This design comes from an exercise in tuning for small area, a short achievable clock period and few clock cycles on the open sky130 flow, not from production work. In this exercise RTL edits were held to simulation tests only and were not proved equivalent to the original. Not every run is shown, and edits may drop behaviour that the tests do not exercise.

run_1/port_nets.png
Scale: 1.5 px per um.
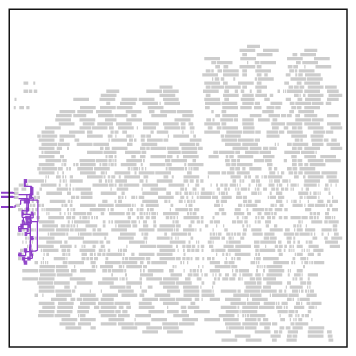
run_1/zoom.png
Region (97, 142) to (127, 172) um. Cells in grey, sequential cells in the stronger grey; small squares are vias.
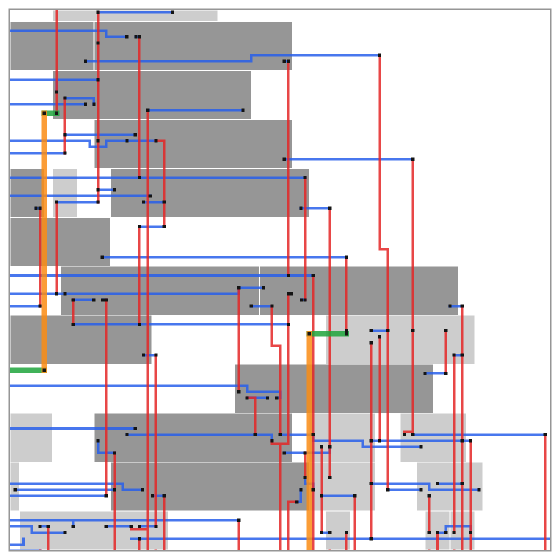
run_1/cell_classes.png
Scale: 3 px per um. Fill, decap, tap and diode cells in grey.
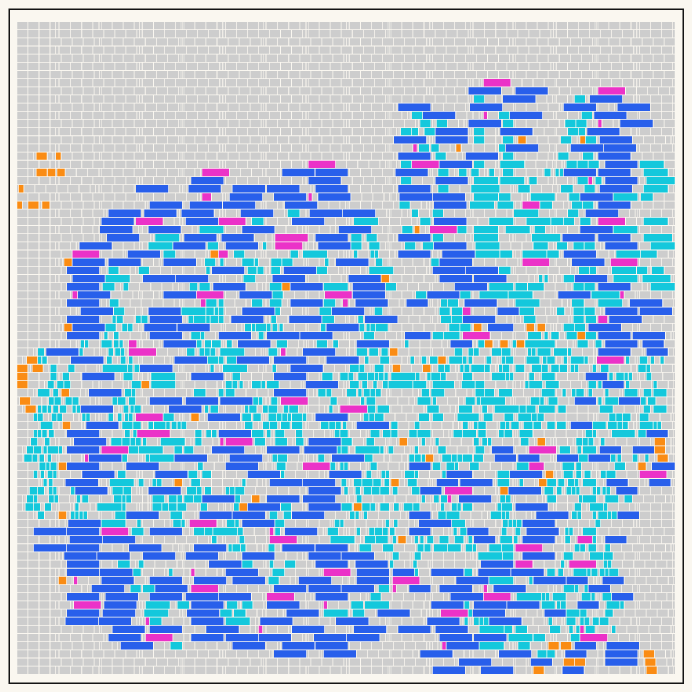
<file path="flow/config.mk">
export PLATFORM = sky130hd
export DESIGN_NAME = Top
export DESIGN_NICKNAME = Top
export VERILOG_FILES = /design/flow/design.v
export SDC_FILE = /design/flow/constraint.sdc
export NUM_CORES = 4
export LEC_CHECK = 0
export CAP_MARGIN = 20
export CORE_MARGIN = 2
export CORE_UTILIZATION = 40
export SLEW_MARGIN = 20
</file>
<file path="flow/constraint.sdc">
create_clock -name core_clock -period 12.0 [get_ports {clk}]
set_input_delay 2.4000 -clock core_clock [delete_from_list [all_inputs] [get_ports {clk}]]
set_output_delay 2.4000 -clock core_clock [all_outputs]
set_load 0.01 [all_outputs]
</file>
<file path="flow/design.v">
`timescale 1ps/1ps
module debouncer(in,io_sel,tk_inp,start,reset,clk);
 input [3:0]in;
 input clk;
 output reg io_sel,tk_inp,start,reset;
 always@(posedge clk)
 begin
     io_sel<=in[0];
     tk_inp<=in[1];
     start<=in[2];
     reset<=in[3];
 end
endmodule
module comparator(pts,io_sel,tk_inp,led,start,clk,out,reset,wr_en,wr_a,wr_b,wr_w);
 input clk,start,reset;
 output reg [2:0]out;
 input [2:0]pts;
 input io_sel,tk_inp;
 output reg led;
 input wr_en;
 input [2:0]wr_a,wr_b;
 input [5:0]wr_w;
 localparam SEL=2'd0, RELAX=2'd1, BACK=2'd2, DONE=2'd3;
 reg [5:0]wt[63:0];
 reg [8:0]dt[7:0];
 reg [7:0]visited;
 reg [2:0]path[7:0];
 reg [2:0]i_state,f_state,p_state;
 reg [1:0]phase;
 reg [3:0]a,cnt;
 reg [3:0]ct;
 reg [9:0]best;
 reg [2:0]best_n;
 reg found;
 reg tk_d,st_d;
 integer k;
 wire [8:0]cand = dt[p_state]+{3'd0,wt[{p_state,a[2:0]}]};
 wire [8:0]back = dt[a[2:0]]+{3'd0,wt[{a[2:0],p_state}]};
 always@(posedge clk)
 begin
     if(wr_en)
     begin
         wt[{wr_a,wr_b}]<=wr_w;
         wt[{wr_b,wr_a}]<=wr_w;
     end
 end
 always@(posedge clk)
 begin
     tk_d<=tk_inp;
     st_d<=start;
     if(tk_inp && !tk_d)
     begin
         if(io_sel==1'b0)
           i_state<=pts;
         else
           f_state<=pts;
     end
 end
 always@(posedge clk)
 begin
     if(reset==1'b1)
     begin
         phase<=SEL;
         a<=4'd0;
         cnt<=4'd0;
         ct<=4'd0;
         visited<=8'd0;
         best<=10'h3ff;
         found<=1'b0;
         led<=1'b0;
         p_state<=i_state;
         for(k=0;k<8;k=k+1)
           dt[k]<=(k[2:0]==i_state)?9'd0:9'h1ff;
     end
     else
     begin
         case(phase)
             SEL : begin
                 if(a<4'd8)
                 begin
                     if(!visited[a[2:0]] && {1'b0,dt[a[2:0]]}<best)
                     begin
                         best<={1'b0,dt[a[2:0]]};
                         best_n<=a[2:0];
                     end
                     a<=a+4'd1;
                 end
                 else
                 begin
                     p_state<=best_n;
                     visited[best_n]<=1'b1;
                     best<=10'h3ff;
                     a<=4'd0;
                     phase<=RELAX;
                 end
             end
             RELAX : begin
                 if(a<4'd8)
                 begin
                     if(!visited[a[2:0]] && cand<dt[a[2:0]])
                       dt[a[2:0]]<=cand;
                     a<=a+4'd1;
                 end
                 else
                 begin
                     a<=4'd0;
                     if(cnt==4'd7)
                     begin
                         cnt<=4'd1;
                         p_state<=f_state;
                         path[0]<=f_state;
                         phase<=BACK;
                     end
                     else
                     begin
                         cnt<=cnt+4'd1;
                         phase<=SEL;
                     end
                 end
             end
             BACK : begin
                 if(p_state==i_state)
                 begin
                     led<=1'b1;
                     phase<=DONE;
                 end
                 else if(a<4'd8)
                 begin
                     if(!found && a[2:0]!=p_state && back==dt[p_state])
                     begin
                         found<=1'b1;
                         best_n<=a[2:0];
                     end
                     a<=a+4'd1;
                 end
                 else
                 begin
                     found<=1'b0;
                     a<=4'd0;
                     p_state<=best_n;
                     path[cnt[2:0]]<=best_n;
                     cnt<=cnt+4'd1;
                 end
             end
             DONE : begin
                 if(start && !st_d)
                 begin
                     out<=path[ct[2:0]];
                     if(ct+4'd1<cnt)
                       ct<=ct+4'd1;
                 end
             end
         endcase
     end
 end
endmodule
module Top(pts,led,out,clk,IN,wr_en,wr_a,wr_b,wr_w);
 input [2:0]pts;
 input [3:0]IN;
 input clk;
 output led;
 output [2:0]out;
 input wr_en;
 input [2:0]wr_a,wr_b;
 input [5:0]wr_w;
 wire io_sel,tk_inp,start,reset;
 debouncer D1(IN,io_sel,tk_inp,start,reset,clk);
 comparator c1(pts,io_sel,tk_inp,led,start,clk,out,reset,wr_en,wr_a,wr_b,wr_w);
endmodule
</file>
<file path="flow/run.sh">
#!/bin/bash
# synth_recipe.tcl (not shown) runs the flow's synth.tcl, then flattens the netlist and writes it again
# the make line also repeats each setting of config.mk as NAME=value (left out here)
make -C /OpenROAD-flow-scripts/flow DESIGN_CONFIG=/design/flow/config.mk WORK_HOME=/design/flow/orfs CLKGATE_MAP_FILE= SYNTH_SCRIPT=/design/flow/synth_recipe.tcl finish
</file>
==> impl_metrics.yaml, run 1 <==
run_status:
  status: "complete, no violations"
finish:
  layout-drive-gt1-share_pct: 16.46
  final_util_pct: 45.14
  nNetsFinal: 1536
  fillCellCount: 4260
  non_clock_buffer_count: 67
  clock_area_share_pct: 5.934
  nonClkBufAreaFrac_pct: 2.508
  nMultiInputCombCells: 939
  largest_class: "sequential cells"
  num-nonclk-inverters: 47
grt:
  grtUsageTotal_pct: 22.71
  grt_max_degree: 62
  grt_pass1_vias: 12830
  busiest_layer: "met2"
clock_network:
  path_clk_slew_ns: 0.06
  clockBufferDepth: 3
  clk_latency_ns: 0.58
  cts_root_buf: "clkbuf_16"
yosys:
  synth-seq-area-share_pct: 55.39
  ys_seq_elements: 373
  yosys-top-cells-count: "edfxtp_1 (327), mux2i_1 (121), nor2_1 (104)"
  syn_area_per_cell_um2: 13.21
  synth_compound_area_share_pct: 10.73
  synth.area.mux_share_pct: 18.39
  synth_top_family_by_area: "multiplexers"
placement:
  hpwl_um: 39770
  gp_routability_congestion: 0.9446
die:
  start_util_pct: 40.61
  die_h_um: 224.2
drt:
  num_vias: 12990
  first_iter_violations: 1512
timing:
  finalCritPeriodShare_pct: 66.18
  fmax_ghz: 0.1259
critical_path:
  crit_fanout: 61
  crit_type: "reg -> reg"
min_path:
  hp-start: "D1.start"
Testbench counts for the RTL of run 1, summed over its fixed seeds: cycles 41,836.
About port_nets.png:
purple -> `wr_a`  # bits 3, direction input, end cells 27, buffers 3, wire 237 um
IO buf count: 24
IO Pins: 25

About zoom.png:
orange -> met4
blue -> met1
green -> met3
red -> met2
netlist names of flops here include = `c1.wt` (11)
sequential cells in the window = 11
most frequent = edfxtp_1 (11), mux2i_1 (4), nor2_1 (3)
cells with their middle in the window = 21

About cell_classes.png:
magenta -> clock drivers and dummy loads  # cells 75
orange -> other buffers and delay cells  # cells 67
blue -> flops  # cells 373
cyan -> all other logic  # cells 986
Seq area share: 49.90%
Core Area: 47,750 um2
Design Area, Final: 21,550 um2

==> run 1: through the flow <==
step / instances / setup WS, ns / instance area [um2] / hold slack (ns)
after floorplan: 1468 / 6.243 / 19390 / 0.3309
after global placement: 2036 / 4.173 / 20230 / 0.3548
after detailed placement: 2036 / 3.989 / 20220 / 0.3526
after CTS: 2111 / 3.970 / 21500 / 0.3680
after global routing: 2116 / 3.597 / 21550 / 0.3768
final: 2116 / 4.058 / 21550 / 0.3652
==> run 1: layout by cell type (no fill, tap or decap), types with 40 or more instances in the layout <==
master,instances
edfxtp_1,327
nor2_1,103
mux4_2,65
dfxtp_1,42
clkbuf_16,41
inv_1,43
buf_4,40
a21oi_1,73
ha_1,44
nand2_1,74
mux2i_1,121
mux2_2,57
o21ai_0,44
==> run 1: sequential cells by signal, summed over array words and instances (netlist names), 3 cells and up, named ones only <==
name	cells
c1.i_state	3
c1.wt	216
c1.dt	72
c1.out	3
c1.ct	4
c1.a	4
c1.best_n	3
c1.cnt	4
c1.best	10
c1.path	24
c1.f_state	3
c1.visited	8
c1.p_state	3
==> run 1: final timing paths <==
path,end,slack (ns),cells after the start
min reg2reg,c1.st_d,0.37,0
min,c1.st_d,0.37,0
max reg2reg,c1.dt[7][1],4.06,24
max,c1.dt[7][1],4.06,24
==> run 1: worst max-delay path: cells and delay by family (launching register included) <==
family | cells | cell delay (ns)
mux | 1 | 0.51
compound gates | 10 | 2.67
simple gates | 5 | 1.18
flops | 1 | 0.89
buf+inv | 5 | 1.57
fa+ha+maj | 3 | 0.74
==> run 1: logic make-up after synthesis <==
| family | after synthesis |
|---|---|
| flops | 373 |
| simple gates | 304 |
| compound gates | 303 |
| mux | 254 |
| buf+inv | 156 |
| fa+ha+maj | 46 |
| xor+xnor | 32 |
==> run 1: routing by layer <==
layer | up-vias | routed length, um
li1 | 5740 | -
met1 | 6542 | 22930
met2 | 559 | 27700
met3 | 145 | 3654
met4 | 0 | 2594
met5 | - | 0
run_1/met4.png
Scale: 2 px per um.
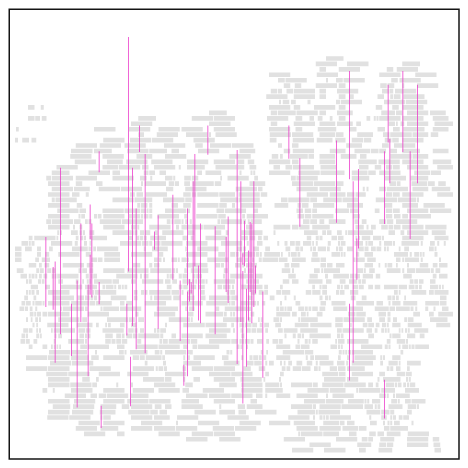

==> run 1 -> run 2 <==
==> flow/design.v (replaced) <==
`timescale 1ps/1ps
module Top(pts,led,out,clk,IN,wr_en,wr_a,wr_b,wr_w);
 input [2:0]pts;
 input [3:0]IN;
 input clk;
 output reg led;
 output reg [2:0]out;
 input wr_en;
 input [2:0]wr_a,wr_b;
 input [5:0]wr_w;
 reg io_sel,tk_inp,start,reset;
 reg tk_d,st_d;
 always@(posedge clk)
 begin
     io_sel<=IN[0];
     tk_inp<=IN[1];
     start<=IN[2];
     reset<=IN[3];
     tk_d<=tk_inp;
     st_d<=start;
 end
 reg [2:0]i_state,f_state;
 wire ld=tk_inp&&!tk_d;
 wire ld_src=ld&&!io_sel;
 always@(posedge clk)
 begin
     if(ld_src)
       i_state<=pts;
     if(ld&&io_sel)
       f_state<=pts;
 end
 wire [2:0]src_n=ld_src?pts:i_state;
 reg [5:0]wt[27:0];
 function integer eidx(input integer i,input integer j);
   integer lo,hi;
   begin
     lo=(i<j)?i:j;
     hi=(i<j)?j:i;
     eidx=lo*7-(lo*(lo-1))/2+(hi-lo-1);
   end
 endfunction
 genvar gi,gj;
 generate
   for(gi=0;gi<8;gi=gi+1)
   begin:wi
     for(gj=gi+1;gj<8;gj=gj+1)
     begin:wj
       always@(posedge clk)
         if(wr_en&&((wr_a==gi&&wr_b==gj)||(wr_a==gj&&wr_b==gi)))
           wt[eidx(gi,gj)]<=wr_w;
     end
   end
 endgenerate
 reg [8:0]dt[7:0];
 reg [7:0]visited;
 reg [2:0]pred[7:0];
 wire restart=wr_en||ld_src;
 wire [7:0]sel;
 generate
   for(gi=0;gi<8;gi=gi+1)
   begin:sl
     wire [7:0]ok;
     for(gj=0;gj<8;gj=gj+1)
     begin:sc
       if(gj==gi) assign ok[gj]=1'b1;
       else if(gj>gi) assign ok[gj]=visited[gj]||(dt[gi]<=dt[gj]);
       else assign ok[gj]=visited[gj]||(dt[gi]<dt[gj]);
     end
     assign sel[gi]=!visited[gi]&&(&ok);
   end
 endgenerate
 wire [2:0]p={sel[4]|sel[5]|sel[6]|sel[7],sel[2]|sel[3]|sel[6]|sel[7],sel[1]|sel[3]|sel[5]|sel[7]};
 reg [8:0]dp;
 reg [5:0]wp[7:0];
 integer u,v;
 always@(*)
 begin
     dp=9'd0;
     for(u=0;u<8;u=u+1)
       dp=dp|({9{sel[u]}}&dt[u]);
     for(v=0;v<8;v=v+1)
     begin
       wp[v]=6'd0;
       for(u=0;u<8;u=u+1)
         if(u!=v)
           wp[v]=wp[v]|({6{sel[u]}}&wt[eidx(u,v)]);
     end
 end
 integer k;
 always@(posedge clk)
 begin
     if(restart)
     begin
         visited<=8'd0;
         for(k=0;k<8;k=k+1)
           dt[k]<=(k[2:0]==src_n)?9'd0:9'h1ff;
     end
     else
     begin
         visited<=visited|sel;
         for(k=0;k<8;k=k+1)
           if(!visited[k]&&!sel[k])
           begin
             if(dp+{3'd0,wp[k]}<dt[k])
             begin
               dt[k]<=dp+{3'd0,wp[k]};
               pred[k]<=p;
             end
             else if(dp+{3'd0,wp[k]}==dt[k]&&p<pred[k])
               pred[k]<=p;
           end
     end
 end
 always@(posedge clk)
 begin
     if(IN[3]&&reset)
       led<=1'b0;
     else if(!IN[3]&&(visited[f_state]||sel[f_state]))
       led<=1'b1;
 end
 reg [2:0]cur;
 always@(posedge clk)
 begin
     if(reset)
       cur<=f_state;
     else if(start&&!st_d)
     begin
         out<=cur;
         if(cur!=i_state)
           cur<=pred[cur];
     end
 end
endmodule
run_2/met4.png
Scale: 2 px per um.
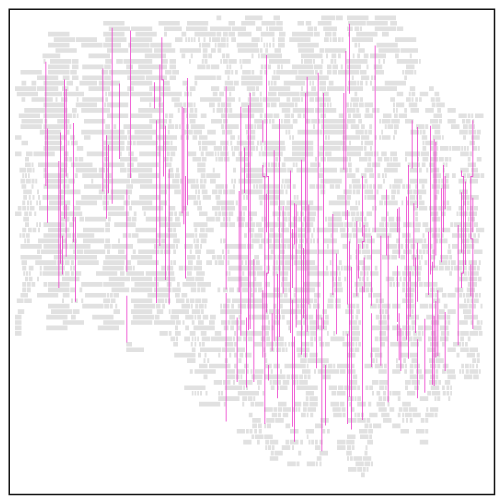
main direction = vertical
wire length on this layer = 6,370 um
nets with wire on the layer = 88
longest straight run = 132 um
share of all routed wire = 7.3%
Via Count: 19,560
Routed WL: 87,150 um

run_2/final_congestion.png
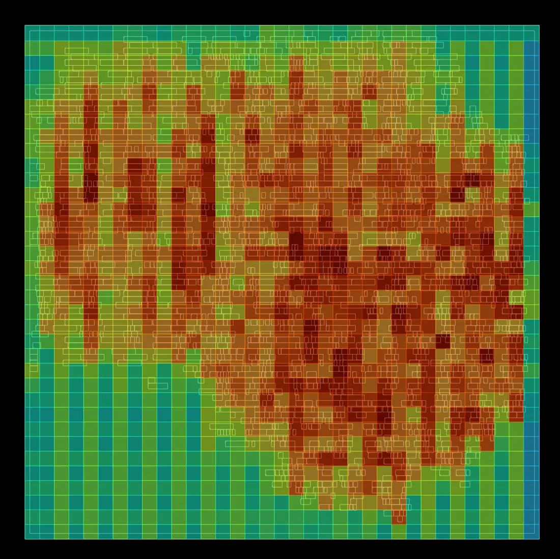
global routing usage on met3: 4.708%
GR Util met2: 46.94%
most used routing layer: met2
met1 GRT Util: 36.56%
Layout Utilization: 44.32%

run_2/cell_classes.png
Scale: 3 px per um. Fill, decap, tap and diode cells in grey.
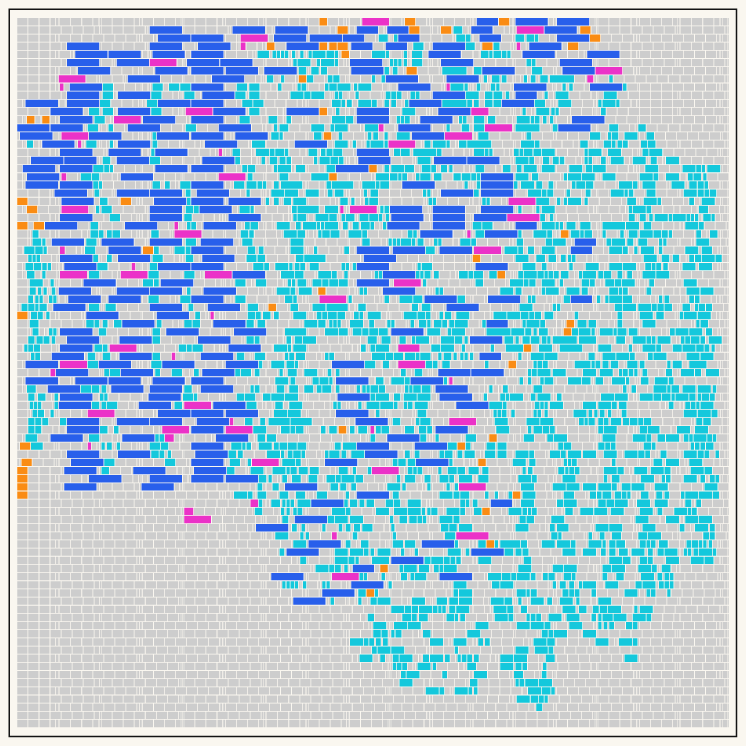
orange -> other buffers and delay cells  # cells 54
cyan -> all other logic  # cells 1,839
blue -> flops  # cells 291
magenta -> clock drivers and dummy loads  # cells 65
Seq area share: 34.38%
Core Area: 56,170 um2
# rows: 87

==> run 2 against run 1 <==
First-iteration DRC count up 90%. Clock skew is 0.0028 ns lower. Routed wire length rose by 53%. Synthesized area is 17% higher. Critical path type unchanged.
==> impl_metrics.yaml, run 2 <==
min_path:
  holdPathStages: 0
  hp-start: "tk_inp"
  min_to: "tk_d"
yosys:
  synth_edf_count: 273
  synth_ff_type: "edfxtp_1"
  synth-seq-area-share_pct: 37.79
  yosys-top-cells-count: "ha_1 (388), edfxtp_1 (273), nand2_1 (191)"
  ys_seq_elements: 291
  syn_area_per_cell_um2: 10.24
  ys_types: 81
critical_path:
  crit_fanout: 54
  crit_type: "reg -> reg"
  rr_startpoint: "dt[5][4]"
  r2r_end: "pred[1][0]"
  rrSetupSlack_ns: 3.66
  worst_ep_arrival_time_ns: 8.56
  rr_worst_depth: 24
grt:
  grt_max_degree: 56
  grt_pass1_vias: 19090
  grt.overflow.total: 0
  grtUsageTotal_pct: 29.11
timing:
  finalCritPeriodShare_pct: 69.50
  hold_viol: 0
  relSlewSlack_pct: 28.29
  fmax_ghz: 0.1199
  fin_setup_tns_ns: 0
  tightest_slew_ns: 1.073
  holdWs_ns: 0.3660
clock_network:
  cts_root_buf: "clkbuf_16"
  cts-htree-levels: 2
  clk_latency_ns: 0.57
  path_clk_slew_ns: 0.06
  clockBufferDepth: 3
  cts_inserted_buffers: 36
  cts_tree: "yes"
finish:
  nNetsFinal: 2639
  top_regs: "wt: 168 flops, dt: 72 flops, pred: 24 flops"
  layout_common_cells: "ha_1 (388), edfxtp_1 (273), nand2_1 (191)"
  largest_reg_flops: 168
  largest_register: "wt"
  fillCellCount: 5310
  antenna_cells: 0
  final_common_cell: "ha_1"
  layout-drive-gt1-share_pct: 5.024
drt:
  via_per_inst: 6.510
  first_iter_violations: 2877
  routedWlPerCell_um: 29.00
  antenna_left: 0
run_status:
  status: "complete, no violations"
die:
  start_util_pct: 40.31
  die_h_um: 241.9
  top_level_ports: 25
placement:
  gp_routability_congestion: 0.9964
  hpwl_um: 64110
  portBuffers: 24
Testbench counts for the RTL of run 2, summed over its fixed seeds: cycles 3,879.
==> run 2: logic make-up after synthesis <==
family / synth area share, %
xor gates and xnor gates: 2.321
and+or+nand+nor: 14.01
DFF: 37.79
buffers and inverters: 3.917
adders and majority gates: 22.15
muxes: 1.094
AOI/OAI and AO/OA: 18.71
==> run 2: worst max-delay path by stage <==
stage | to | startpoint | slack [ns] | cells past startpoint
2_1_floorplan | dt[1][0] | dt[0][2] | 5.49 | 23
3_3_place_gp | dt[7][4] | dt[5][4] | 3.75 | 23
3_5_place_dp | pred[3][1] | dt[5][4] | 4.03 | 24
4_1_cts | pred[3][2] | dt[5][4] | 3.97 | 24
5_1_grt | pred[3][2] | dt[5][4] | 3.44 | 24
6_report | pred[1][0] | dt[5][4] | 3.66 | 24
==> run 2: critical path, stage by stage (launching register included) <==
cell,delay (ns)
edfxtp_1,0.86
inv_1,0.21
ha_1,0.39
a22o_1,0.23
o41ai_1,0.75
o221ai_1,0.26
nor4b_2,0.60
and2_2,0.24
buf_4,0.58
a22o_1,0.24
a21oi_1,0.05
nand3_1,0.13
buf_4,0.30
ha_1,0.28
a21o_1,0.18
a21oi_1,0.27
o21bai_1,0.10
a21oi_1,0.23
nor2b_1,0.08
o32ai_1,0.16
xor2_1,0.41
ha_1,0.37
nand3b_1,0.28
o41ai_1,0.37
and3_1,0.42
==> run 2: metal layers <==
layer | global-route usage [%] | routed length (um)
met5 | 0 | 0
met4 | 18.14 | 6373
met3 | 4.708 | 7896
met2 | 46.94 | 39280
met1 | 36.56 | 33600
==> run 2: layout make-up <==
| cell class | instances | share of cell area, % |
|---|---|---|
| Tap cell | 756 | 3.799 |
| Sequential cell | 291 | 34.38 |
| Inverter | 149 | 2.246 |
| Clock inverter | 19 | 0.7086 |
| Timing Repair Buffer | 54 | 1.870 |
| Multi-Input combinational cell | 1690 | 53.23 |
| Clock buffer | 46 | 3.769 |
==> run 2: through the flow <==
step	area, um2	setup WS (ns)	std cells
after global placement	23750	3.747	2939
after detailed placement	23780	4.031	2940
final	24900	3.660	3005
after global routing	24900	3.437	3005
after floorplan	22640	5.486	2211
after CTS	24890	3.967	3005
run_2/port_nets.png
Scale: 1.5 px per um.
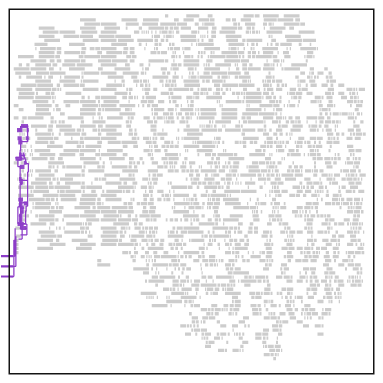

## Run 3: files that changed since run 2, shown whole
==> flow/design.v <==
`timescale 1ps/1ps
module Top(pts,led,out,clk,IN,wr_en,wr_a,wr_b,wr_w);
 input [2:0]pts;
 input [3:0]IN;
 input clk;
 output reg led;
 output reg [2:0]out;
 input wr_en;
 input [2:0]wr_a,wr_b;
 input [5:0]wr_w;
 reg io_sel,tk_inp,start,reset;
 reg tk_d,st_d;
 always@(posedge clk)
 begin
     io_sel<=IN[0];
     tk_inp<=IN[1];
     start<=IN[2];
     reset<=IN[3];
     tk_d<=tk_inp;
     st_d<=start;
 end
 reg [2:0]i_state,f_state;
 wire ld=tk_inp&&!tk_d;
 wire ld_src=ld&&!io_sel;
 always@(posedge clk)
 begin
     if(ld_src)
       i_state<=pts;
     if(ld&&io_sel)
       f_state<=pts;
 end
 wire [2:0]src_n=ld_src?pts:i_state;
 reg [5:0]wt[27:0];
 function integer eidx(input integer i,input integer j);
   integer lo,hi;
   begin
     lo=(i<j)?i:j;
     hi=(i<j)?j:i;
     eidx=lo*7-(lo*(lo-1))/2+(hi-lo-1);
   end
 endfunction
 genvar gi,gj;
 generate
   for(gi=0;gi<8;gi=gi+1)
   begin:wi
     for(gj=gi+1;gj<8;gj=gj+1)
     begin:wj
       always@(posedge clk)
         if(wr_en&&((wr_a==gi&&wr_b==gj)||(wr_a==gj&&wr_b==gi)))
           wt[eidx(gi,gj)]<=wr_w;
     end
   end
 endgenerate
 reg [8:0]dt[7:0];
 reg [7:0]visited;
 reg [2:0]pred[7:0];
 reg relax;
 wire restart=wr_en||ld_src;
 function kle(input [9:0]x,input [9:0]y);
   integer b;
   reg l,e;
   begin
     l=1'b0;
     e=1'b1;
     for(b=9;b>=0;b=b-1)
     begin
       l=l|(e&~x[b]&y[b]);
       e=e&~(x[b]^y[b]);
     end
     kle=l|e;
   end
 endfunction
 wire [9:0]key[7:0];
 generate
   for(gi=0;gi<8;gi=gi+1)
   begin:ky
     assign key[gi]={visited[gi],dt[gi]};
   end
 endgenerate
 wire [7:0]hw;
 wire [9:0]mh[1:0];
 generate
   for(gi=0;gi<2;gi=gi+1)
   begin:hf
     wire l01=kle(key[4*gi],key[4*gi+1]);
     wire l02=kle(key[4*gi],key[4*gi+2]);
     wire l03=kle(key[4*gi],key[4*gi+3]);
     wire l12=kle(key[4*gi+1],key[4*gi+2]);
     wire l13=kle(key[4*gi+1],key[4*gi+3]);
     wire l23=kle(key[4*gi+2],key[4*gi+3]);
     assign hw[4*gi]=l01&l02&l03;
     assign hw[4*gi+1]=!l01&l12&l13;
     assign hw[4*gi+2]=!l02&!l12&l23;
     assign hw[4*gi+3]=!l03&!l13&!l23;
     assign mh[gi]=({10{hw[4*gi]}}&key[4*gi])|({10{hw[4*gi+1]}}&key[4*gi+1])|
                   ({10{hw[4*gi+2]}}&key[4*gi+2])|({10{hw[4*gi+3]}}&key[4*gi+3]);
   end
 endgenerate
 wire hi=!kle(mh[0],mh[1]);
 wire [9:0]m07=hi?mh[1]:mh[0];
 wire any=!m07[9];
 wire [7:0]sel={{4{any&hi}}&hw[7:4],{4{any&!hi}}&hw[3:0]};
 reg [7:0]sel_r;
 reg [8:0]dp;
 always@(posedge clk)
 begin
     sel_r<=sel;
     dp<=m07[8:0];
 end
 wire [2:0]p={sel_r[4]|sel_r[5]|sel_r[6]|sel_r[7],sel_r[2]|sel_r[3]|sel_r[6]|sel_r[7],sel_r[1]|sel_r[3]|sel_r[5]|sel_r[7]};
 reg [5:0]wp[7:0];
 integer u,v;
 always@(*)
 begin
     for(v=0;v<8;v=v+1)
     begin
       wp[v]=6'd0;
       for(u=0;u<8;u=u+1)
         if(u!=v)
           wp[v]=wp[v]|({6{sel_r[u]}}&wt[eidx(u,v)]);
     end
 end
 function [1:0]cmp3(input [8:0]d,input [8:0]b,input [5:0]w);
   reg [10:0]x,y,z,s,t,g,pp;
   reg [10:0]gl,pl,gh,ph;
   integer i,j;
   reg c_lt,c_le;
   begin
     x={2'b00,d};
     y=~{2'b00,b};
     z=~{5'b00000,w};
     s=x^y^z;
     t={(x[9:0]&y[9:0])|(x[9:0]&z[9:0])|(y[9:0]&z[9:0]),1'b1};
     g=s&t;
     pp=s^t;
     gl=g;
     pl=pp;
     for(j=1;j<10;j=j*2)
     begin
       gh=gl;
       ph=pl;
       for(i=j;i<10;i=i+1)
       begin
         gh[i]=gl[i]|(pl[i]&gl[i-j]);
         ph[i]=pl[i]&pl[i-j];
       end
       gl=gh;
       pl=ph;
     end
     c_lt=gl[9];
     c_le=gl[9]|pl[9];
     cmp3={~(pp[10]^c_le),~(pp[10]^c_lt)};
   end
 endfunction
 wire [8:0]sum[7:0];
 wire [7:0]r_lt,r_le;
 generate
   for(gi=0;gi<8;gi=gi+1)
   begin:sm
     assign sum[gi]=dp+{3'd0,wp[gi]};
     assign {r_le[gi],r_lt[gi]}=cmp3(dt[gi],dp,wp[gi]);
   end
 endgenerate
 integer k;
 always@(posedge clk)
 begin
     if(restart)
     begin
         visited<=8'd0;
         relax<=1'b0;
         for(k=0;k<8;k=k+1)
           dt[k]<=(k[2:0]==src_n)?9'd0:9'h1ff;
     end
     else if(!relax)
     begin
         visited<=visited|sel;
         relax<=any;
     end
     else
     begin
         relax<=1'b0;
         for(k=0;k<8;k=k+1)
           if(!visited[k])
           begin
             if(r_lt[k])
             begin
               dt[k]<=sum[k];
               pred[k]<=p;
             end
             else if(r_le[k]&&p<pred[k])
               pred[k]<=p;
           end
     end
 end
 always@(posedge clk)
 begin
     if(IN[3]&&reset)
       led<=1'b0;
     else if(!IN[3]&&(visited[f_state]||(!relax&&sel[f_state])))
       led<=1'b1;
 end
 reg [2:0]cur;
 always@(posedge clk)
 begin
     if(reset)
       cur<=f_state;
     else if(start&&!st_d)
     begin
         out<=cur;
         if(cur!=i_state)
           cur<=pred[cur];
     end
 end
endmodule
run_3/port_nets.png
Scale: 1.5 px per um.
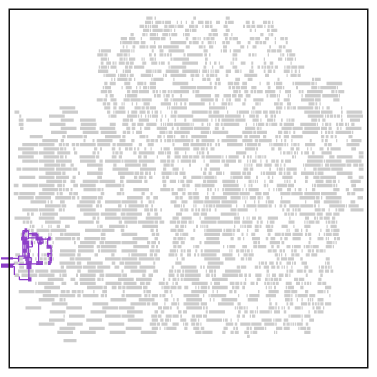
purple -> `wr_a`  # bits 3, direction input, end cells 26, buffers 3, wire 220 um

run_3/final_congestion.png
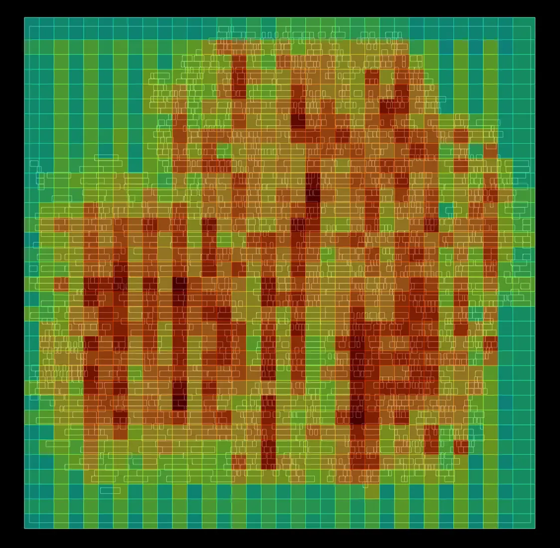
post-DR wirelength/cell: 26.25 um
met1 GRT Util: 35.11%
Layout Utilization: 44.27%
global routing usage on met3: 3.447%
Overall Global Routing Usage: 26.00%

run_3/cell_classes.png
Scale: 3 px per um. Fill, decap, tap and diode cells in grey.
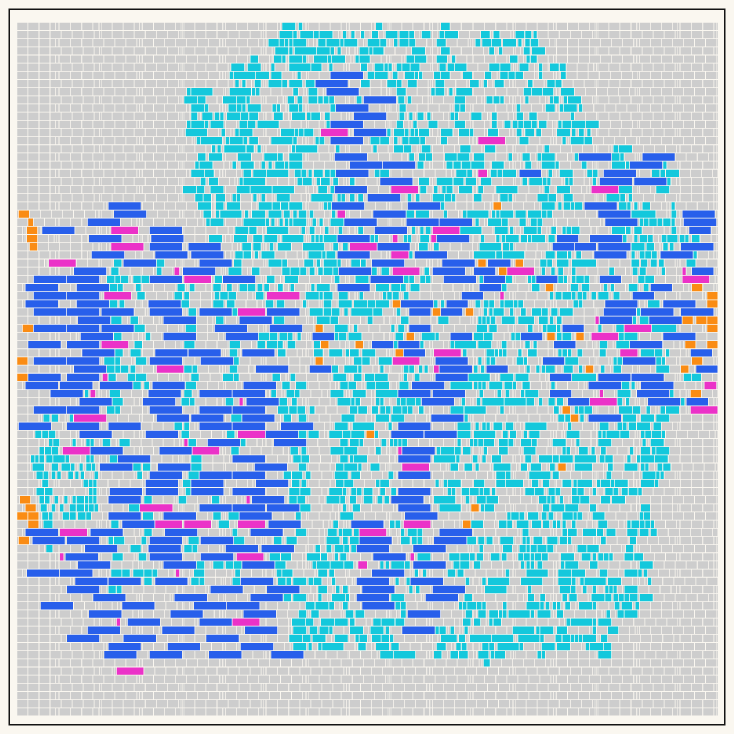
Core Area: 54,030 um2
Seq area share: 37.29%
Design Area, Final: 23,920 um2
# rows: 85

==> run 3 against run 2 <==
First-iteration DRC count shrank 25%. Via count decreased by 12%. Fmax is 76% higher. Register-to-register slack improved by 3.7 ns. Cell count shrank 6.5%. Sequential share of layout area is 2.9 points higher. Final area fell by 3.9%. Routed wire length decreased by 15%.
==> impl_metrics.yaml, run 3 <==
clock_network:
  cts.sink_count: 309
  clk_latency_ns: 0.56
  ctsHoldBuffers: 0
  cts_tree: "yes"
  cts_inserted_buffers: 35
  clockBufferDepth: 3
  cts_post_setup_buffers_inserted: 0
  path_clk_slew_ns: 0.05
  ctsResizeCount: 0
  cts-htree-levels: 2
  cts_root_buf: "clkbuf_16"
finish:
  layout_common_cells: "inv_1 (287), edfxtp_1 (273), ha_1 (213)"
  layout-drive-gt1-share_pct: 6.336
  top_regs: "wt: 168 flops, dt: 72 flops, pred: 24 flops"
  antenna_cells: 0
  nNetsFinal: 2379
  fillCellCount: 5114
  area_growth_pct: 9.171
  final_common_cell: "inv_1"
  largest_register: "wt"
  largest_reg_flops: 168
critical_path:
  crit_type: "in -> reg"
  rr_worst_depth: 14
  cp.required_ns: 12.23
  rrSetupSlack_ns: 7.36
  crit_start: "pts[1]"
  worst_ep_arrival_time_ns: 4.96
  rr_startpoint: "dt[6][7]"
  crit_path_end: "dt[4][7]"
  crit_fanout: 9
  r2r_end: "led"
  start_kind: "primary input"
  end_kind: "flip-flop"
timing:
  hold_viol: 0
  finalWorstSetupSlack_ns: 7.270
  fmax_ghz: 0.2114
  tightest_slew_ns: 1.042
  fin_skew_ns: 0.02204
  finalCriticalPeriod_ns: 4.730
  final_max_slew_viol_count: 0
  fin_setup_tns_ns: 0
  finalSetupViolCount: 0
  rsz0062_at_grt: "no"
  finalCritPeriodShare_pct: 39.41
  relSlewSlack_pct: 30.30
yosys:
  syn_area_per_cell_um2: 10.41
  ys_types: 96
  synth_edf_count: 273
  syn-cell-area_um2: 21910
  yosysMostFrequentCell: "inv_1"
  yosysWarnings: 5
  ys_seq_elements: 309
  yosys-top-cells-count: "inv_1 (287), edfxtp_1 (273), ha_1 (213)"
  synth_top_area_share_pct: 37.42
  syn-num-nets: 2395
  synth_area_leaders: "edfxtp_1 (37%), ha_1 (12%), fa_1 (5.1%)"
  async_reset_ff_share_pct: 0
  netlist_instances: 2105
  synth-seq-area-share_pct: 40.71
  synth_top_area_cell: "edfxtp_1"
  synth_ff_type: "edfxtp_1"
grt:
  grt_pass1_vias: 16930
  grt_pass1_wl_um: 109400
  antenna_found_initial: 0
  grt_max_degree: 75
  grt.overflow.total: 0
placement:
  gp_routability_congestion: 0.9639
  portBuffers: 24
  place_area_um2: 22780
  hpwl_um: 55560
  dp_slack_ns: 6.814
job:
  cap_violations: 0
die:
  die_x_um: 238.0
  die_h_um: 238.0
  die_area_um2: 56660
  top_level_ports: 25
  start_util_pct: 40.55
drt:
  num_vias: 17250
  via_per_inst: 6.136
  antenna_left: 0
  wirelength_um: 73780
  firstDrtPassIters: 7
  first_iter_violations: 2167
  drc: 0
min_path:
  hp-class: "reg -> reg"
run_status:
  status: "complete, no violations"
Testbench counts for the RTL of run 3, summed over its fixed seeds: cycles 4,559.
## run 3: layer usage
layer | global-route usage, % | vias up | part of all wire (%) | wire length, um
met4 | 9.375 | 0 | 3.8 | 2790
li1 | - | 7681 | - | -
met3 | 3.447 | 152 | 8.0 | 5871
met1 | 35.11 | 8524 | 41 | 30600
met2 | 42.85 | 891 | 47 | 34520
met5 | 0 | - | 0 | 0
## run 3: area by class of cell
class	count	area, um2	share of cell area [%]
Clock buffer	41	898.4	3.756
Inverter	291	1092	4.567
Sequential cell	309	8920	37.29
Timing Repair Buffer	49	422.9	1.768
Tap cell	696	870.8	3.641
Multi-Input combinational cell	1403	11470	47.97
Clock inverter	22	241.5	1.010
## run 3: through the flow
step	util [%]	cells	hold slack, ns
2_1_floorplan	-	2105	0.3364
3_3_place_gp	42.13	2748	0.3500
3_5_place_dp	42.17	2748	0.3557
4_1_cts	44.28	2811	0.3697
5_1_grt	44.27	2811	0.3827
6_report	44.27	2811	0.3695
## run 3: critical path: stages
cell and delay (ns):
clkdlybuf4s50_1 0.52, mux2i_1 0.64, inv_1 0.35, o31ai_1 0.83, o21ai_0 0.22
## run 3: cell families (layout without fill, tap and decap cells)
group	after synthesis	after routing	synth area share (%)
AO/OA/AOI/OAI	576	576	19.22
AND/OR/NAND/NOR	432	432	10.26
buffers and inverters	393	403	7.041
flip-flops	309	309	40.71
adder cells (fa/ha/maj)	289	289	18.24
XOR/XNOR	96	96	3.838
multiplexers	10	10	0.6967
## run 3: worst min path at each step
| stage | start | end | slack, ns | cells past startpoint |
|---|---|---|---|---|
| 3_5_place_dp | tk_inp | tk_d | 0.36 | 0 |
| 2_1_floorplan | tk_inp | tk_d | 0.34 | 0 |
| 6_report | tk_inp | tk_d | 0.37 | 0 |
| 5_1_grt | tk_inp | tk_d | 0.38 | 0 |
| 4_1_cts | tk_inp | tk_d | 0.37 | 0 |
| 3_3_place_gp | tk_inp | tk_d | 0.35 | 0 |
run_3/zoom.png
Region (104, 152) to (134, 182) um. Cells in grey, sequential cells in the stronger grey; small squares are vias.
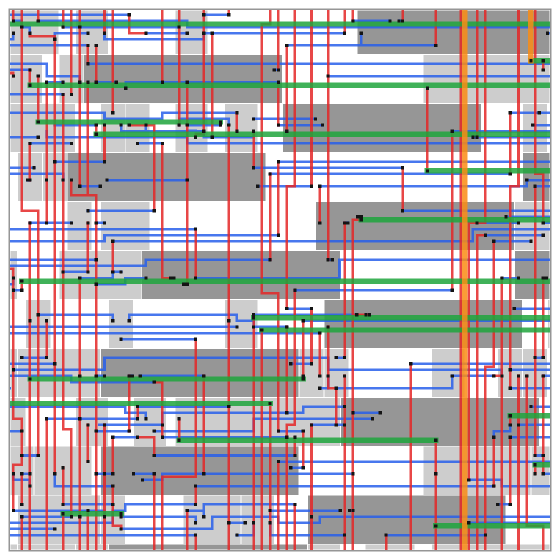

==> run 3 -> run 4 <==
--- a/flow/design.v
+++ b/flow/design.v
@@ -12,2 +12,6 @@
  reg tk_d,st_d;
+ reg [2:0]pts_r;
+ reg we_r;
+ reg [2:0]wa_r,wb_r;
+ reg [5:0]ww_r;
  always@(posedge clk)
@@ -20,2 +24,7 @@
      st_d<=start;
+     pts_r<=pts;
+     we_r<=wr_en;
+     wa_r<=wr_a;
+     wb_r<=wr_b;
+     ww_r<=wr_w;
  end
@@ -27,7 +36,7 @@
      if(ld_src)
-       i_state<=pts;
+       i_state<=pts_r;
      if(ld&&io_sel)
-       f_state<=pts;
- end
- wire [2:0]src_n=ld_src?pts:i_state;
+       f_state<=pts_r;
+ end
+ wire [2:0]src_n=ld_src?pts_r:i_state;
  reg [5:0]wt[27:0];
@@ -48,4 +57,4 @@
        always@(posedge clk)
-         if(wr_en&&((wr_a==gi&&wr_b==gj)||(wr_a==gj&&wr_b==gi)))
-           wt[eidx(gi,gj)]<=wr_w;
+         if(we_r&&((wa_r==gi&&wb_r==gj)||(wa_r==gj&&wb_r==gi)))
+           wt[eidx(gi,gj)]<=ww_r;
      end
@@ -56,4 +65,4 @@
  reg [2:0]pred[7:0];
- reg relax;
- wire restart=wr_en||ld_src;
+ reg relax,first;
+ wire restart=we_r||ld_src;
  function kle(input [9:0]x,input [9:0]y);
@@ -106,4 +115,12 @@
  begin
-     sel_r<=sel;
-     dp<=m07[8:0];
+     if(restart)
+     begin
+         sel_r<=8'd1<<src_n;
+         dp<=9'd0;
+     end
+     else
+     begin
+         sel_r<=sel;
+         dp<=m07[8:0];
+     end
  end
@@ -122,34 +139,2 @@
  end
- function [1:0]cmp3(input [8:0]d,input [8:0]b,input [5:0]w);
-   reg [10:0]x,y,z,s,t,g,pp;
-   reg [10:0]gl,pl,gh,ph;
-   integer i,j;
-   reg c_lt,c_le;
-   begin
-     x={2'b00,d};
-     y=~{2'b00,b};
-     z=~{5'b00000,w};
-     s=x^y^z;
-     t={(x[9:0]&y[9:0])|(x[9:0]&z[9:0])|(y[9:0]&z[9:0]),1'b1};
-     g=s&t;
-     pp=s^t;
-     gl=g;
-     pl=pp;
-     for(j=1;j<10;j=j*2)
-     begin
-       gh=gl;
-       ph=pl;
-       for(i=j;i<10;i=i+1)
-       begin
-         gh[i]=gl[i]|(pl[i]&gl[i-j]);
-         ph[i]=pl[i]&pl[i-j];
-       end
-       gl=gh;
-       pl=ph;
-     end
-     c_lt=gl[9];
-     c_le=gl[9]|pl[9];
-     cmp3={~(pp[10]^c_le),~(pp[10]^c_lt)};
-   end
- endfunction
  wire [8:0]sum[7:0];
@@ -160,3 +145,4 @@
      assign sum[gi]=dp+{3'd0,wp[gi]};
-     assign {r_le[gi],r_lt[gi]}=cmp3(dt[gi],dp,wp[gi]);
+     assign r_lt[gi]=sum[gi]<dt[gi];
+     assign r_le[gi]=sum[gi]<=dt[gi];
    end
@@ -168,6 +154,5 @@
      begin
-         visited<=8'd0;
-         relax<=1'b0;
-         for(k=0;k<8;k=k+1)
-           dt[k]<=(k[2:0]==src_n)?9'd0:9'h1ff;
+         visited<=8'd1<<src_n;
+         relax<=1'b1;
+         first<=1'b1;
      end
@@ -181,2 +166,3 @@
          relax<=1'b0;
+         first<=1'b0;
          for(k=0;k<8;k=k+1)
@@ -184,3 +170,3 @@
            begin
-             if(r_lt[k])
+             if(first||r_lt[k])
              begin
run_4/zoom.png
Region (97, 142) to (127, 172) um. Cells in grey, sequential cells in the stronger grey; small squares are vias.
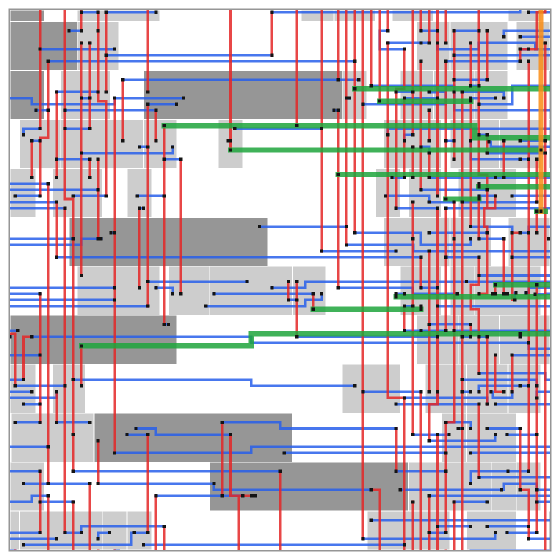
red -> met2
green -> met3
orange -> met4
blue -> met1
most frequent = inv_1 (9), ha_1 (7)
netlist names of flops here include = `dt` (5)
sequential cells in the window = 5
cells with their middle in the window = 56

run_4/final_congestion.png
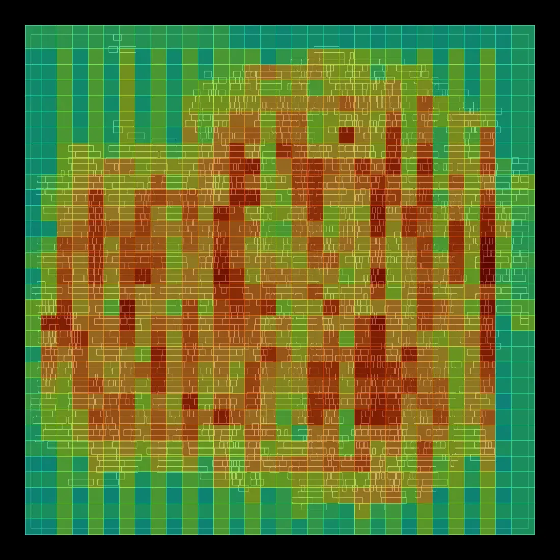
met1 GRT Util: 31.98%
Layout Utilization: 44.99%
global routing usage on met3: 2.991%

run_4/met4.png
Scale: 2 px per um.
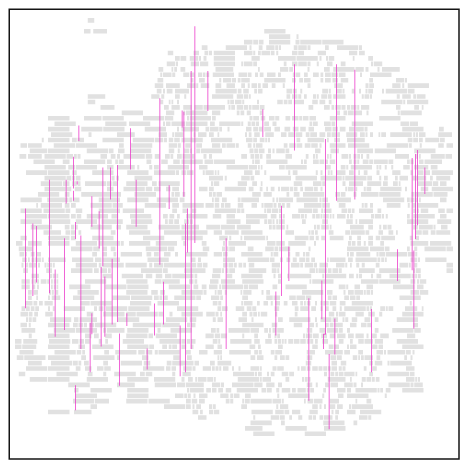
longest straight run = 139 um
share of all routed wire = 3.6%
main direction = vertical
nets with wire on the layer = 44
wire length on this layer = 2,130 um
Via Count: 14,780
Routed WL: 59,520 um

==> run 4 against run 3 <==
Cell count fell by 15%. Flip-flop and latch count up 17. Sequential share of layout area grew 6.2 points. Clock skew grew 0.0017 ns. Clock-buffer cell count rose by 9. Worst hold slack worse by 0.010 ns. Worst setup slack worse by 0.56 ns. Die area shrank 11%. Final area shrank 10%.
==> impl_metrics.yaml, run 4 <==
grt:
  grt_max_degree: 46
critical_path:
  crit_buf_inv: 1
  worst_ep_arrival_time_ns: 5.69
  crit_fanout: 25
  cp.required_ns: 12.40
  end_kind: "flip-flop"
  cpPeakStageDelay_ns: 0.81
  critical-path-top-delay-family: "compound AO/OA/AOI/OAI gates"
  crit_type: "reg -> reg"
  crit_chain: "inv_1 -> ha_1 -> and4b_1 -> or4_4 -> a41oi_1 -> a21oi_1 -> o211a_2 -> a222oi_1 -> a21boi_0 -> ha_1 -> o21ai_0 -> nor2_1 -> nand4_1 -> o221a_1 -> nand3_1 -> o221ai_1"
  rrSetupSlack_ns: 6.71
  start_kind: "flip-flop"
finish:
  layout_common_cells: "edfxtp_1 (281), inv_1 (153), ha_1 (149)"
  area_growth_pct: 10.82
  layout-drive-gt1-share_pct: 6.670
  largest_reg_flops: 168
yosys:
  yosysWarnings: 5
  synth_area_leaders: "edfxtp_1 (44%), ha_1 (9.6%), dfxtp_1 (4.6%)"
  yosys-top-cells-count: "edfxtp_1 (281), inv_1 (153), ha_1 (149)"
  ys_seq_elements: 326
  synth-seq-area-share_pct: 48.18
  ys_types: 88
  synth_top_area_share_pct: 43.53
  async_reset_ff_share_pct: 0
  syn_area_per_cell_um2: 11.01
  yosysMostFrequentCell: "edfxtp_1"
drt:
  firstDrtPassIters: 11
  antenna_left: 0
  drc: 0
  routedWlPerCell_um: 24.81
die:
  start_util_pct: 40.60
  die_area_um2: 50240
  top_level_ports: 25
  rows: 80
  core_area_um2: 47750
run_status:
  status: "complete, no violations"
clock_network:
  clockBufferDepth: 3
  path_clk_slew_ns: 0.06
  cts_inserted_buffers: 38
  cts-htree-levels: 2
  cts_post_setup_buffers_inserted: 0
timing:
  final_max_slew_viol_count: 0
  rsz0062_at_grt: "no"
  fmax_ghz: 0.1891
  finalSetupViolCount: 0
placement:
  hpwl_um: 43210
Testbench counts for the RTL of run 4, summed over its fixed seeds: cycles 4,529.
## run 4: cells by family (layout without fill, tap and decap cells)
kind of cell,count (synthesis),after routing,share of synthesized area [%]
flops,326,326,48.18
buf+inv,249,272,5.131
mux,14,14,0.9940
simple gates,387,387,10.70
xor+xnor,97,97,4.383
fa+ha+maj,177,177,11.50
compound gates,511,511,19.12
## run 4: final timing paths
path	from	end	depth (start not counted)
max	visited[1]	visited[4]	16
min	tk_inp	tk_d	0
max reg2reg	visited[1]	visited[4]	16
min reg2reg	tk_inp	tk_d	0
## run 4: through the flow
step | instances | utilization, %
6_report | 2399 | 44.99
4_1_cts | 2398 | 44.95
3_5_place_dp | 2328 | 42.23
3_3_place_gp | 2328 | 42.23
5_1_grt | 2399 | 44.99
2_1_floorplan | 1761 | -
## run 4: final cells by class
class                      count  area, um2
multi-input combinational   1186       9076
sequential                   326       9339
fill                        4383      26260
tap                          615      769.5
timing repair buffer          47      416.7
clock buffer                  50       1087
inverter                     155      581.8
clock inverter                20      211.5
## run 4: worst register-to-register path, stage by stage (launching register included)
cell and delay [ns]:
edfxtp_1 0.50, inv_1 0.11, ha_1 0.34, and4b_1 0.19
or4_4 0.52, a41oi_1 0.20, a21oi_1 0.09, o211a_2 0.22
a222oi_1 0.31, a21boi_0 0.59, ha_1 0.36, o21ai_0 0.08
nor2_1 0.06, nand4_1 0.09, o221a_1 0.81, nand3_1 0.39
o221ai_1 0.27
## run 4: per-layer routing
layer	global-route usage, %	wire length, um	vias up
met2	38.76	27750	811
met4	8.796	2126	0
li1	-	-	6740
met3	2.991	4793	139
met5	0	0	-
met1	31.98	24860	7085
run_4/cell_classes.png
Scale: 3 px per um. Fill, decap, tap and diode cells in grey.
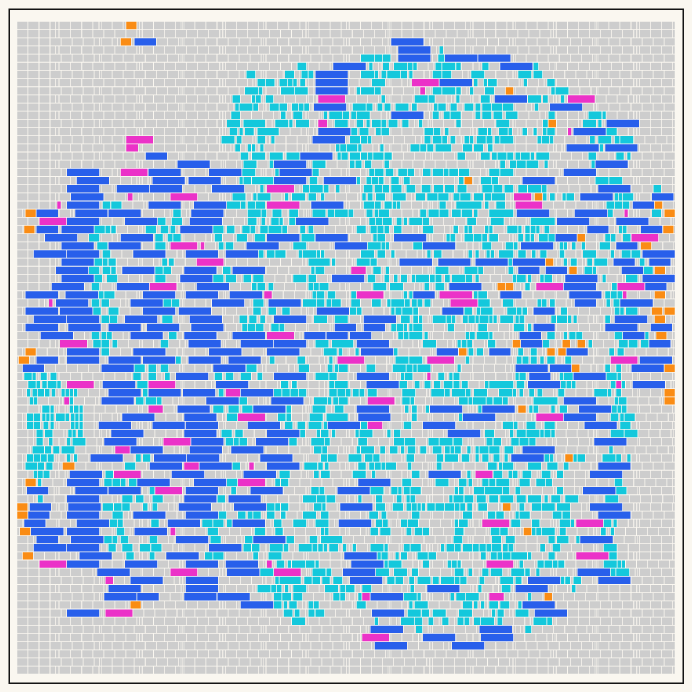

==> run 4 -> run 5 <==
==> flow/flow/run.sh (new file) <==
#!/bin/bash
# The standard layout, with repair_timing aiming for a larger setup slack
# than the 12 ns clock needs, so that the achieved period shrinks.
set -euo pipefail
bash standard.sh SETUP_SLACK_MARGIN=8.0 finish > standard.log 2>&1
==> flow/standard.sh (new file) <==
#!/bin/bash
# synth_recipe.tcl (not shown) runs the flow's synth.tcl, then flattens the netlist and writes it again
# the make line also repeats each setting of config.mk as NAME=value (left out here)
make -C /OpenROAD-flow-scripts/flow DESIGN_CONFIG=/design/flow/config.mk WORK_HOME=/design/flow/orfs CLKGATE_MAP_FILE= SYNTH_SCRIPT=/design/flow/synth_recipe.tcl "${@:-finish}"
removed: flow/run.sh
run_5/cell_classes.png
Scale: 3 px per um. Fill, decap, tap and diode cells in grey.
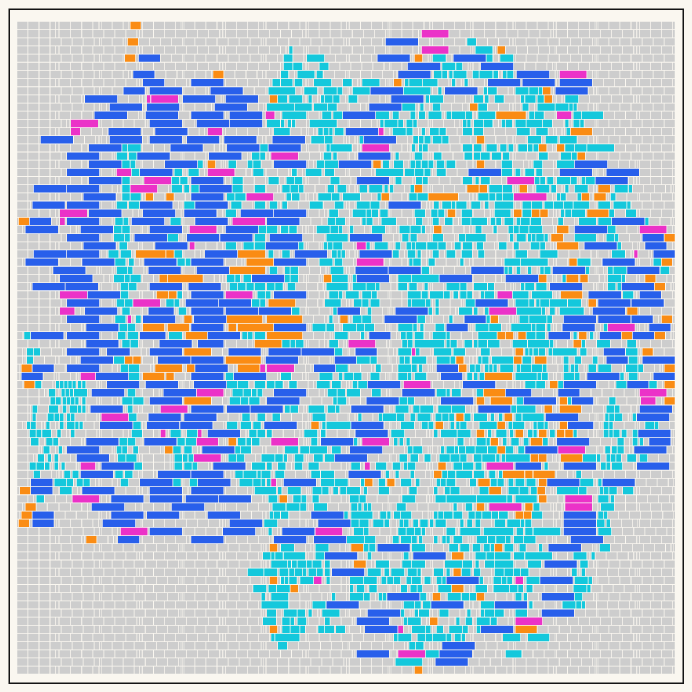
blue -> flops  # cells 326
cyan -> all other logic  # cells 1,342
magenta -> clock drivers and dummy loads  # cells 70
orange -> other buffers and delay cells  # cells 168
Design Area, Final: 24,100 um2
Core Area: 47,750 um2
Seq area share: 38.85%

run_5/final_congestion.png
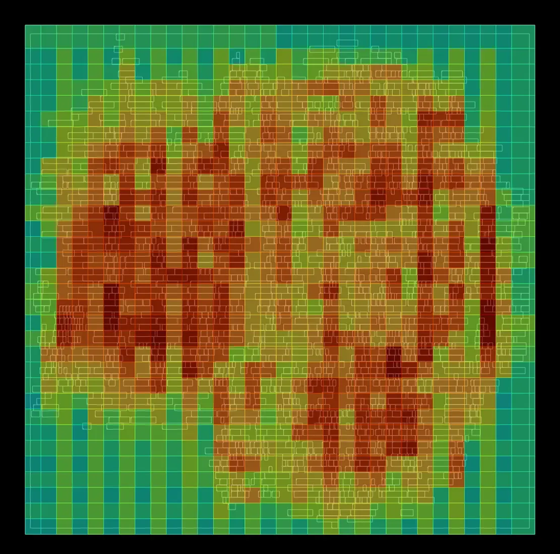
GR Util met2: 42.85%
met1 GRT Util: 33.29%
Layout Utilization: 50.48%
Overall Global Routing Usage: 25.87%
global routing usage on met3: 4.512%

==> run 5 against run 4 <==
Routed wire length increased by 15%. Worst setup slack improved by 0.95 ns. Utilization increased by 5.5 points. Fmax increased by 22%. Critical path type unchanged. Cell count increased by 5.1%. Flip-flop and latch count unchanged. Worst hold slack improved by 0.0024 ns. Critical endpoint is now dt[1][1].
==> impl_metrics.yaml, run 5 <==
run_status:
  status: "complete, no violations"
yosys:
  netlist_instances: 1761
  ys_types: 88
  syn_area_per_cell_um2: 11.01
  synth_top_area_cell: "edfxtp_1"
  synth_top_area_share_pct: 43.53
  synth_ff_type: "edfxtp_1"
  yosysMostFrequentCell: "edfxtp_1"
  yosys-top-cells-count: "edfxtp_1 (281), inv_1 (153), ha_1 (149)"
  ys_seq_elements: 326
  synth_area_leaders: "edfxtp_1 (44%), ha_1 (9.6%), dfxtp_1 (4.6%)"
  syn-num-nets: 1939
  syn-cell-area_um2: 19380
  synth_edf_count: 281
grt:
  grt.overflow.total: 0
  grt_pass1_wl_um: 96810
  grt_max_degree: 45
  antenna_found_initial: 3
  grt_pass1_vias: 15060
critical_path:
  crit_buf_inv: 6
  cpPeakStageDelay_ns: 0.42
  rr_worst_depth: 23
  worst_ep_arrival_time_ns: 4.62
  rrSetupSlack_ns: 7.67
  cp.required_ns: 12.29
  crit_chain: "buf_12 -> buf_4 -> a22oi_1 -> nand3_1 -> ha_2 -> inv_2 -> fa_1 -> inv_2 -> ha_4 -> nor2b_4 -> o21a_1 -> o21a_1 -> o21ai_1 -> nand2b_1 -> a21oi_2 -> nor2b_1 -> o21ai_2 -> nand2b_1 -> a21oi_2 -> nor2_4 -> nor3_4 -> buf_6 -> buf_12"
  crit_type: "reg -> reg"
  start_kind: "flip-flop"
  rr_startpoint: "sel_r[6]"
  end_kind: "flip-flop"
  crit_path_end: "dt[1][1]"
  crit_start: "sel_r[6]"
  r2r_end: "dt[1][1]"
finish:
  final_common_cell: "edfxtp_1"
  layout_common_cells: "edfxtp_1 (281), inv_1 (136), ha_1 (130)"
  nNetsFinal: 2054
  area_growth_pct: 24.35
  fillCellCount: 4083
  final_cells: 2521
  antenna_cells: 0
  largest_register: "wt"
  top_regs: "wt: 168 flops, dt: 72 flops, pred: 24 flops"
clock_network:
  cts.sink_count: 326
  clockBufferDepth: 3
  path_clk_slew_ns: 0.06
  cts_tree: "yes"
  cts_inserted_buffers: 38
  clk_latency_ns: 0.60
  cts_root_buf: "clkbuf_16"
  cts-htree-levels: 2
timing:
  finalSetupViolCount: 0
  fin_setup_tns_ns: 0
  hold_viol: 0
  fmax_ghz: 0.2307
  tightest_slew_ns: 1.271
  relSlewSlack_pct: 14.93
  fin_skew_ns: 0.03150
  finalCritPeriodShare_pct: 36.12
job:
  cap_violations: 0
placement:
  portBuffers: 24
  place_area_um2: 20160
  hpwl_um: 45560
  dp.cells: 2322
drt:
  wirelength_um: 68190
  firstDrtPassIters: 11
  drc: 0
  num_vias: 15880
  via_per_inst: 6.298
  routedWlPerCell_um: 27.05
  antenna_left: 0
  first_iter_violations: 2406
die:
  rows: 80
  top_level_ports: 25
  die_area_um2: 50240
  die_h_um: 224.1
min_path:
  hp-class: "reg -> reg"
run_5/port_nets.png
Scale: 1.5 px per um.
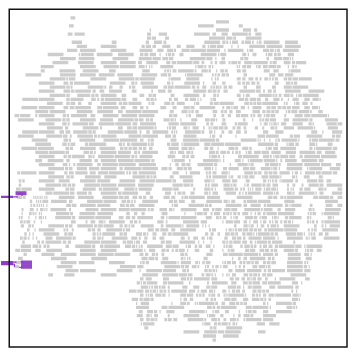
purple -> `wr_a`  # bits 3, direction input, end cells 3, buffers 3, wire 21.0 um

## run 5: what timing repair did
action                                  4_1_cts  5_1_grt
endpoints found under the setup margin      123      123
resized for setup                           150      123
pin swaps                                    53       96
buffers inserted                             62       48
cloned                                       11        8
## run 5: worst register-to-register path: cells and delay by family (launching register included)
family	cells	cell delay, ns
AO/OA/AOI/OAI	7	1.29
adder cells (fa/ha/maj)	3	0.86
buffers and inverters	6	0.69
flip-flops	1	0.36
AND/OR/NAND/NOR	7	0.85
## run 5: layout make-up
cell class                 count  area, um2  share of cell area [%]
multi-input combinational   1187      10110                   41.94
tap                          615      769.5                   3.192
clock buffer                  50       1119                   4.641
inverter                     155      585.6                   2.429
sequential                   326       9365                   38.85
clock inverter                20      202.7                  0.8409
timing repair buffer         168       1953                   8.103
## run 5: how the worst min path moves through the flow
stage | endpoint | cells after the start | slack, ns | from
2_1_floorplan | tk_d | 0 | 0.34 | tk_inp
3_3_place_gp | tk_d | 0 | 0.35 | tk_inp
3_5_place_dp | tk_d | 0 | 0.36 | tk_inp
4_1_cts | tk_d | 0 | 0.37 | tk_inp
5_1_grt | tk_d | 0 | 0.37 | tk_inp
6_report | tk_d | 0 | 0.36 | tk_inp
## run 5: per-stage QoR
| step | hold WS (ns) | setup WS (ns) |
|---|---|---|
| 2_1_floorplan | 0.3364 | 8.014 |
| 3_3_place_gp | 0.3544 | 6.601 |
| 3_5_place_dp | 0.3569 | 6.573 |
| 4_1_cts | 0.3656 | 7.706 |
| 5_1_grt | 0.3696 | 7.445 |
| 6_report | 0.3619 | 7.666 |
## run 5: cell families after synthesis
kind of cell	synth area share, %
xor+xnor	4.383
mux	0.9940
compound gates	19.12
flops	48.18
fa+ha+maj	11.50
buf+inv	5.131
simple gates	10.70
## run 5: metal layers
| metal | up-vias | share of wire (%) | GRT usage, % |
|---|---|---|---|
| met5 | - | 0 | 0 |
| met4 | 0 | 5.3 | 11.25 |
| met3 | 225 | 9.6 | 4.512 |
| met2 | 1023 | 47 | 42.85 |
| met1 | 7644 | 39 | 33.29 |
| li1 | 6986 | - | - |
run_5/met4.png
Scale: 2 px per um.
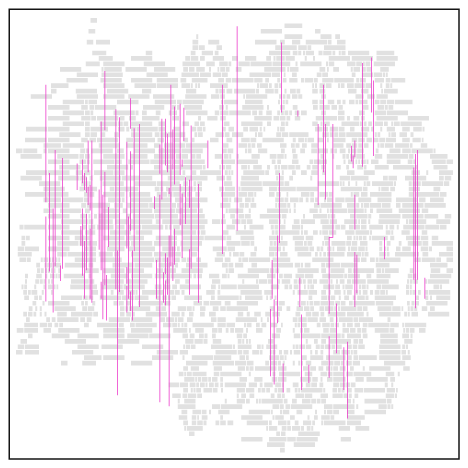

--- run 6 (changed files replaced; the others as in run 5) ---
==> flow/design.v <==
`timescale 1ps/1ps
module Top(pts,led,out,clk,IN,wr_en,wr_a,wr_b,wr_w);
 input [2:0]pts;
 input [3:0]IN;
 input clk;
 output reg led;
 output reg [2:0]out;
 input wr_en;
 input [2:0]wr_a,wr_b;
 input [5:0]wr_w;
 reg tk_inp,start,reset;
 reg st_d;
 always@(posedge clk)
 begin
     tk_inp<=IN[1];
     start<=IN[2];
     reset<=IN[3];
     st_d<=start;
 end
 reg [2:0]i_state,f_state;
 wire ld=IN[1]&&!tk_inp;
 wire ld_src=ld&&!IN[0];
 always@(posedge clk)
 begin
     if(ld_src)
       i_state<=pts;
     if(ld&&IN[0])
       f_state<=pts;
 end
 wire [2:0]src_n=ld_src?pts:i_state;
 reg [5:0]wt[27:0];
 function integer eidx(input integer i,input integer j);
   integer lo,hi;
   begin
     lo=(i<j)?i:j;
     hi=(i<j)?j:i;
     eidx=lo*7-(lo*(lo-1))/2+(hi-lo-1);
   end
 endfunction
 genvar gi,gj;
 generate
   for(gi=0;gi<8;gi=gi+1)
   begin:wi
     for(gj=gi+1;gj<8;gj=gj+1)
     begin:wj
       always@(posedge clk)
         if(wr_en&&((wr_a==gi&&wr_b==gj)||(wr_a==gj&&wr_b==gi)))
           wt[eidx(gi,gj)]<=wr_w;
     end
   end
 endgenerate
 reg [6:0]dt[7:0];
 reg [7:0]visited;
 reg [2:0]pred[7:0];
 reg relax,first;
 wire restart=wr_en||ld_src;
 function mle(input [6:0]x,input [6:0]y);
   integer b;
   reg l,e;
   begin
     l=1'b0;
     e=1'b1;
     for(b=5;b>=0;b=b-1)
     begin
       l=l|(e&~x[b]&y[b]);
       e=e&~(x[b]^y[b]);
     end
     mle=(l|e)^x[6]^y[6];
   end
 endfunction
 function kle(input [7:0]x,input [7:0]y);
   begin
     kle=x[7]?y[7]:(y[7]|mle(x[6:0],y[6:0]));
   end
 endfunction
 wire [7:0]key[7:0];
 generate
   for(gi=0;gi<8;gi=gi+1)
   begin:ky
     assign key[gi]={visited[gi],dt[gi]};
   end
 endgenerate
 wire [7:0]hw;
 wire [7:0]mh[1:0];
 generate
   for(gi=0;gi<2;gi=gi+1)
   begin:hf
     wire l01=kle(key[4*gi],key[4*gi+1]);
     wire l02=kle(key[4*gi],key[4*gi+2]);
     wire l03=kle(key[4*gi],key[4*gi+3]);
     wire l12=kle(key[4*gi+1],key[4*gi+2]);
     wire l13=kle(key[4*gi+1],key[4*gi+3]);
     wire l23=kle(key[4*gi+2],key[4*gi+3]);
     assign hw[4*gi]=l01&l02&l03;
     assign hw[4*gi+1]=!l01&l12&l13;
     assign hw[4*gi+2]=!l02&!l12&l23;
     assign hw[4*gi+3]=!l03&!l13&!l23;
     assign mh[gi]=({8{hw[4*gi]}}&key[4*gi])|({8{hw[4*gi+1]}}&key[4*gi+1])|
                   ({8{hw[4*gi+2]}}&key[4*gi+2])|({8{hw[4*gi+3]}}&key[4*gi+3]);
   end
 endgenerate
 wire hi=!kle(mh[0],mh[1]);
 wire [7:0]m07=hi?mh[1]:mh[0];
 wire any=!m07[7];
 wire [7:0]sel={{4{any&hi}}&hw[7:4],{4{any&!hi}}&hw[3:0]};
 reg [7:0]sel_r;
 reg [6:0]dp;
 always@(posedge clk)
 begin
     if(restart)
     begin
         sel_r<=8'd1<<src_n;
         dp<=7'd0;
     end
     else
     begin
         sel_r<=sel;
         dp<=m07[6:0];
     end
 end
 wire [2:0]p={sel_r[4]|sel_r[5]|sel_r[6]|sel_r[7],sel_r[2]|sel_r[3]|sel_r[6]|sel_r[7],sel_r[1]|sel_r[3]|sel_r[5]|sel_r[7]};
 reg [5:0]wp[7:0];
 integer u,v;
 always@(*)
 begin
     for(v=0;v<8;v=v+1)
     begin
       wp[v]=6'd0;
       for(u=0;u<8;u=u+1)
         if(u!=v)
           wp[v]=wp[v]|({6{sel_r[u]}}&wt[eidx(u,v)]);
     end
 end
 wire [6:0]sum[7:0];
 wire [7:0]r_lt,r_le;
 generate
   for(gi=0;gi<8;gi=gi+1)
   begin:sm
     assign sum[gi]=dp+{1'b0,wp[gi]};
     assign r_lt[gi]=(sum[gi][6]==dt[gi][6])?(sum[gi][5:0]<dt[gi][5:0]):(sum[gi][5:0]>=dt[gi][5:0]);
     assign r_le[gi]=(sum[gi][6]==dt[gi][6])?(sum[gi][5:0]<=dt[gi][5:0]):(sum[gi][5:0]>dt[gi][5:0]);
   end
 endgenerate
 always@(posedge clk)
 begin
     if(restart)
     begin
         visited<=8'd1<<src_n;
         relax<=1'b1;
         first<=1'b1;
     end
     else if(!relax)
     begin
         visited<=visited|sel;
         relax<=any;
     end
     else
     begin
         relax<=1'b0;
         first<=1'b0;
     end
 end
 integer k;
 always@(posedge clk)
 begin
     if(relax)
       for(k=0;k<8;k=k+1)
         if(!visited[k])
         begin
           if(first||r_lt[k])
           begin
             dt[k]<=sum[k];
             pred[k]<=p;
           end
           else if(r_le[k]&&p<pred[k])
             pred[k]<=p;
         end
 end
 always@(posedge clk)
 begin
     if(IN[3]&&reset)
       led<=1'b0;
     else if(!IN[3]&&(visited[f_state]||(!relax&&sel[f_state])))
       led<=1'b1;
 end
 reg [2:0]cur;
 always@(posedge clk)
 begin
     if(reset)
       cur<=f_state;
     else if(start&&!st_d)
     begin
         out<=cur;
         if(cur!=i_state)
           cur<=pred[cur];
     end
 end
endmodule
run_6/met4.png
Scale: 3 px per um.
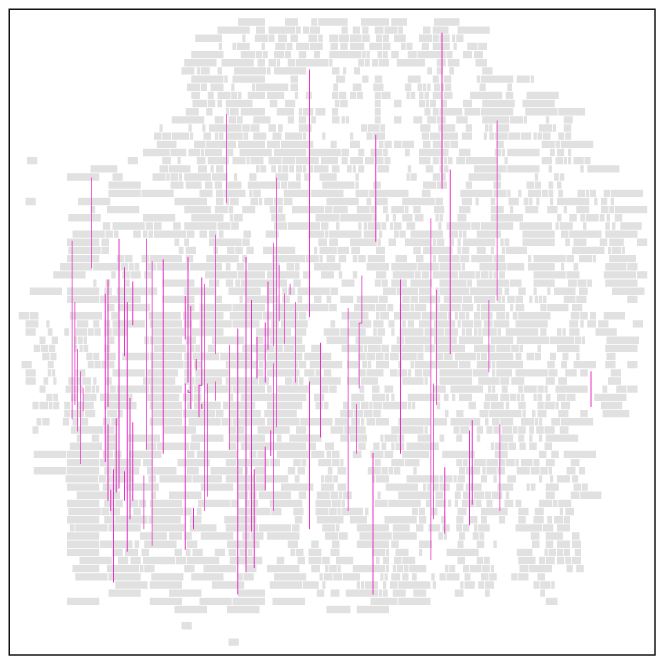
longest straight run = 114 um
share of all routed wire = 4.7%
main direction = vertical
nets with wire on the layer = 63
Via Count: 14,650
Routed WL: 61,740 um

run_6/final_congestion.png
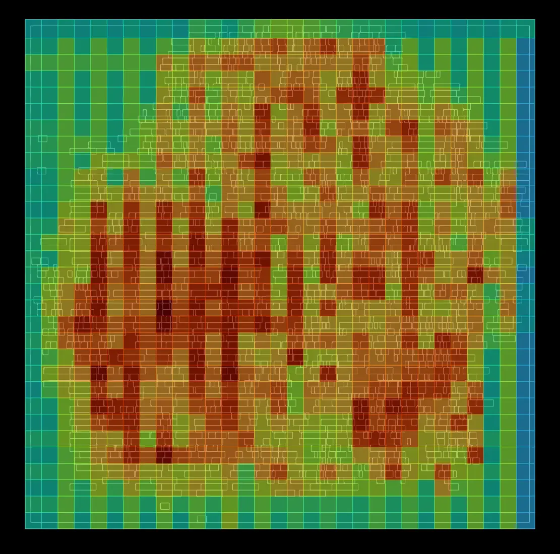
Layout Utilization: 50.34%
global routing usage on met3: 4.176%
Overall Global Routing Usage: 25.47%
post-DR wirelength/cell: 26.21 um

==> run 6 against run 5 <==
Still clean on timing, DRC and antenna. Synthesized area shrank 8.3%. Worst setup slack gained 0.13 ns. Flip-flop and latch count shrank 36. Final area shrank 8.1%. Highest routed layer unchanged.
==> impl_metrics.yaml, run 6 <==
die:
  die_h_um: 214.8
  die_x_um: 214.8
  die_area_um2: 46130
  top_level_ports: 25
  start_util_pct: 40.36
  rows: 77
timing:
  fin_setup_tns_ns: 0
  fin_skew_ns: 0.01706
  holdWs_ns: 0.3718
  tightest_slew_ns: 1.027
  finalCritPeriodShare_pct: 35.06
  final_max_slew_viol_count: 0
  fmax_ghz: 0.2377
  finalSetupViolCount: 0
  hold_viol: 0
  finalCriticalPeriod_ns: 4.207
  relSlewSlack_pct: 31.35
yosys:
  async_reset_ff_share_pct: 0
  synth_top_area_share_pct: 44.78
  synth_area_leaders: "edfxtp_1 (45%), ha_1 (8.8%), a22oi_1 (4.4%)"
  synth_ff_type: "edfxtp_1"
  syn_area_per_cell_um2: 10.97
  ys_seq_elements: 290
  yosysMostFrequentCell: "edfxtp_1"
  syn-num-nets: 1774
  synth_top_area_cell: "edfxtp_1"
  netlist_instances: 1620
  synth_edf_count: 265
  ys_types: 93
  synth-seq-area-share_pct: 47.59
  yosysWarnings: 5
  yosys-top-cells-count: "edfxtp_1 (265), inv_1 (130), ha_1 (125)"
  syn-cell-area_um2: 17770
clock_network:
  path_clk_slew_ns: 0.06
  clk_latency_ns: 0.60
  clockBufferDepth: 3
  ctsHoldBuffers: 0
  cts.sink_count: 290
  cts_root_buf: "clkbuf_16"
  cts-htree-levels: 1
min_path:
  hp-class: "reg -> reg"
placement:
  place_area_um2: 18560
  hpwl_um: 41630
  gp_routability_congestion: 0.9859
  portBuffers: 24
critical_path:
  crit_chain: "buf_12 -> a222oi_1 -> nand3_1 -> ha_4 -> a21oi_4 -> o21bai_1 -> a21oi_1 -> xnor2_1 -> ha_1 -> nand4_1 -> nor2_1 -> nor2_1 -> nand2_1 -> nor2_2 -> mux2i_1 -> o21a_2 -> a41o_1"
  worst_ep_arrival_time_ns: 4.55
  crit_top_cell: "nor2_1"
  rr_startpoint: "sel_r[3]"
  start_kind: "flip-flop"
  crit_start: "sel_r[3]"
  rrSetupSlack_ns: 7.79
  cpPeakStageDelay_ns: 0.75
  crit_path_end: "pred[4][0]"
  crit_type: "reg -> reg"
  rr_worst_depth: 17
  end_kind: "flip-flop"
  crit_fanout: 5
  r2r_end: "pred[4][0]"
  cp.required_ns: 12.34
finish:
  largest_register: "wt"
  nNetsFinal: 1893
  final_common_cell: "edfxtp_1"
  layout-drive-gt1-share_pct: 24.26
  antenna_cells: 0
  area_growth_pct: 24.71
  fillCellCount: 3803
  layout_common_cells: "edfxtp_1 (265), inv_1 (115), ha_1 (105)"
grt:
  grt_pass1_vias: 14150
  met1_usage_pct: 33.21
  grt_util_met2_pct: 42.52
  grt_pass1_wl_um: 89110
  busiest_layer: "met2"
  grt_max_degree: 46
  grt.overflow.total: 0
  antenna_found_initial: 0
drt:
  first_iter_violations: 2150
  firstDrtPassIters: 10
  drt-met1-wl_um: 23970
  via_per_inst: 6.218
  wl_met2_um: 29270
  drc: 0
job:
  cap_violations: 0
run_status:
  status: "complete, no violations"
Testbench counts for the RTL of run 6, summed over its fixed seeds: cycles 4,371.
run_6/cell_classes.png
Scale: 3 px per um. Fill, decap, tap and diode cells in grey.
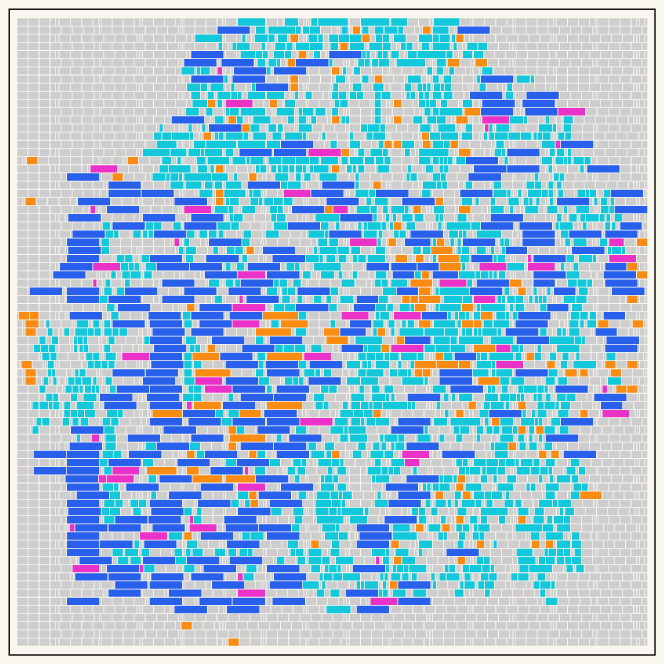
cyan -> all other logic  # cells 1,258
orange -> other buffers and delay cells  # cells 158
blue -> flops  # cells 290
magenta -> clock drivers and dummy loads  # cells 58
Design Area, Final: 22,160 um2
Core Area: 44,030 um2
Seq area share: 38.27%

## run 6: changes by cell type after synthesis, sizes merged, moves of 15 or more
cell / delta
xnor2: -25
a21oi: -24
ha: -24
buf: -21
dfxtp: -20
inv: -19
edfxtp: -16
o21ai: -15
## run 6: cell type report
cell class              instances  area, um2  area share (%)
clock inverters                18      206.4          0.9315
well taps                     592      740.7           3.342
inverters                     135      510.5           2.303
flip-flops and latches        290       8482           38.27
repair buffers                158       1755           7.920
clock buffers                  40      849.6           3.833
multi-input cells            1123       9619           43.40
## run 6: what timing repair did
| action | CTS | global route |
|---|---|---|
| pin swaps | 52 | 137 |
| cloned | 10 | 3 |
| hold endpoints to repair | 0 | 0 |
| gates resized for setup | 142 | 174 |
| setup buffers | 46 | 65 |
| endpoints found under the setup margin | 235 | 195 |
## run 6: worst min-delay path by stage
stage,start,endpoint,slack [ns],depth (start not counted)
2_1_floorplan,start,st_d,0.34,0
3_3_place_gp,start,st_d,0.36,0
3_5_place_dp,start,st_d,0.37,0
4_1_cts,start,st_d,0.37,0
5_1_grt,start,st_d,0.38,0
6_report,start,st_d,0.37,0
## run 6: through the flow
stage / instances / util (%) / worst slack, ns
final: 2356 / 50.34 / 7.793
after global routing: 2356 / 50.34 / 7.649
after CTS: 2288 / 47.36 / 7.833
after detailed placement: 2174 / 42.14 / 6.952
after global placement: 2174 / 42.12 / 6.579
after floorplan: 1620 / - / 8.033
## run 6: kinds of logic (layout without fill, tap and decap cells)
kind of cell,after synthesis,in the layout,synth area share (%)
AO/OA/AOI/OAI,435,435,18.49
XOR/XNOR,76,76,3.893
multiplexers,28,28,1.901
AND/OR/NAND/NOR,442,442,13.43
buffers and inverters,207,351,4.485
adder cells (fa/ha/maj),142,142,10.22
flip-flops,290,290,47.59
## run 6: critical path: cells and delay by family (launching register included)
kind / cells / cell delay, ns
DFF: 1 / 0.40
and+or+nand+nor: 6 / 0.84
muxes: 1 / 0.08
xor gates and xnor gates: 1 / 0.27
AOI/OAI and AO/OA: 6 / 1.49
buffers and inverters: 1 / 0.16
adders and majority gates: 2 / 0.71
run_6/zoom.png
Region (92, 135) to (122, 165) um. Cells in grey, sequential cells in the stronger grey; small squares are vias.
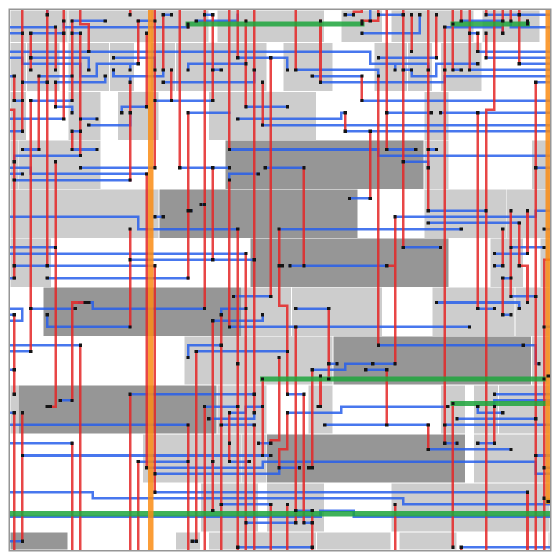

==> run 6 -> run 7 <==
--- a/flow/design.v
+++ b/flow/design.v
@@ -139,4 +139,5 @@
      assign sum[gi]=dp+{1'b0,wp[gi]};
-     assign r_lt[gi]=(sum[gi][6]==dt[gi][6])?(sum[gi][5:0]<dt[gi][5:0]):(sum[gi][5:0]>=dt[gi][5:0]);
-     assign r_le[gi]=(sum[gi][6]==dt[gi][6])?(sum[gi][5:0]<=dt[gi][5:0]):(sum[gi][5:0]>dt[gi][5:0]);
+     wire lo=sum[gi][5:0]<dt[gi][5:0];
+     assign r_lt[gi]=(sum[gi][6]==dt[gi][6])?lo:!lo;
+     assign r_le[gi]=r_lt[gi]|(sum[gi]==dt[gi]);
    end
run_7/zoom.png
Region (91, 133) to (121, 163) um. Cells in grey, sequential cells in the stronger grey; small squares are vias.
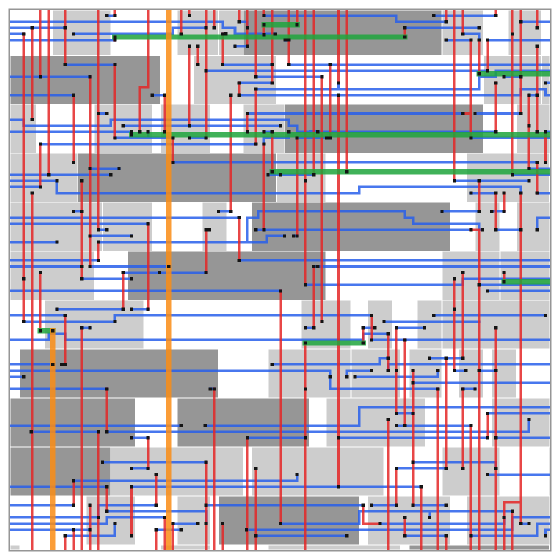
blue -> met1
red -> met2
orange -> met4
green -> met3
cells with their middle in the window = 51
netlist names of flops here include = `dt` (6), `sel_r` (3), `wt` (2)
most frequent = edfxtp_1 (8), ha_1 (7), inv_1 (6)
sequential cells in the window = 11

run_7/port_nets.png
Scale: 2 px per um.
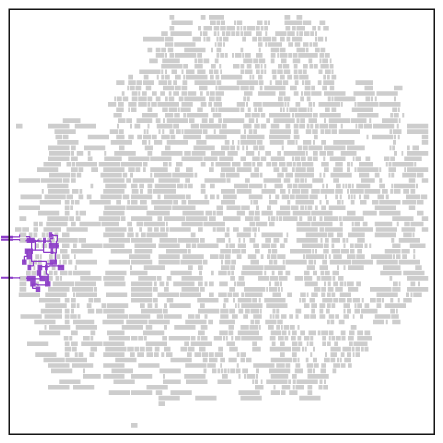
purple -> `wr_a`  # bits 3, direction input, end cells 24, buffers 3, wire 181 um

run_7/cell_classes.png
Scale: 3 px per um. Fill, decap, tap and diode cells in grey.
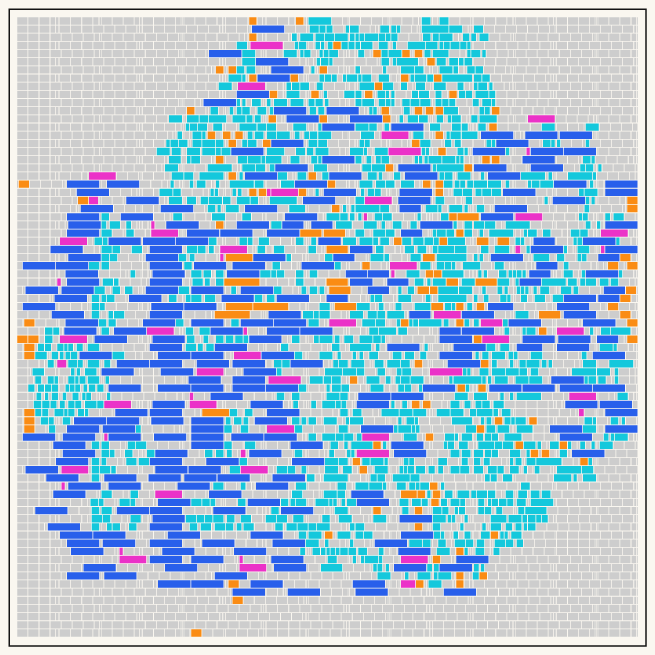
blue -> flops  # cells 290
magenta -> clock drivers and dummy loads  # cells 57
orange -> other buffers and delay cells  # cells 148
cyan -> all other logic  # cells 1,169
# rows: 76
Design Area, Final: 20,890 um2
Layout Utilization: 48.82%
Core Area: 42,790 um2
Seq area share: 40.54%

==> run 7 against run 6 <==
Largest cell class unchanged. Cell count decreased by 6.2%. First-iteration DRC count increased by 0.19%. Register-to-register slack got worse by 0.11 ns. Critical path depth unchanged.
==> impl_metrics.yaml, run 7 <==
drt:
  dr_wl_met3_um: 5257
  maxUsedRoutingLayer: "met5"
  antenna_left: 0
  firstDrtPassIters: 9
  drc: 0
  wl_met2_um: 26210
  routedWlPerCell_um: 26.15
  num_vias: 14070
  drt-met1-wl_um: 23800
  via_per_inst: 6.367
  first_iter_violations: 2154
critical_path:
  crit_chain: "nor2b_4 -> maj3_2 -> a221o_1 -> and3_1 -> or3_4 -> o221a_4 -> buf_4 -> a211oi_2 -> o21bai_4 -> a221oi_4 -> a2111oi_4 -> buf_4 -> a211oi_4 -> buf_6 -> buf_12 -> buf_6 -> a211oi_2"
  rrSetupSlack_ns: 7.69
  end_kind: "flip-flop"
  crit_fanout: 4
  critPathSlowestCell: "a211oi_2"
  rr_startpoint: "dt[5][2]"
clock_network:
  cts_inserted_buffers: 31
  path_clk_slew_ns: 0.06
  cts-htree-levels: 1
  clk_latency_ns: 0.61
  cts_root_buf: "clkbuf_16"
  cts_tree: "yes"
  clockBufferDepth: 3
timing:
  tightest_slew_ns: 1.128
  fin_setup_tns_ns: 0
  finalCriticalPeriod_ns: 4.315
  final_max_slew_viol_count: 0
  finalSetupViolCount: 0
  finalCritPeriodShare_pct: 35.96
  hold_viol: 0
min_path:
  hp-start: "start"
  min_to: "st_d"
finish:
  nNetsFinal: 1794
  antenna_cells: 0
  area_growth_pct: 21.01
  fillCellCount: 3788
  top_regs: "wt: 168 flops, dt: 56 flops, pred: 24 flops"
  largest_register: "wt"
  final_common_cell: "edfxtp_1"
  seqCellArea_um2: 8469
  multi_input_comb_area_um2: 8741
die:
  die_x_um: 211.7
  die_area_um2: 44830
  die_h_um: 211.7
yosys:
  netlist_instances: 1531
  yosysWarnings: 5
  syn_area_per_cell_um2: 11.28
  synth-seq-area-share_pct: 49.00
  syn-cell-area_um2: 17260
  yosysMostFrequentCell: "edfxtp_1"
  synth_top_area_cell: "edfxtp_1"
  ys_types: 86
  syn-num-nets: 1685
  synth_ff_type: "edfxtp_1"
grt:
  grt_pass1_vias: 13440
  grt_pass1_wl_um: 84530
  antenna_found_initial: 1
  grtUsageTotal_pct: 25.18
placement:
  gp_routability_congestion: 0.9819
  portBuffers: 24
  dp_slack_ns: 7.008
run_status:
  status: "complete, no violations"
Testbench counts for the RTL of run 7, summed over its fixed seeds: cycles 4,371.
-- run 7: worst max-delay path: cells and delay by family, from the launching register on --
kind / cells / cell delay (ns)
fa+ha+maj: 1 / 0.31
flops: 1 / 0.42
buf+inv: 5 / 0.67
simple gates: 3 / 0.69
compound gates: 8 / 2.07
-- run 7: final cells by class --
cell class / count / share of cell area (%)
sequential: 290 / 40.54
inverter: 135 / 2.444
tap: 546 / 3.270
multi-input combinational: 1034 / 41.84
clock buffer: 41 / 3.941
clock inverter: 16 / 1.060
timing repair buffer: 148 / 6.900
-- run 7: how the worst max path moves through the flow --
stage / slack [ns] / startpoint / end / cells past startpoint
finish: 7.69 / dt[5][2] / dp[4] / 17
global route: 7.53 / dt[5][2] / dp[3] / 17
CTS: 7.82 / dt[5][2] / visited[5] / 15
detailed placement: 7.01 / IN[1] / visited[5] / 7
global placement: 7.03 / IN[1] / visited[4] / 7
floorplan: 7.97 / dt[5][2] / visited[5] / 16
-- run 7: logic make-up (layout without fill, tap and decap cells) --
kind of cell             count (synthesis)  after routing  synth area share, %
AND/OR/NAND/NOR                        347            348                10.63
AO/OA/AOI/OAI                          451            451                19.66
flip-flops                             290            290                49.00
adder cells (fa/ha/maj)                139            139                10.34
buffers and inverters                  208            340                4.646
XOR/XNOR                                80             80                4.218
multiplexers                            16             16                1.515
-- run 7: timing repair --
action,4_1_cts,5_1_grt
cloned,4,3
endpoints found under the setup margin,191,164
pin swaps,43,66
setup buffers,69,39
resized for setup,123,92
-- run 7: metrics by stage --
step | hold slack (ns) | instance area (um2) | util, %
2_1_floorplan | 0.3441 | 17280 | -
3_3_place_gp | 0.3654 | 17980 | 42.03
3_5_place_dp | 0.3573 | 17980 | 42.03
4_1_cts | 0.3677 | 20140 | 47.07
5_1_grt | 0.3784 | 20890 | 48.82
6_report | 0.3668 | 20890 | 48.82
-- run 7: per-layer routing --
metal  GRT usage (%)  vias up
met5               0        -
li1                -     6161
met1           34.19     6957
met3           4.317      142
met2           40.51      810
met4           9.203        2
run_7/final_congestion.png
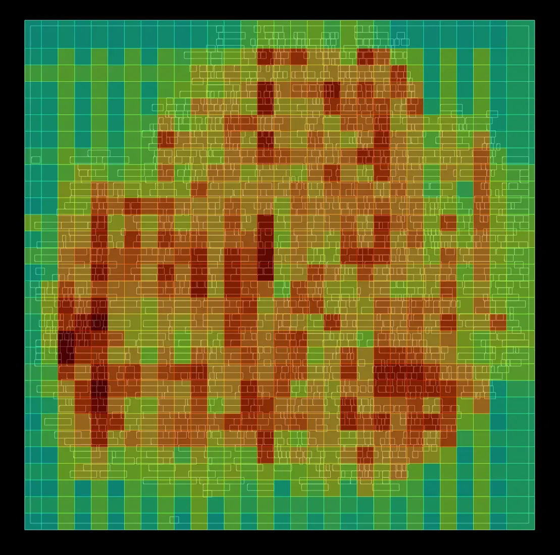

==> run 7 -> run 8 <==
--- a/flow/config.mk
+++ b/flow/config.mk
@@ -10,2 +10,5 @@
 export CORE_UTILIZATION = 40
+export CTS_BUF_LIST = sky130_fd_sc_hd__clkbuf_8
+export CTS_CLUSTER_DIAMETER = 60
+export CTS_CLUSTER_SIZE = 20
 export SLEW_MARGIN = 20
run_8/final_congestion.png
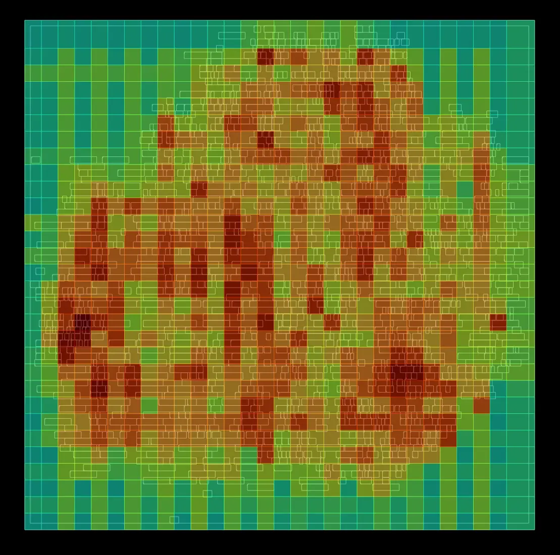
post-DR wirelength/cell: 26.24 um
Overall Global Routing Usage: 25.17%
global routing usage on met3: 3.382%
Layout Utilization: 47.25%
met1 GRT Util: 34.83%

run_8/zoom.png
Region (91, 133) to (121, 163) um. Cells in grey, sequential cells in the stronger grey; small squares are vias.
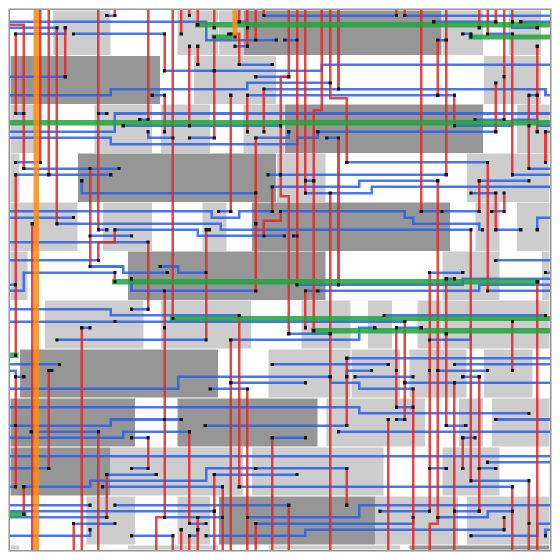
orange -> met4
green -> met3
red -> met2
blue -> met1
most frequent = edfxtp_1 (8), ha_1 (7)
cells with their middle in the window = 50
sequential cells in the window = 11
netlist names of flops here include = `dt` (6), `sel_r` (3), `wt` (2)

==> run 8 against run 7 <==
Fmax is 2.3% lower. Clock-buffer cell count shrank 11. Flip-flop and latch count is the same. Register-to-register slack lost 0.10 ns. Highest routed layer unchanged. Critical path depth down 4. Non-clock buffer count decreased by 17. Critical path type unchanged. Worst setup slack lost 0.10 ns.
==> impl_metrics.yaml, run 8 <==
timing:
  finalCritPeriodShare_pct: 36.82
  tightest_slew_ns: 1.119
  hold_viol: 0
  finalCriticalPeriod_ns: 4.418
  fin_setup_tns_ns: 0
  fin_skew_ns: 0.04783
  finalSetupViolCount: 0
  final_max_slew_viol_count: 0
  rsz0062_at_grt: "yes"
  relSlewSlack_pct: 25.14
  fmax_ghz: 0.2264
drt:
  via_per_inst: 6.349
  drc: 0
  wl_met2_um: 25950
  firstDrtPassIters: 10
  maxUsedRoutingLayer: "met5"
  drt-met1-wl_um: 23750
  first_iter_violations: 2408
  dr_wl_met3_um: 5230
  antenna_left: 0
clock_network:
  ctsResizeCount: 115
  cts_inserted_buffers: 27
  cts_tree: "yes"
  cts_post_setup_buffers_inserted: 63
  cts-htree-levels: 1
  cts_root_buf: "clkbuf_8"
  cts.sink_count: 290
  clockBufferDepth: 3
  ctsHoldBuffers: 0
  path_clk_slew_ns: 0.10
  clk_latency_ns: 0.64
finish:
  fillCellCount: 3846
  largest_reg_flops: 168
  final_cells: 2186
  top_regs: "wt: 168 flops, dt: 56 flops, pred: 24 flops"
  layout-drive-gt1-share_pct: 19.45
  layout_common_cells: "edfxtp_1 (265), inv_1 (129), ha_1 (118)"
  final_common_cell: "edfxtp_1"
  seqCellArea_um2: 8474
  multi_input_comb_area_um2: 8635
  area_growth_pct: 17.13
  largest_register: "wt"
critical_path:
  crit_type: "reg -> reg"
  rr_worst_depth: 13
  crit_chain: "nor2b_1 -> o21ai_0 -> a41o_1 -> or3_1 -> o211ai_2 -> nor3_2 -> a222oi_1 -> nand2_1 -> a221oi_4 -> a21o_1 -> a21o_4 -> nor3_4 -> a221o_1"
  critPathSlowestCell: "a222oi_1"
  cp.required_ns: 12.36
  worst_ep_arrival_time_ns: 4.78
  crit_fanout: 8
  crit_buf_inv: 0
  cpPeakStageDelay_ns: 0.66
  worst-path-stages: 13
  end_kind: "flip-flop"
  critical-path-top-delay-family: "compound AO/OA/AOI/OAI gates"
  start_kind: "flip-flop"
grt:
  grt.overflow.total: 0
  grt_pass1_vias: 13390
  grt_pass1_wl_um: 84560
  antenna_found_initial: 2
  grt_max_degree: 46
job:
  cap_violations: 0
yosys:
  ys_types: 86
  yosysMostFrequentCell: "edfxtp_1"
  synth-seq-area-share_pct: 49.00
  synth_top_area_cell: "edfxtp_1"
  async_reset_ff_share_pct: 0
  yosysWarnings: 5
  synth_area_leaders: "edfxtp_1 (46%), ha_1 (9.1%), a22oi_1 (4.4%)"
  syn-num-nets: 1685
  syn_area_per_cell_um2: 11.28
  synth_top_area_share_pct: 46.10
  ys_seq_elements: 290
  netlist_instances: 1531
  syn-cell-area_um2: 17260
  yosys-top-cells-count: "edfxtp_1 (265), inv_1 (134), ha_1 (125)"
die:
  die_h_um: 211.7
  die_x_um: 211.7
  die_area_um2: 44830
  start_util_pct: 40.34
  top_level_ports: 25
  rows: 76
  core_area_um2: 42790
run_status:
  status: "complete, no violations"
placement:
  hpwl_um: 39640
  portBuffers: 24
  dp.cells: 2038
  gp_routability_congestion: 0.9819
min_path:
  holdPathStages: 0
  hp-class: "reg -> reg"
run_8/met4.png
Scale: 3 px per um.
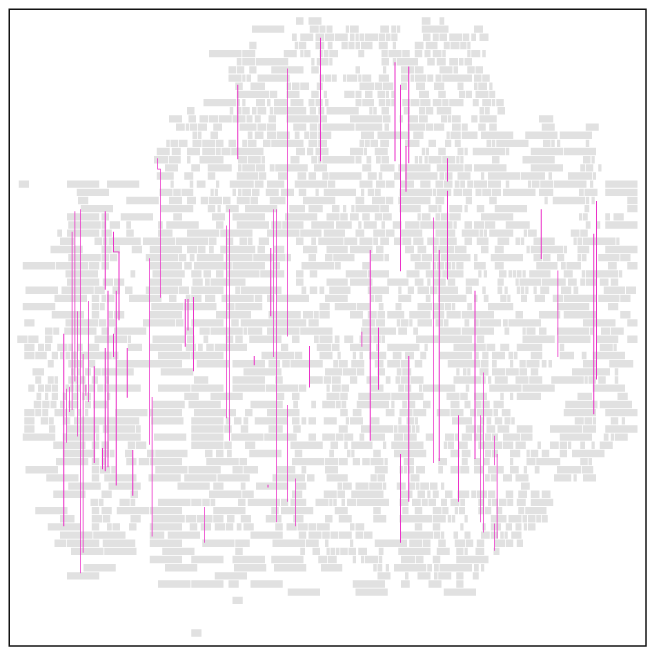
longest straight run = 121 um
share of all routed wire = 4.2%
main direction = vertical
nets with wire on the layer = 51
wire length on this layer = 2,400 um
Routed WL: 57,360 um
Via Count: 13,880

## run 8: layout make-up
class,count,area share (%)
well taps,546,3.379
repair buffers,131,6.491
clock buffers,30,2.042
clock inverters,20,0.9529
inverters,135,2.525
multi-input cells,1034,42.70
flip-flops and latches,290,41.91
## run 8: worst paths after layout
path / startpoint / endpoint / slack, ns
worst max-delay path: dt[7][0] / visited[6] / 7.58
worst min-delay path: start / st_d / 0.38
worst max register to register: dt[7][0] / visited[6] / 7.58
worst min register to register: start / st_d / 0.38
## run 8: worst register-to-register path: stages (launching register included)
cell	delay, ns
edfxtp_1	0.51
nor2b_1	0.21
o21ai_0	0.15
a41o_1	0.28
or3_1	0.38
o211ai_2	0.37
nor3_2	0.17
a222oi_1	0.66
nand2_1	0.26
a221oi_4	0.35
a21o_1	0.25
a21o_4	0.17
nor3_4	0.05
a221o_1	0.34
## run 8: logic make-up (layout without fill, tap and decap cells)
family,count (synthesis),in the layout,synth area share [%]
xor gates and xnor gates,80,80,4.218
adders and majority gates,139,139,10.34
and+or+nand+nor,347,348,10.63
DFF,290,290,49.00
muxes,16,16,1.515
buffers and inverters,208,316,4.646
AOI/OAI and AO/OA,451,451,19.66
## run 8: metal layers
| metal | GRT usage [%] | vias to the layer above |
|---|---|---|
| met5 | 0 | - |
| met3 | 3.382 | 138 |
| met1 | 34.83 | 6815 |
| met2 | 40.31 | 797 |
| li1 | - | 6125 |
| met4 | 9.422 | 4 |
## run 8: stage by stage
step / setup WS [ns] / utilization [%] / instance area, um2 / hold slack (ns)
4_1_cts: 7.852 / 45.88 / 19630 / 0.3739
2_1_floorplan: 7.967 / - / 17280 / 0.3441
6_report: 7.582 / 47.25 / 20220 / 0.3753
3_3_place_gp: 7.026 / 42.03 / 17980 / 0.3654
3_5_place_dp: 7.008 / 42.03 / 17980 / 0.3573
5_1_grt: 7.495 / 47.25 / 20220 / 0.3856
run_8/cell_classes.png
Scale: 3 px per um. Fill, decap, tap and diode cells in grey.
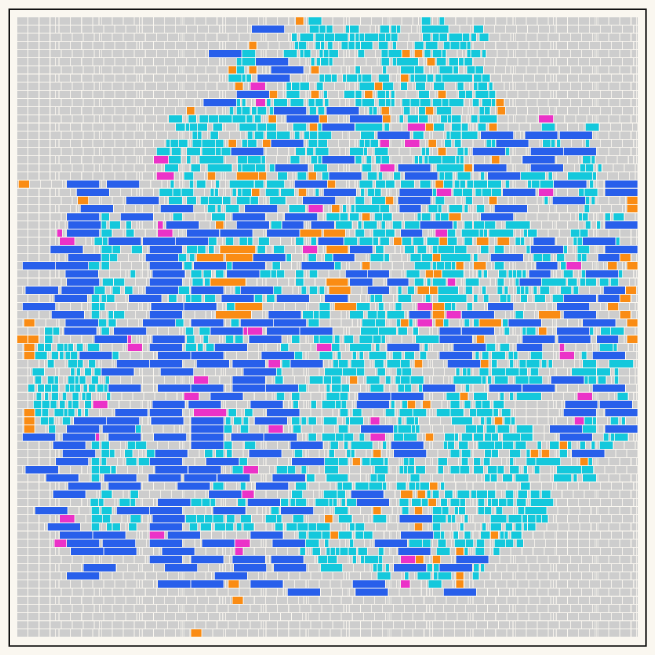

==> run 8 -> run 9 <==
--- a/flow/config.mk
+++ b/flow/config.mk
@@ -10,5 +10,5 @@
 export CORE_UTILIZATION = 40
-export CTS_BUF_LIST = sky130_fd_sc_hd__clkbuf_8
-export CTS_CLUSTER_DIAMETER = 60
-export CTS_CLUSTER_SIZE = 20
+export CTS_BUF_LIST = sky130_fd_sc_hd__clkbuf_16
+export CTS_CLUSTER_DIAMETER = 80
+export CTS_CLUSTER_SIZE = 30
 export SLEW_MARGIN = 20
run_9/cell_classes.png
Scale: 3 px per um. Fill, decap, tap and diode cells in grey.
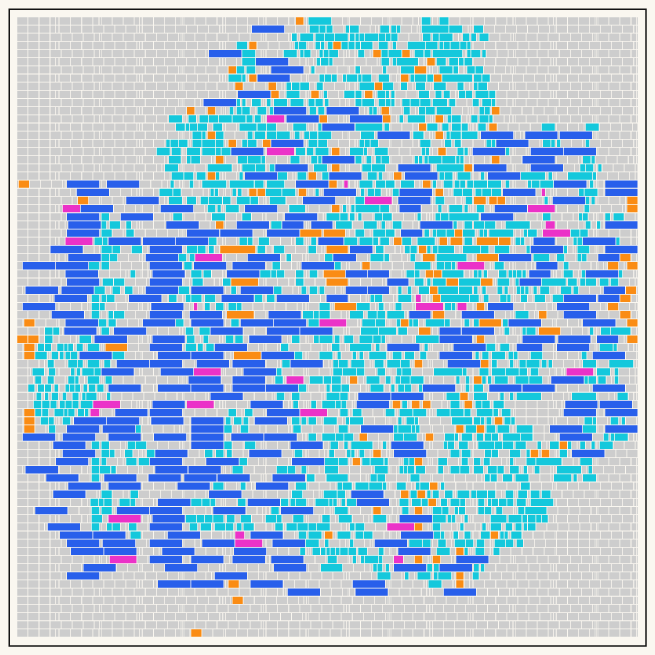
Design Area, Final: 20,380 um2
Seq area share: 41.56%
Layout Utilization: 47.63%

run_9/zoom.png
Region (91, 133) to (121, 163) um. Cells in grey, sequential cells in the stronger grey; small squares are vias.
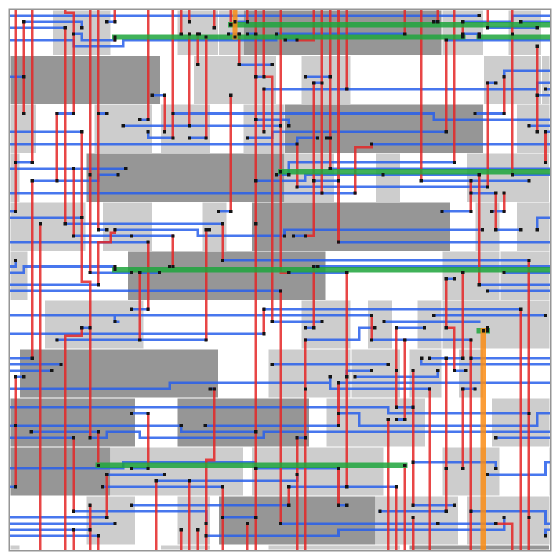
red -> met2
green -> met3
blue -> met1
orange -> met4
sequential cells in the window = 11
netlist names of flops here include = `dt` (6), `sel_r` (3), `wt` (2)
most frequent = edfxtp_1 (8), inv_1 (7), ha_1 (7)
cells with their middle in the window = 50

run_9/met4.png
Scale: 3 px per um.
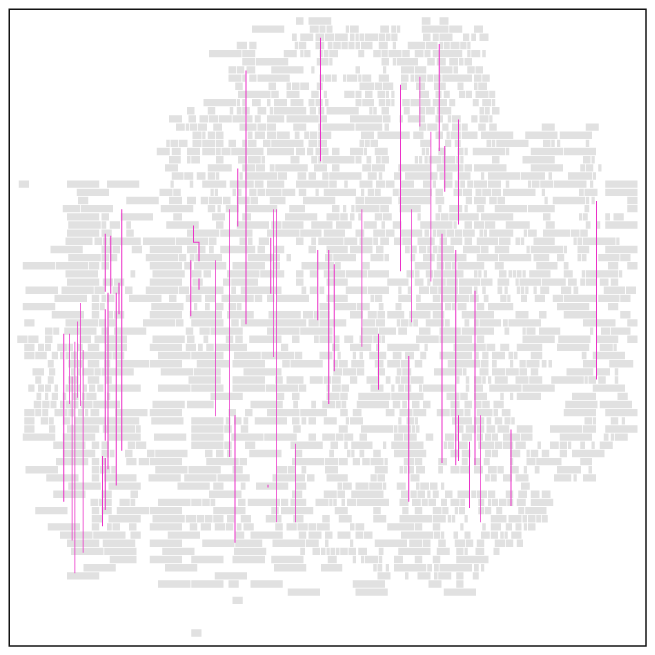
share of all routed wire = 3.6%
main direction = vertical
longest straight run = 104 um
wire length on this layer = 2,060 um
nets with wire on the layer = 44
Routed WL: 57,110 um
Via Count: 13,770

==> run 9 against run 8 <==
Still clean on timing, DRC and antenna. Clock skew about the same. Cell count shrank 0.37%. Synthesized cell count is the same. Final area increased by 0.80%. Register-to-register slack improved by 0.14 ns. Worst setup slack better by 0.14 ns. Flip-flop and latch count stayed put. Critical path depth rose by 2. Clock-buffer cell count is 13 lower.
==> impl_metrics.yaml, run 9 <==
grt:
  antenna_found_initial: 1
  grt.overflow.total: 0
  grt_pass1_vias: 13270
  grtUsageTotal_pct: 24.94
  grt_pass1_wl_um: 83920
yosys:
  synth_top_area_cell: "edfxtp_1"
  ys_types: 86
  synth_edf_count: 265
  yosysMostFrequentCell: "edfxtp_1"
  ys_seq_elements: 290
  netlist_instances: 1531
  syn-num-nets: 1685
  yosysWarnings: 5
  yosys-top-cells-count: "edfxtp_1 (265), inv_1 (134), ha_1 (125)"
  synth_ff_type: "edfxtp_1"
  synth-seq-area-share_pct: 49.00
  syn_area_per_cell_um2: 11.28
  syn-cell-area_um2: 17260
  synth_area_leaders: "edfxtp_1 (46%), ha_1 (9.1%), a22oi_1 (4.4%)"
  async_reset_ff_share_pct: 0
  synth_top_area_share_pct: 46.10
timing:
  fmax_ghz: 0.2337
  finalSetupViolCount: 0
  hold_viol: 0
  finalCritPeriodShare_pct: 35.65
  finalCriticalPeriod_ns: 4.278
  fin_skew_ns: 0.04775
  relSlewSlack_pct: 25.17
  holdWs_ns: 0.3704
  rsz0062_at_grt: "yes"
  tightest_slew_ns: 1.119
  final_max_slew_viol_count: 0
  finalWorstSetupSlack_ns: 7.722
  fin_setup_tns_ns: 0
critical_path:
  crit_fanout: 8
  end_kind: "flip-flop"
  critPathSlowestCell: "a222oi_1"
  cpPeakStageDelay_ns: 0.57
  start_kind: "flip-flop"
  worst_ep_arrival_time_ns: 4.68
  crit_buf_inv: 3
  cp.required_ns: 12.40
  crit_chain: "inv_1 -> a21oi_1 -> a32o_1 -> or3_1 -> o211ai_2 -> nor3_4 -> a222oi_1 -> nand2_1 -> a221oi_4 -> a2111oi_4 -> buf_4 -> a211oi_4 -> buf_6 -> mux2i_1 -> nor2_1"
  critical-path-top-delay-family: "compound AO/OA/AOI/OAI gates"
  crit_type: "reg -> reg"
clock_network:
  cts_tree: "yes"
  cts.sink_count: 290
  cts-htree-levels: 1
  clockBufferDepth: 3
  cts_inserted_buffers: 17
  cts_root_buf: "clkbuf_16"
  ctsHoldBuffers: 0
  clk_latency_ns: 0.55
  path_clk_slew_ns: 0.09
finish:
  largest_reg_flops: 168
  final_common_cell: "edfxtp_1"
  antenna_cells: 0
  largest_register: "wt"
  area_growth_pct: 18.08
  top_regs: "wt: 168 flops, dt: 56 flops, pred: 24 flops"
  layout-drive-gt1-share_pct: 19.49
  layout_common_cells: "edfxtp_1 (265), inv_1 (131), ha_1 (117)"
  nNetsFinal: 1775
  final_cells: 2178
drt:
  routedWlPerCell_um: 26.22
  via_per_inst: 6.324
  first_iter_violations: 2189
  antenna_left: 0
  drc: 0
die:
  core_area_um2: 42790
  die_h_um: 211.7
  die_x_um: 211.7
  die_area_um2: 44830
  top_level_ports: 25
  start_util_pct: 40.34
  rows: 76
placement:
  dp_slack_ns: 7.008
  gp_routability_congestion: 0.9819
  place_area_um2: 17980
  hpwl_um: 39640
  portBuffers: 24
  dp.cells: 2038
run_status:
  status: "complete, no violations"
min_path:
  hp-class: "reg -> reg"
job:
  cap_violations: 0
==> run 9: cell counts after synthesis <==
No cell type changed its count.
==> run 9: logic make-up (layout without fill, tap and decap cells) <==
kind of cell               count (synthesis)  count (layout)  share of synthesized area, %
adders and majority gates                139             139                         10.34
xor gates and xnor gates                  80              80                         4.218
and+or+nand+nor                          347             348                         10.63
AOI/OAI and AO/OA                        451             451                         19.66
muxes                                     16              16                         1.515
DFF                                      290             290                         49.00
buffers and inverters                    208             308                         4.646
==> run 9: layer usage <==
metal	global-route usage, %	share of wire [%]	up-vias
met5	0	0.023	-
met4	7.771	3.6	2
met3	3.516	8.9	107
met2	40.88	46	788
met1	34.24	41	6770
li1	-	-	6107
==> run 9: cell type report <==
class	count	area (um2)
clock inverter	13	138.9
fill	3806	22410
clock buffer	17	425.4
inverter	135	510.5
sequential	290	8472
multi-input combinational	1034	8771
timing repair buffer	143	1383
tap	546	683.2
==> run 9: worst paths after layout <==
path	end	cells past startpoint	slack, ns	from
max reg2reg	dp[3]	15	7.72	dt[7][2]
max	dp[3]	15	7.72	dt[7][2]
min reg2reg	st_d	0	0.37	start
min	st_d	0	0.37	start
==> run 9: timing repair <==
| item | CTS | global route |
|---|---|---|
| gates cloned | 2 | 3 |
| endpoints found under the hold margin | 0 | 0 |
| endpoints found under the setup margin | 214 | 159 |
| resized for setup | 127 | 93 |
| buffers inserted | 64 | 41 |
| pin swaps | 52 | 64 |
run_9/port_nets.png
Scale: 2 px per um.
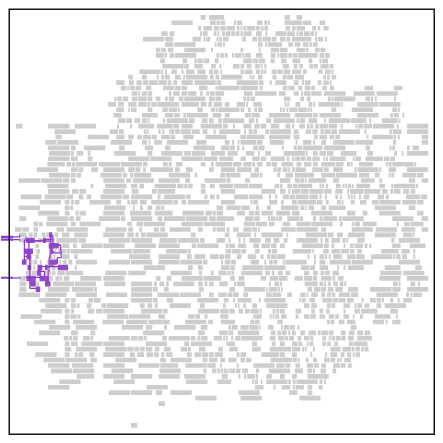

==> run 9 -> run 10 <==
==> flow/flow/run.sh (replaced) <==
#!/bin/bash
# The standard layout, with repair_timing aiming for a larger setup slack
# than the 12 ns clock needs, so that the achieved period shrinks, and
# buf_4 cells as the port buffers.
set -euo pipefail
bash standard.sh SETUP_SLACK_MARGIN=8.0 "BUFFER_PORTS_ARGS=-buffer_cell sky130_fd_sc_hd__buf_4" finish > standard.log 2>&1
run_10/port_nets.png
Scale: 2 px per um.
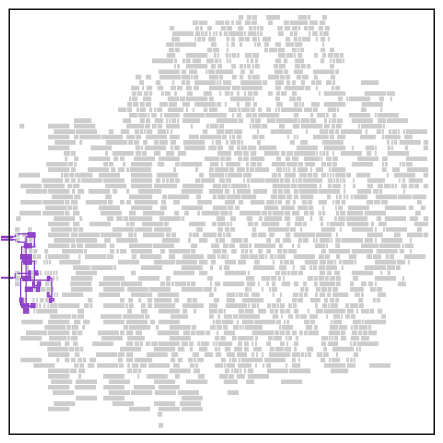
purple -> `wr_a`  # bits 3, direction input, end cells 24, buffers 3, wire 210 um

run_10/zoom.png
Region (91, 133) to (121, 163) um. Cells in grey, sequential cells in the stronger grey; small squares are vias.
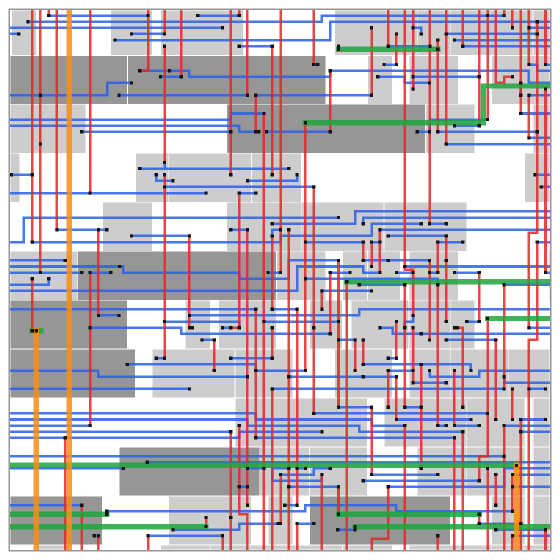
blue -> met1
green -> met3
orange -> met4
red -> met2
cells with their middle in the window = 53
most frequent = ha_1 (10), inv_1 (7), edfxtp_1 (6)
netlist names of flops here include = `dt` (6), `sel_r` (2)
sequential cells in the window = 8

run_10/cell_classes.png
Scale: 3 px per um. Fill, decap, tap and diode cells in grey.
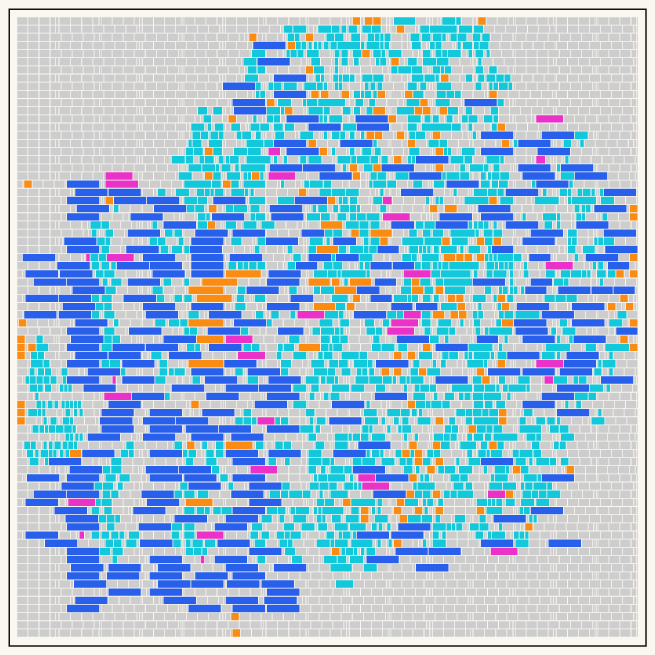
cyan -> all other logic  # cells 1,169
magenta -> clock drivers and dummy loads  # cells 32
orange -> other buffers and delay cells  # cells 160
blue -> flops  # cells 290
Seq area share: 41.44%
Design Area, Final: 20,440 um2

==> run 10 against run 9 <==
Die area stayed put. Flip-flop and latch count stayed put. Cell count is 0.92% higher. Critical path depth is 3 higher. Still clean. Utilization is 0.14 points higher.
==> impl_metrics.yaml, run 10 <==
run_status:
  status: "complete, no violations"
clock_network:
  cts_inserted_buffers: 18
  cts_root_buf: "clkbuf_16"
  clk_latency_ns: 0.55
  cts_tree: "yes"
  path_clk_slew_ns: 0.11
  cts.sink_count: 290
  cts-htree-levels: 1
  clockBufferDepth: 3
  ctsHoldBuffers: 0
placement:
  gp_routability_congestion: 0.9338
  portBuffers: 24
  hpwl_um: 38960
finish:
  layout-drive-gt1-share_pct: 20.78
  layout_common_cells: "edfxtp_1 (265), buf_4 (136), inv_1 (132)"
  nNetsFinal: 1793
  final_common_cell: "edfxtp_1"
  largest_reg_flops: 168
  largest_register: "wt"
  top_regs: "wt: 168 flops, dt: 56 flops, pred: 24 flops"
  area_growth_pct: 18.42
yosys:
  syn-cell-area_um2: 17260
  ys_seq_elements: 290
  synth-seq-area-share_pct: 49.00
  synth_edf_count: 265
  async_reset_ff_share_pct: 0
  synth_area_leaders: "edfxtp_1 (46%), ha_1 (9.1%), a22oi_1 (4.4%)"
  synth_top_area_cell: "edfxtp_1"
  netlist_instances: 1531
  yosysMostFrequentCell: "edfxtp_1"
  yosysWarnings: 5
  syn_area_per_cell_um2: 11.28
  synth_ff_type: "edfxtp_1"
  yosys-top-cells-count: "edfxtp_1 (265), inv_1 (134), ha_1 (125)"
  syn-num-nets: 1685
  ys_types: 86
  synth_top_area_share_pct: 46.10
drt:
  routedWlPerCell_um: 25.98
  num_vias: 13910
  wirelength_um: 57100
  antenna_left: 0
  first_iter_violations: 1945
  via_per_inst: 6.326
  firstDrtPassIters: 8
  drc: 0
critical_path:
  crit_chain: "buf_4 -> nand2b_1 -> a221oi_1 -> a2111oi_0 -> a211oi_1 -> buf_4 -> nor2_1 -> and2_2 -> a222oi_1 -> nand2_1 -> ha_2 -> o21bai_4 -> a221oi_4 -> buf_4 -> a21o_4 -> a21o_4 -> nor3_4 -> a221o_1"
  critical-path-top-delay-family: "compound AO/OA/AOI/OAI gates"
  end_kind: "flip-flop"
  crit_buf_inv: 3
  worst_ep_arrival_time_ns: 4.58
  cp.required_ns: 12.28
  crit_fanout: 8
  critPathSlowestCell: "edfxtp_1"
  crit_type: "reg -> reg"
  crit_top_cell: "buf_4"
  cpPeakStageDelay_ns: 0.42
  start_kind: "flip-flop"
die:
  die_x_um: 211.7
  start_util_pct: 40.34
  top_level_ports: 25
  rows: 76
  die_h_um: 211.7
  core_area_um2: 42790
  die_area_um2: 44830
timing:
  fin_skew_ns: 0.04253
  fmax_ghz: 0.2325
  tightest_slew_ns: 1.122
  final_max_slew_viol_count: 0
  finalSetupViolCount: 0
  fin_setup_tns_ns: 0
  finalCritPeriodShare_pct: 35.85
  rsz0062_at_grt: "yes"
  hold_viol: 0
  finalCriticalPeriod_ns: 4.302
  relSlewSlack_pct: 24.94
grt:
  grt_pass1_vias: 13170
  grt_pass1_wl_um: 82990
  grtUsageTotal_pct: 24.86
  grt_max_degree: 44
  grt.overflow.total: 0
  antenna_found_initial: 1
job:
  cap_violations: 0
min_path:
  hp-class: "reg -> reg"
## run 10: per-stage QoR
stage | setup slack (ns) | util (%) | hold WS (ns) | std cells | area, um2
floorplan | 7.967 | - | 0.3441 | 1531 | 17280
global placement | 7.253 | 41.87 | 0.3633 | 2037 | 17920
detailed placement | 7.304 | 41.88 | 0.3617 | 2037 | 17920
CTS | 7.852 | 46.10 | 0.3828 | 2150 | 19730
global route | 7.600 | 47.77 | 0.3883 | 2198 | 20440
finish | 7.698 | 47.77 | 0.3826 | 2198 | 20440
## run 10: cell families after synthesis
kind of cell,synth area share (%)
AOI/OAI and AO/OA,19.66
xor gates and xnor gates,4.218
DFF,49.00
adders and majority gates,10.34
muxes,1.515
buffers and inverters,4.646
and+or+nand+nor,10.63
## run 10: final timing paths
| path | endpoint | start | slack [ns] | cells after the start |
|---|---|---|---|---|
| hold / removal | st_d | start | 0.38 | 0 |
| hold reg to reg | st_d | start | 0.38 | 0 |
| setup reg to reg | visited[6] | dt[5][1] | 7.70 | 18 |
| setup / recovery | visited[6] | dt[5][1] | 7.70 | 18 |
## run 10: repair_timing
item                                    4_1_cts  5_1_grt
buffers inserted                             73       43
pin swaps                                    38       61
gates cloned                                  8        3
gates resized for setup                     106       74
endpoints found under the setup margin      105       90
## run 10: cell type report
type                            instances  area (um2)
Timing Repair Buffer                  160        1530
Antenna cell                            1       2.502
Fill cell                            3819       22350
Clock inverter                         13       148.9
Sequential cell                       290        8471
Tap cell                              546       683.2
Multi-Input combinational cell       1034        8621
Inverter                              135       510.5
Clock buffer                           19       475.5
## run 10: metal layers
metal / global-route usage [%] / routed length [um]
met1: 34.28 / 23810
met2: 40.79 / 26310
met3: 2.848 / 4676
met4: 8.354 / 2309
met5: 0 / 0
run_10/final_congestion.png
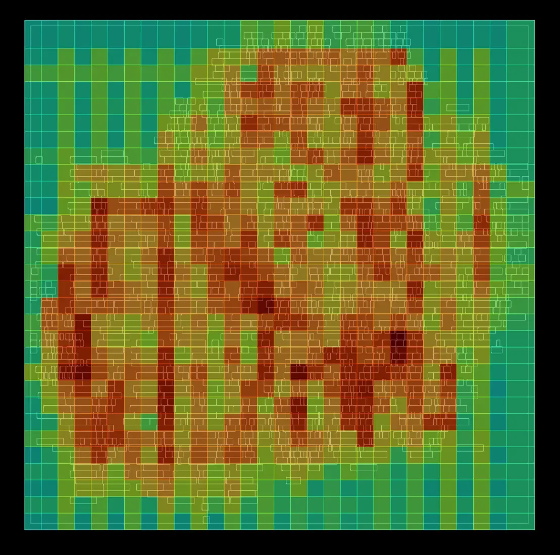

==> run 10 -> run 11 <==
--- a/flow/design.v
+++ b/flow/design.v
@@ -82,25 +82,34 @@
  endgenerate
- wire [7:0]hw;
- wire [7:0]mh[1:0];
- generate
-   for(gi=0;gi<2;gi=gi+1)
-   begin:hf
-     wire l01=kle(key[4*gi],key[4*gi+1]);
-     wire l02=kle(key[4*gi],key[4*gi+2]);
-     wire l03=kle(key[4*gi],key[4*gi+3]);
-     wire l12=kle(key[4*gi+1],key[4*gi+2]);
-     wire l13=kle(key[4*gi+1],key[4*gi+3]);
-     wire l23=kle(key[4*gi+2],key[4*gi+3]);
-     assign hw[4*gi]=l01&l02&l03;
-     assign hw[4*gi+1]=!l01&l12&l13;
-     assign hw[4*gi+2]=!l02&!l12&l23;
-     assign hw[4*gi+3]=!l03&!l13&!l23;
-     assign mh[gi]=({8{hw[4*gi]}}&key[4*gi])|({8{hw[4*gi+1]}}&key[4*gi+1])|
-                   ({8{hw[4*gi+2]}}&key[4*gi+2])|({8{hw[4*gi+3]}}&key[4*gi+3]);
-   end
- endgenerate
- wire hi=!kle(mh[0],mh[1]);
- wire [7:0]m07=hi?mh[1]:mh[0];
- wire any=!m07[7];
- wire [7:0]sel={{4{any&hi}}&hw[7:4],{4{any&!hi}}&hw[3:0]};
+ wire [7:0]le[7:0];
+ wire [7:0]sel;
+ generate
+   for(gi=0;gi<8;gi=gi+1)
+   begin:cm
+     for(gj=0;gj<8;gj=gj+1)
+     begin:cj
+       if(gj>gi) assign le[gi][gj]=kle(key[gi],key[gj]);
+       else assign le[gi][gj]=1'b0;
+     end
+   end
+   for(gi=0;gi<8;gi=gi+1)
+   begin:sl
+     wire [7:0]ok;
+     for(gj=0;gj<8;gj=gj+1)
+     begin:sc
+       if(gj==gi) assign ok[gj]=!visited[gi];
+       else if(gj>gi) assign ok[gj]=le[gi][gj];
+       else assign ok[gj]=!le[gj][gi];
+     end
+     assign sel[gi]=&ok;
+   end
+ endgenerate
+ wire any=!(&visited);
+ reg [6:0]m07;
+ integer q;
+ always@(*)
+ begin
+     m07=7'd0;
+     for(q=0;q<8;q=q+1)
+       m07=m07|({7{sel[q]}}&dt[q]);
+ end
  reg [7:0]sel_r;
@@ -117,3 +126,3 @@
          sel_r<=sel;
-         dp<=m07[6:0];
+         dp<=m07;
      end
run_11/final_congestion.png
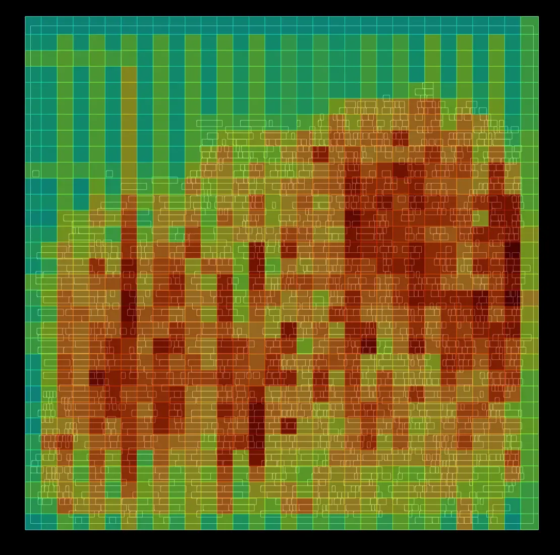
global routing usage on met3: 2.995%
Overall Global Routing Usage: 26.64%
post-DR wirelength/cell: 29.26 um
met1 GRT Util: 34.86%
GR Util met2: 44.45%

run_11/cell_classes.png
Scale: 3 px per um. Fill, decap, tap and diode cells in grey.
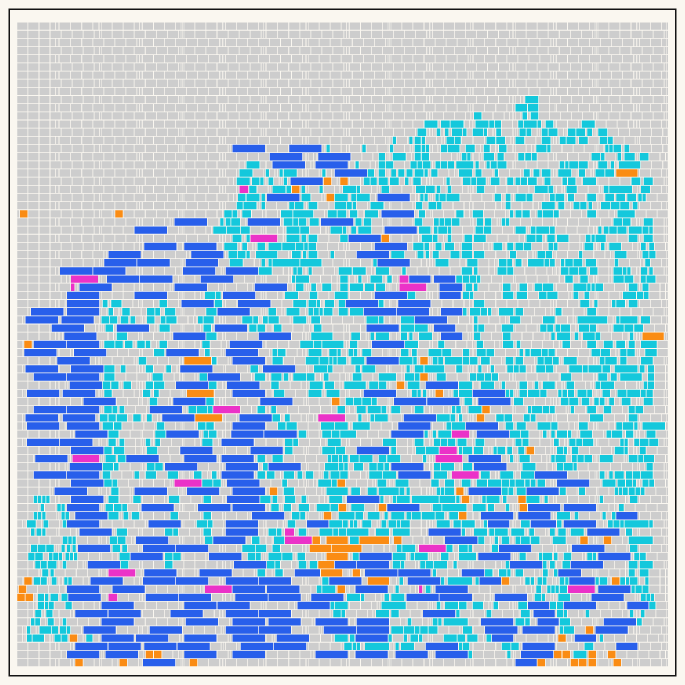
blue -> flops  # cells 290
cyan -> all other logic  # cells 1,348
orange -> other buffers and delay cells  # cells 68
magenta -> clock drivers and dummy loads  # cells 22
Seq area share: 41.23%
Layout Utilization: 44.05%

run_11/zoom.png
Region (96, 140) to (126, 170) um. Cells in grey, sequential cells in the stronger grey; small squares are vias.
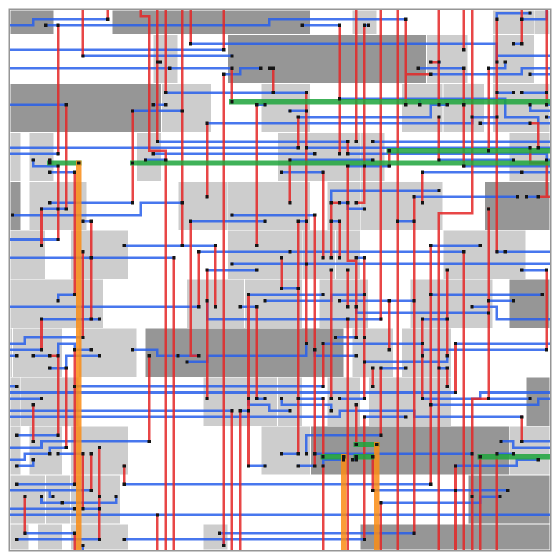

==> run 11 against run 10 <==
Still clean on timing, DRC and antenna. Synthesized cell count rose by 14%. Cell count grew 6.2%. Register-to-register slack improved by 0.35 ns. Routed wire length rose by 20%. Die area up 9.6%. Highest routed layer unchanged. Critical endpoint is now pred[2][2]. Flip-flop and latch count did not move.
==> impl_metrics.yaml, run 11 <==
finish:
  final_common_cell: "edfxtp_1"
  nNetsFinal: 1891
  largest_reg_flops: 168
placement:
  dp_slack_ns: 7.216
  dp.cells: 2284
run_status:
  status: "complete, no violations"
timing:
  finalWorstSetupSlack_ns: 8.047
  fin_setup_tns_ns: 0
  final_max_slew_viol_count: 0
  finalSetupViolCount: 0
drt:
  firstDrtPassIters: 10
  antenna_left: 0
  wirelength_um: 68330
  num_vias: 15500
die:
  core_area_um2: 46650
  die_x_um: 221.6
yosys:
  netlist_instances: 1749
  synth_top_area_share_pct: 42.01
  synth_edf_count: 265
  syn_area_per_cell_um2: 10.83
  yosysWarnings: 5
  synth_ff_type: "edfxtp_1"
  synth-seq-area-share_pct: 44.65
  ys_types: 93
  syn-num-nets: 1918
clock_network:
  path_clk_slew_ns: 0.11
  cts_inserted_buffers: 14
  cts_root_buf: "clkbuf_16"
  cts.sink_count: 290
job:
  cap_violations: 0
grt:
  grt.overflow.total: 0
critical_path:
  worst_ep_arrival_time_ns: 4.23
  cp.required_ns: 12.27
  start_kind: "flip-flop"
min_path:
  hp-class: "reg -> reg"
Testbench counts for the RTL of run 11, summed over its fixed seeds: cycles 4,371.
[run 11: timing repair]
item                       4_1_cts  5_1_grt
setup buffers                   11       15
gates resized for setup         41       51
hold endpoints to repair         0        0
pin swaps                       16       31
setup endpoints to repair       89       91
cloned                           0        3
[run 11: metal layers]
| layer | up-vias | wire, um | GRT usage, % |
|---|---|---|---|
| li1 | 6751 | - | - |
| met1 | 7547 | 27020 | 34.86 |
| met2 | 982 | 31740 | 44.45 |
| met3 | 223 | 5665 | 2.995 |
| met4 | 0 | 3909 | 12.10 |
| met5 | - | 0 | 0 |
[run 11: cell type report]
cell class                      instances  area (um2)  share of cell area [%]
Sequential cell                       290        8473                   41.23
Clock inverter                          8       75.07                  0.3653
Timing Repair Buffer                   68       698.2                   3.397
Inverter                              117       439.2                   2.137
Multi-Input combinational cell       1231        9754                   47.47
Clock buffer                           14       350.3                   1.705
Tap cell                              607       759.5                   3.696
[run 11: critical path, stage by stage, from the launching register on]
cell and delay, ns:
dfxtp_2 0.38, buf_12 0.19, a222oi_1 0.32, nand3_1 0.18, ha_2 0.23, fa_1 0.42
a21oi_1 0.14, nor2_1 0.07, nor2_2 0.19, buf_4 0.14, o21bai_1 0.06, a21oi_1 0.17
xnor2_1 0.24, xor2_1 0.31, xnor2_1 0.10, o21a_2 0.22, or2_2 0.34
[run 11: worst paths after layout]
check	startpoint	endpoint	slack (ns)	cells past startpoint
setup reg to reg	sel_r[0]	pred[2][2]	8.05	16
hold / removal	start	st_d	0.38	0
setup / recovery	sel_r[0]	pred[2][2]	8.05	16
hold reg to reg	start	st_d	0.38	0
[run 11: logic make-up after synthesis]
group,synth area share [%]
mux,1.275
compound gates,21.34
xor+xnor,4.802
simple gates,12.00
buf+inv,5.118
fa+ha+maj,10.82
flops,44.65

[static timing again, ports no longer ideal]
How much do the figures lean on ideal ports? The routed layouts below were timed once more, with nothing changed but the port constraints. Step 1: set_driving_cell puts a clkbuf_16 on clk and a buf_2 on each other input, an assumption about the parent block. Step 2 adds t to the input delays and takes it off the output delays; t is the mean of the earliest and latest rising clock arrival at the registers after step 1. Input paths then give back, and output paths get back, about the clock's delay inside the block. Slacks: ideal ports / drivers / drivers and shift; pairs: ideal ports / drivers.
run	t (ns)	setup WS [ns]	worst setup path after step 2	worst register clock-pin slew, ns	cell pins on the clock port's net
run 1	0.631	4.058 / 4.058 / 4.058	register to register	0.07 / 0.07	1
run 2	0.611	3.660 / 3.660 / 3.660	register to register	0.06 / 0.06	1
run 3	0.607	7.270 / 7.308 / 6.700	input to register	0.06 / 0.06	1
run 4	0.621	6.712 / 6.712 / 6.712	register to register	0.06 / 0.06	1
run 5	0.639	7.666 / 7.666 / 7.666	register to register	0.07 / 0.07	1
run 6	0.648	7.793 / 7.793 / 7.377	input to register	0.07 / 0.07	1
run 7	0.646	7.685 / 7.685 / 7.315	input to register	0.07 / 0.07	1
run 8	0.667	7.582 / 7.582 / 7.301	input to register	0.11 / 0.11	1
run 9	0.583	7.722 / 7.722 / 7.338	input to register	0.11 / 0.11	1
run 10	0.576	7.698 / 7.698 / 7.597	input to register	0.12 / 0.12	1
run 11	0.581	8.047 / 8.047 / 7.655	input to register	0.12 / 0.12	1
After both steps every run listed still meets setup and hold. For run 3, which loses most, drivers alone change the setup slack by +0.038 ns; drivers and shift together by -0.570 ns.
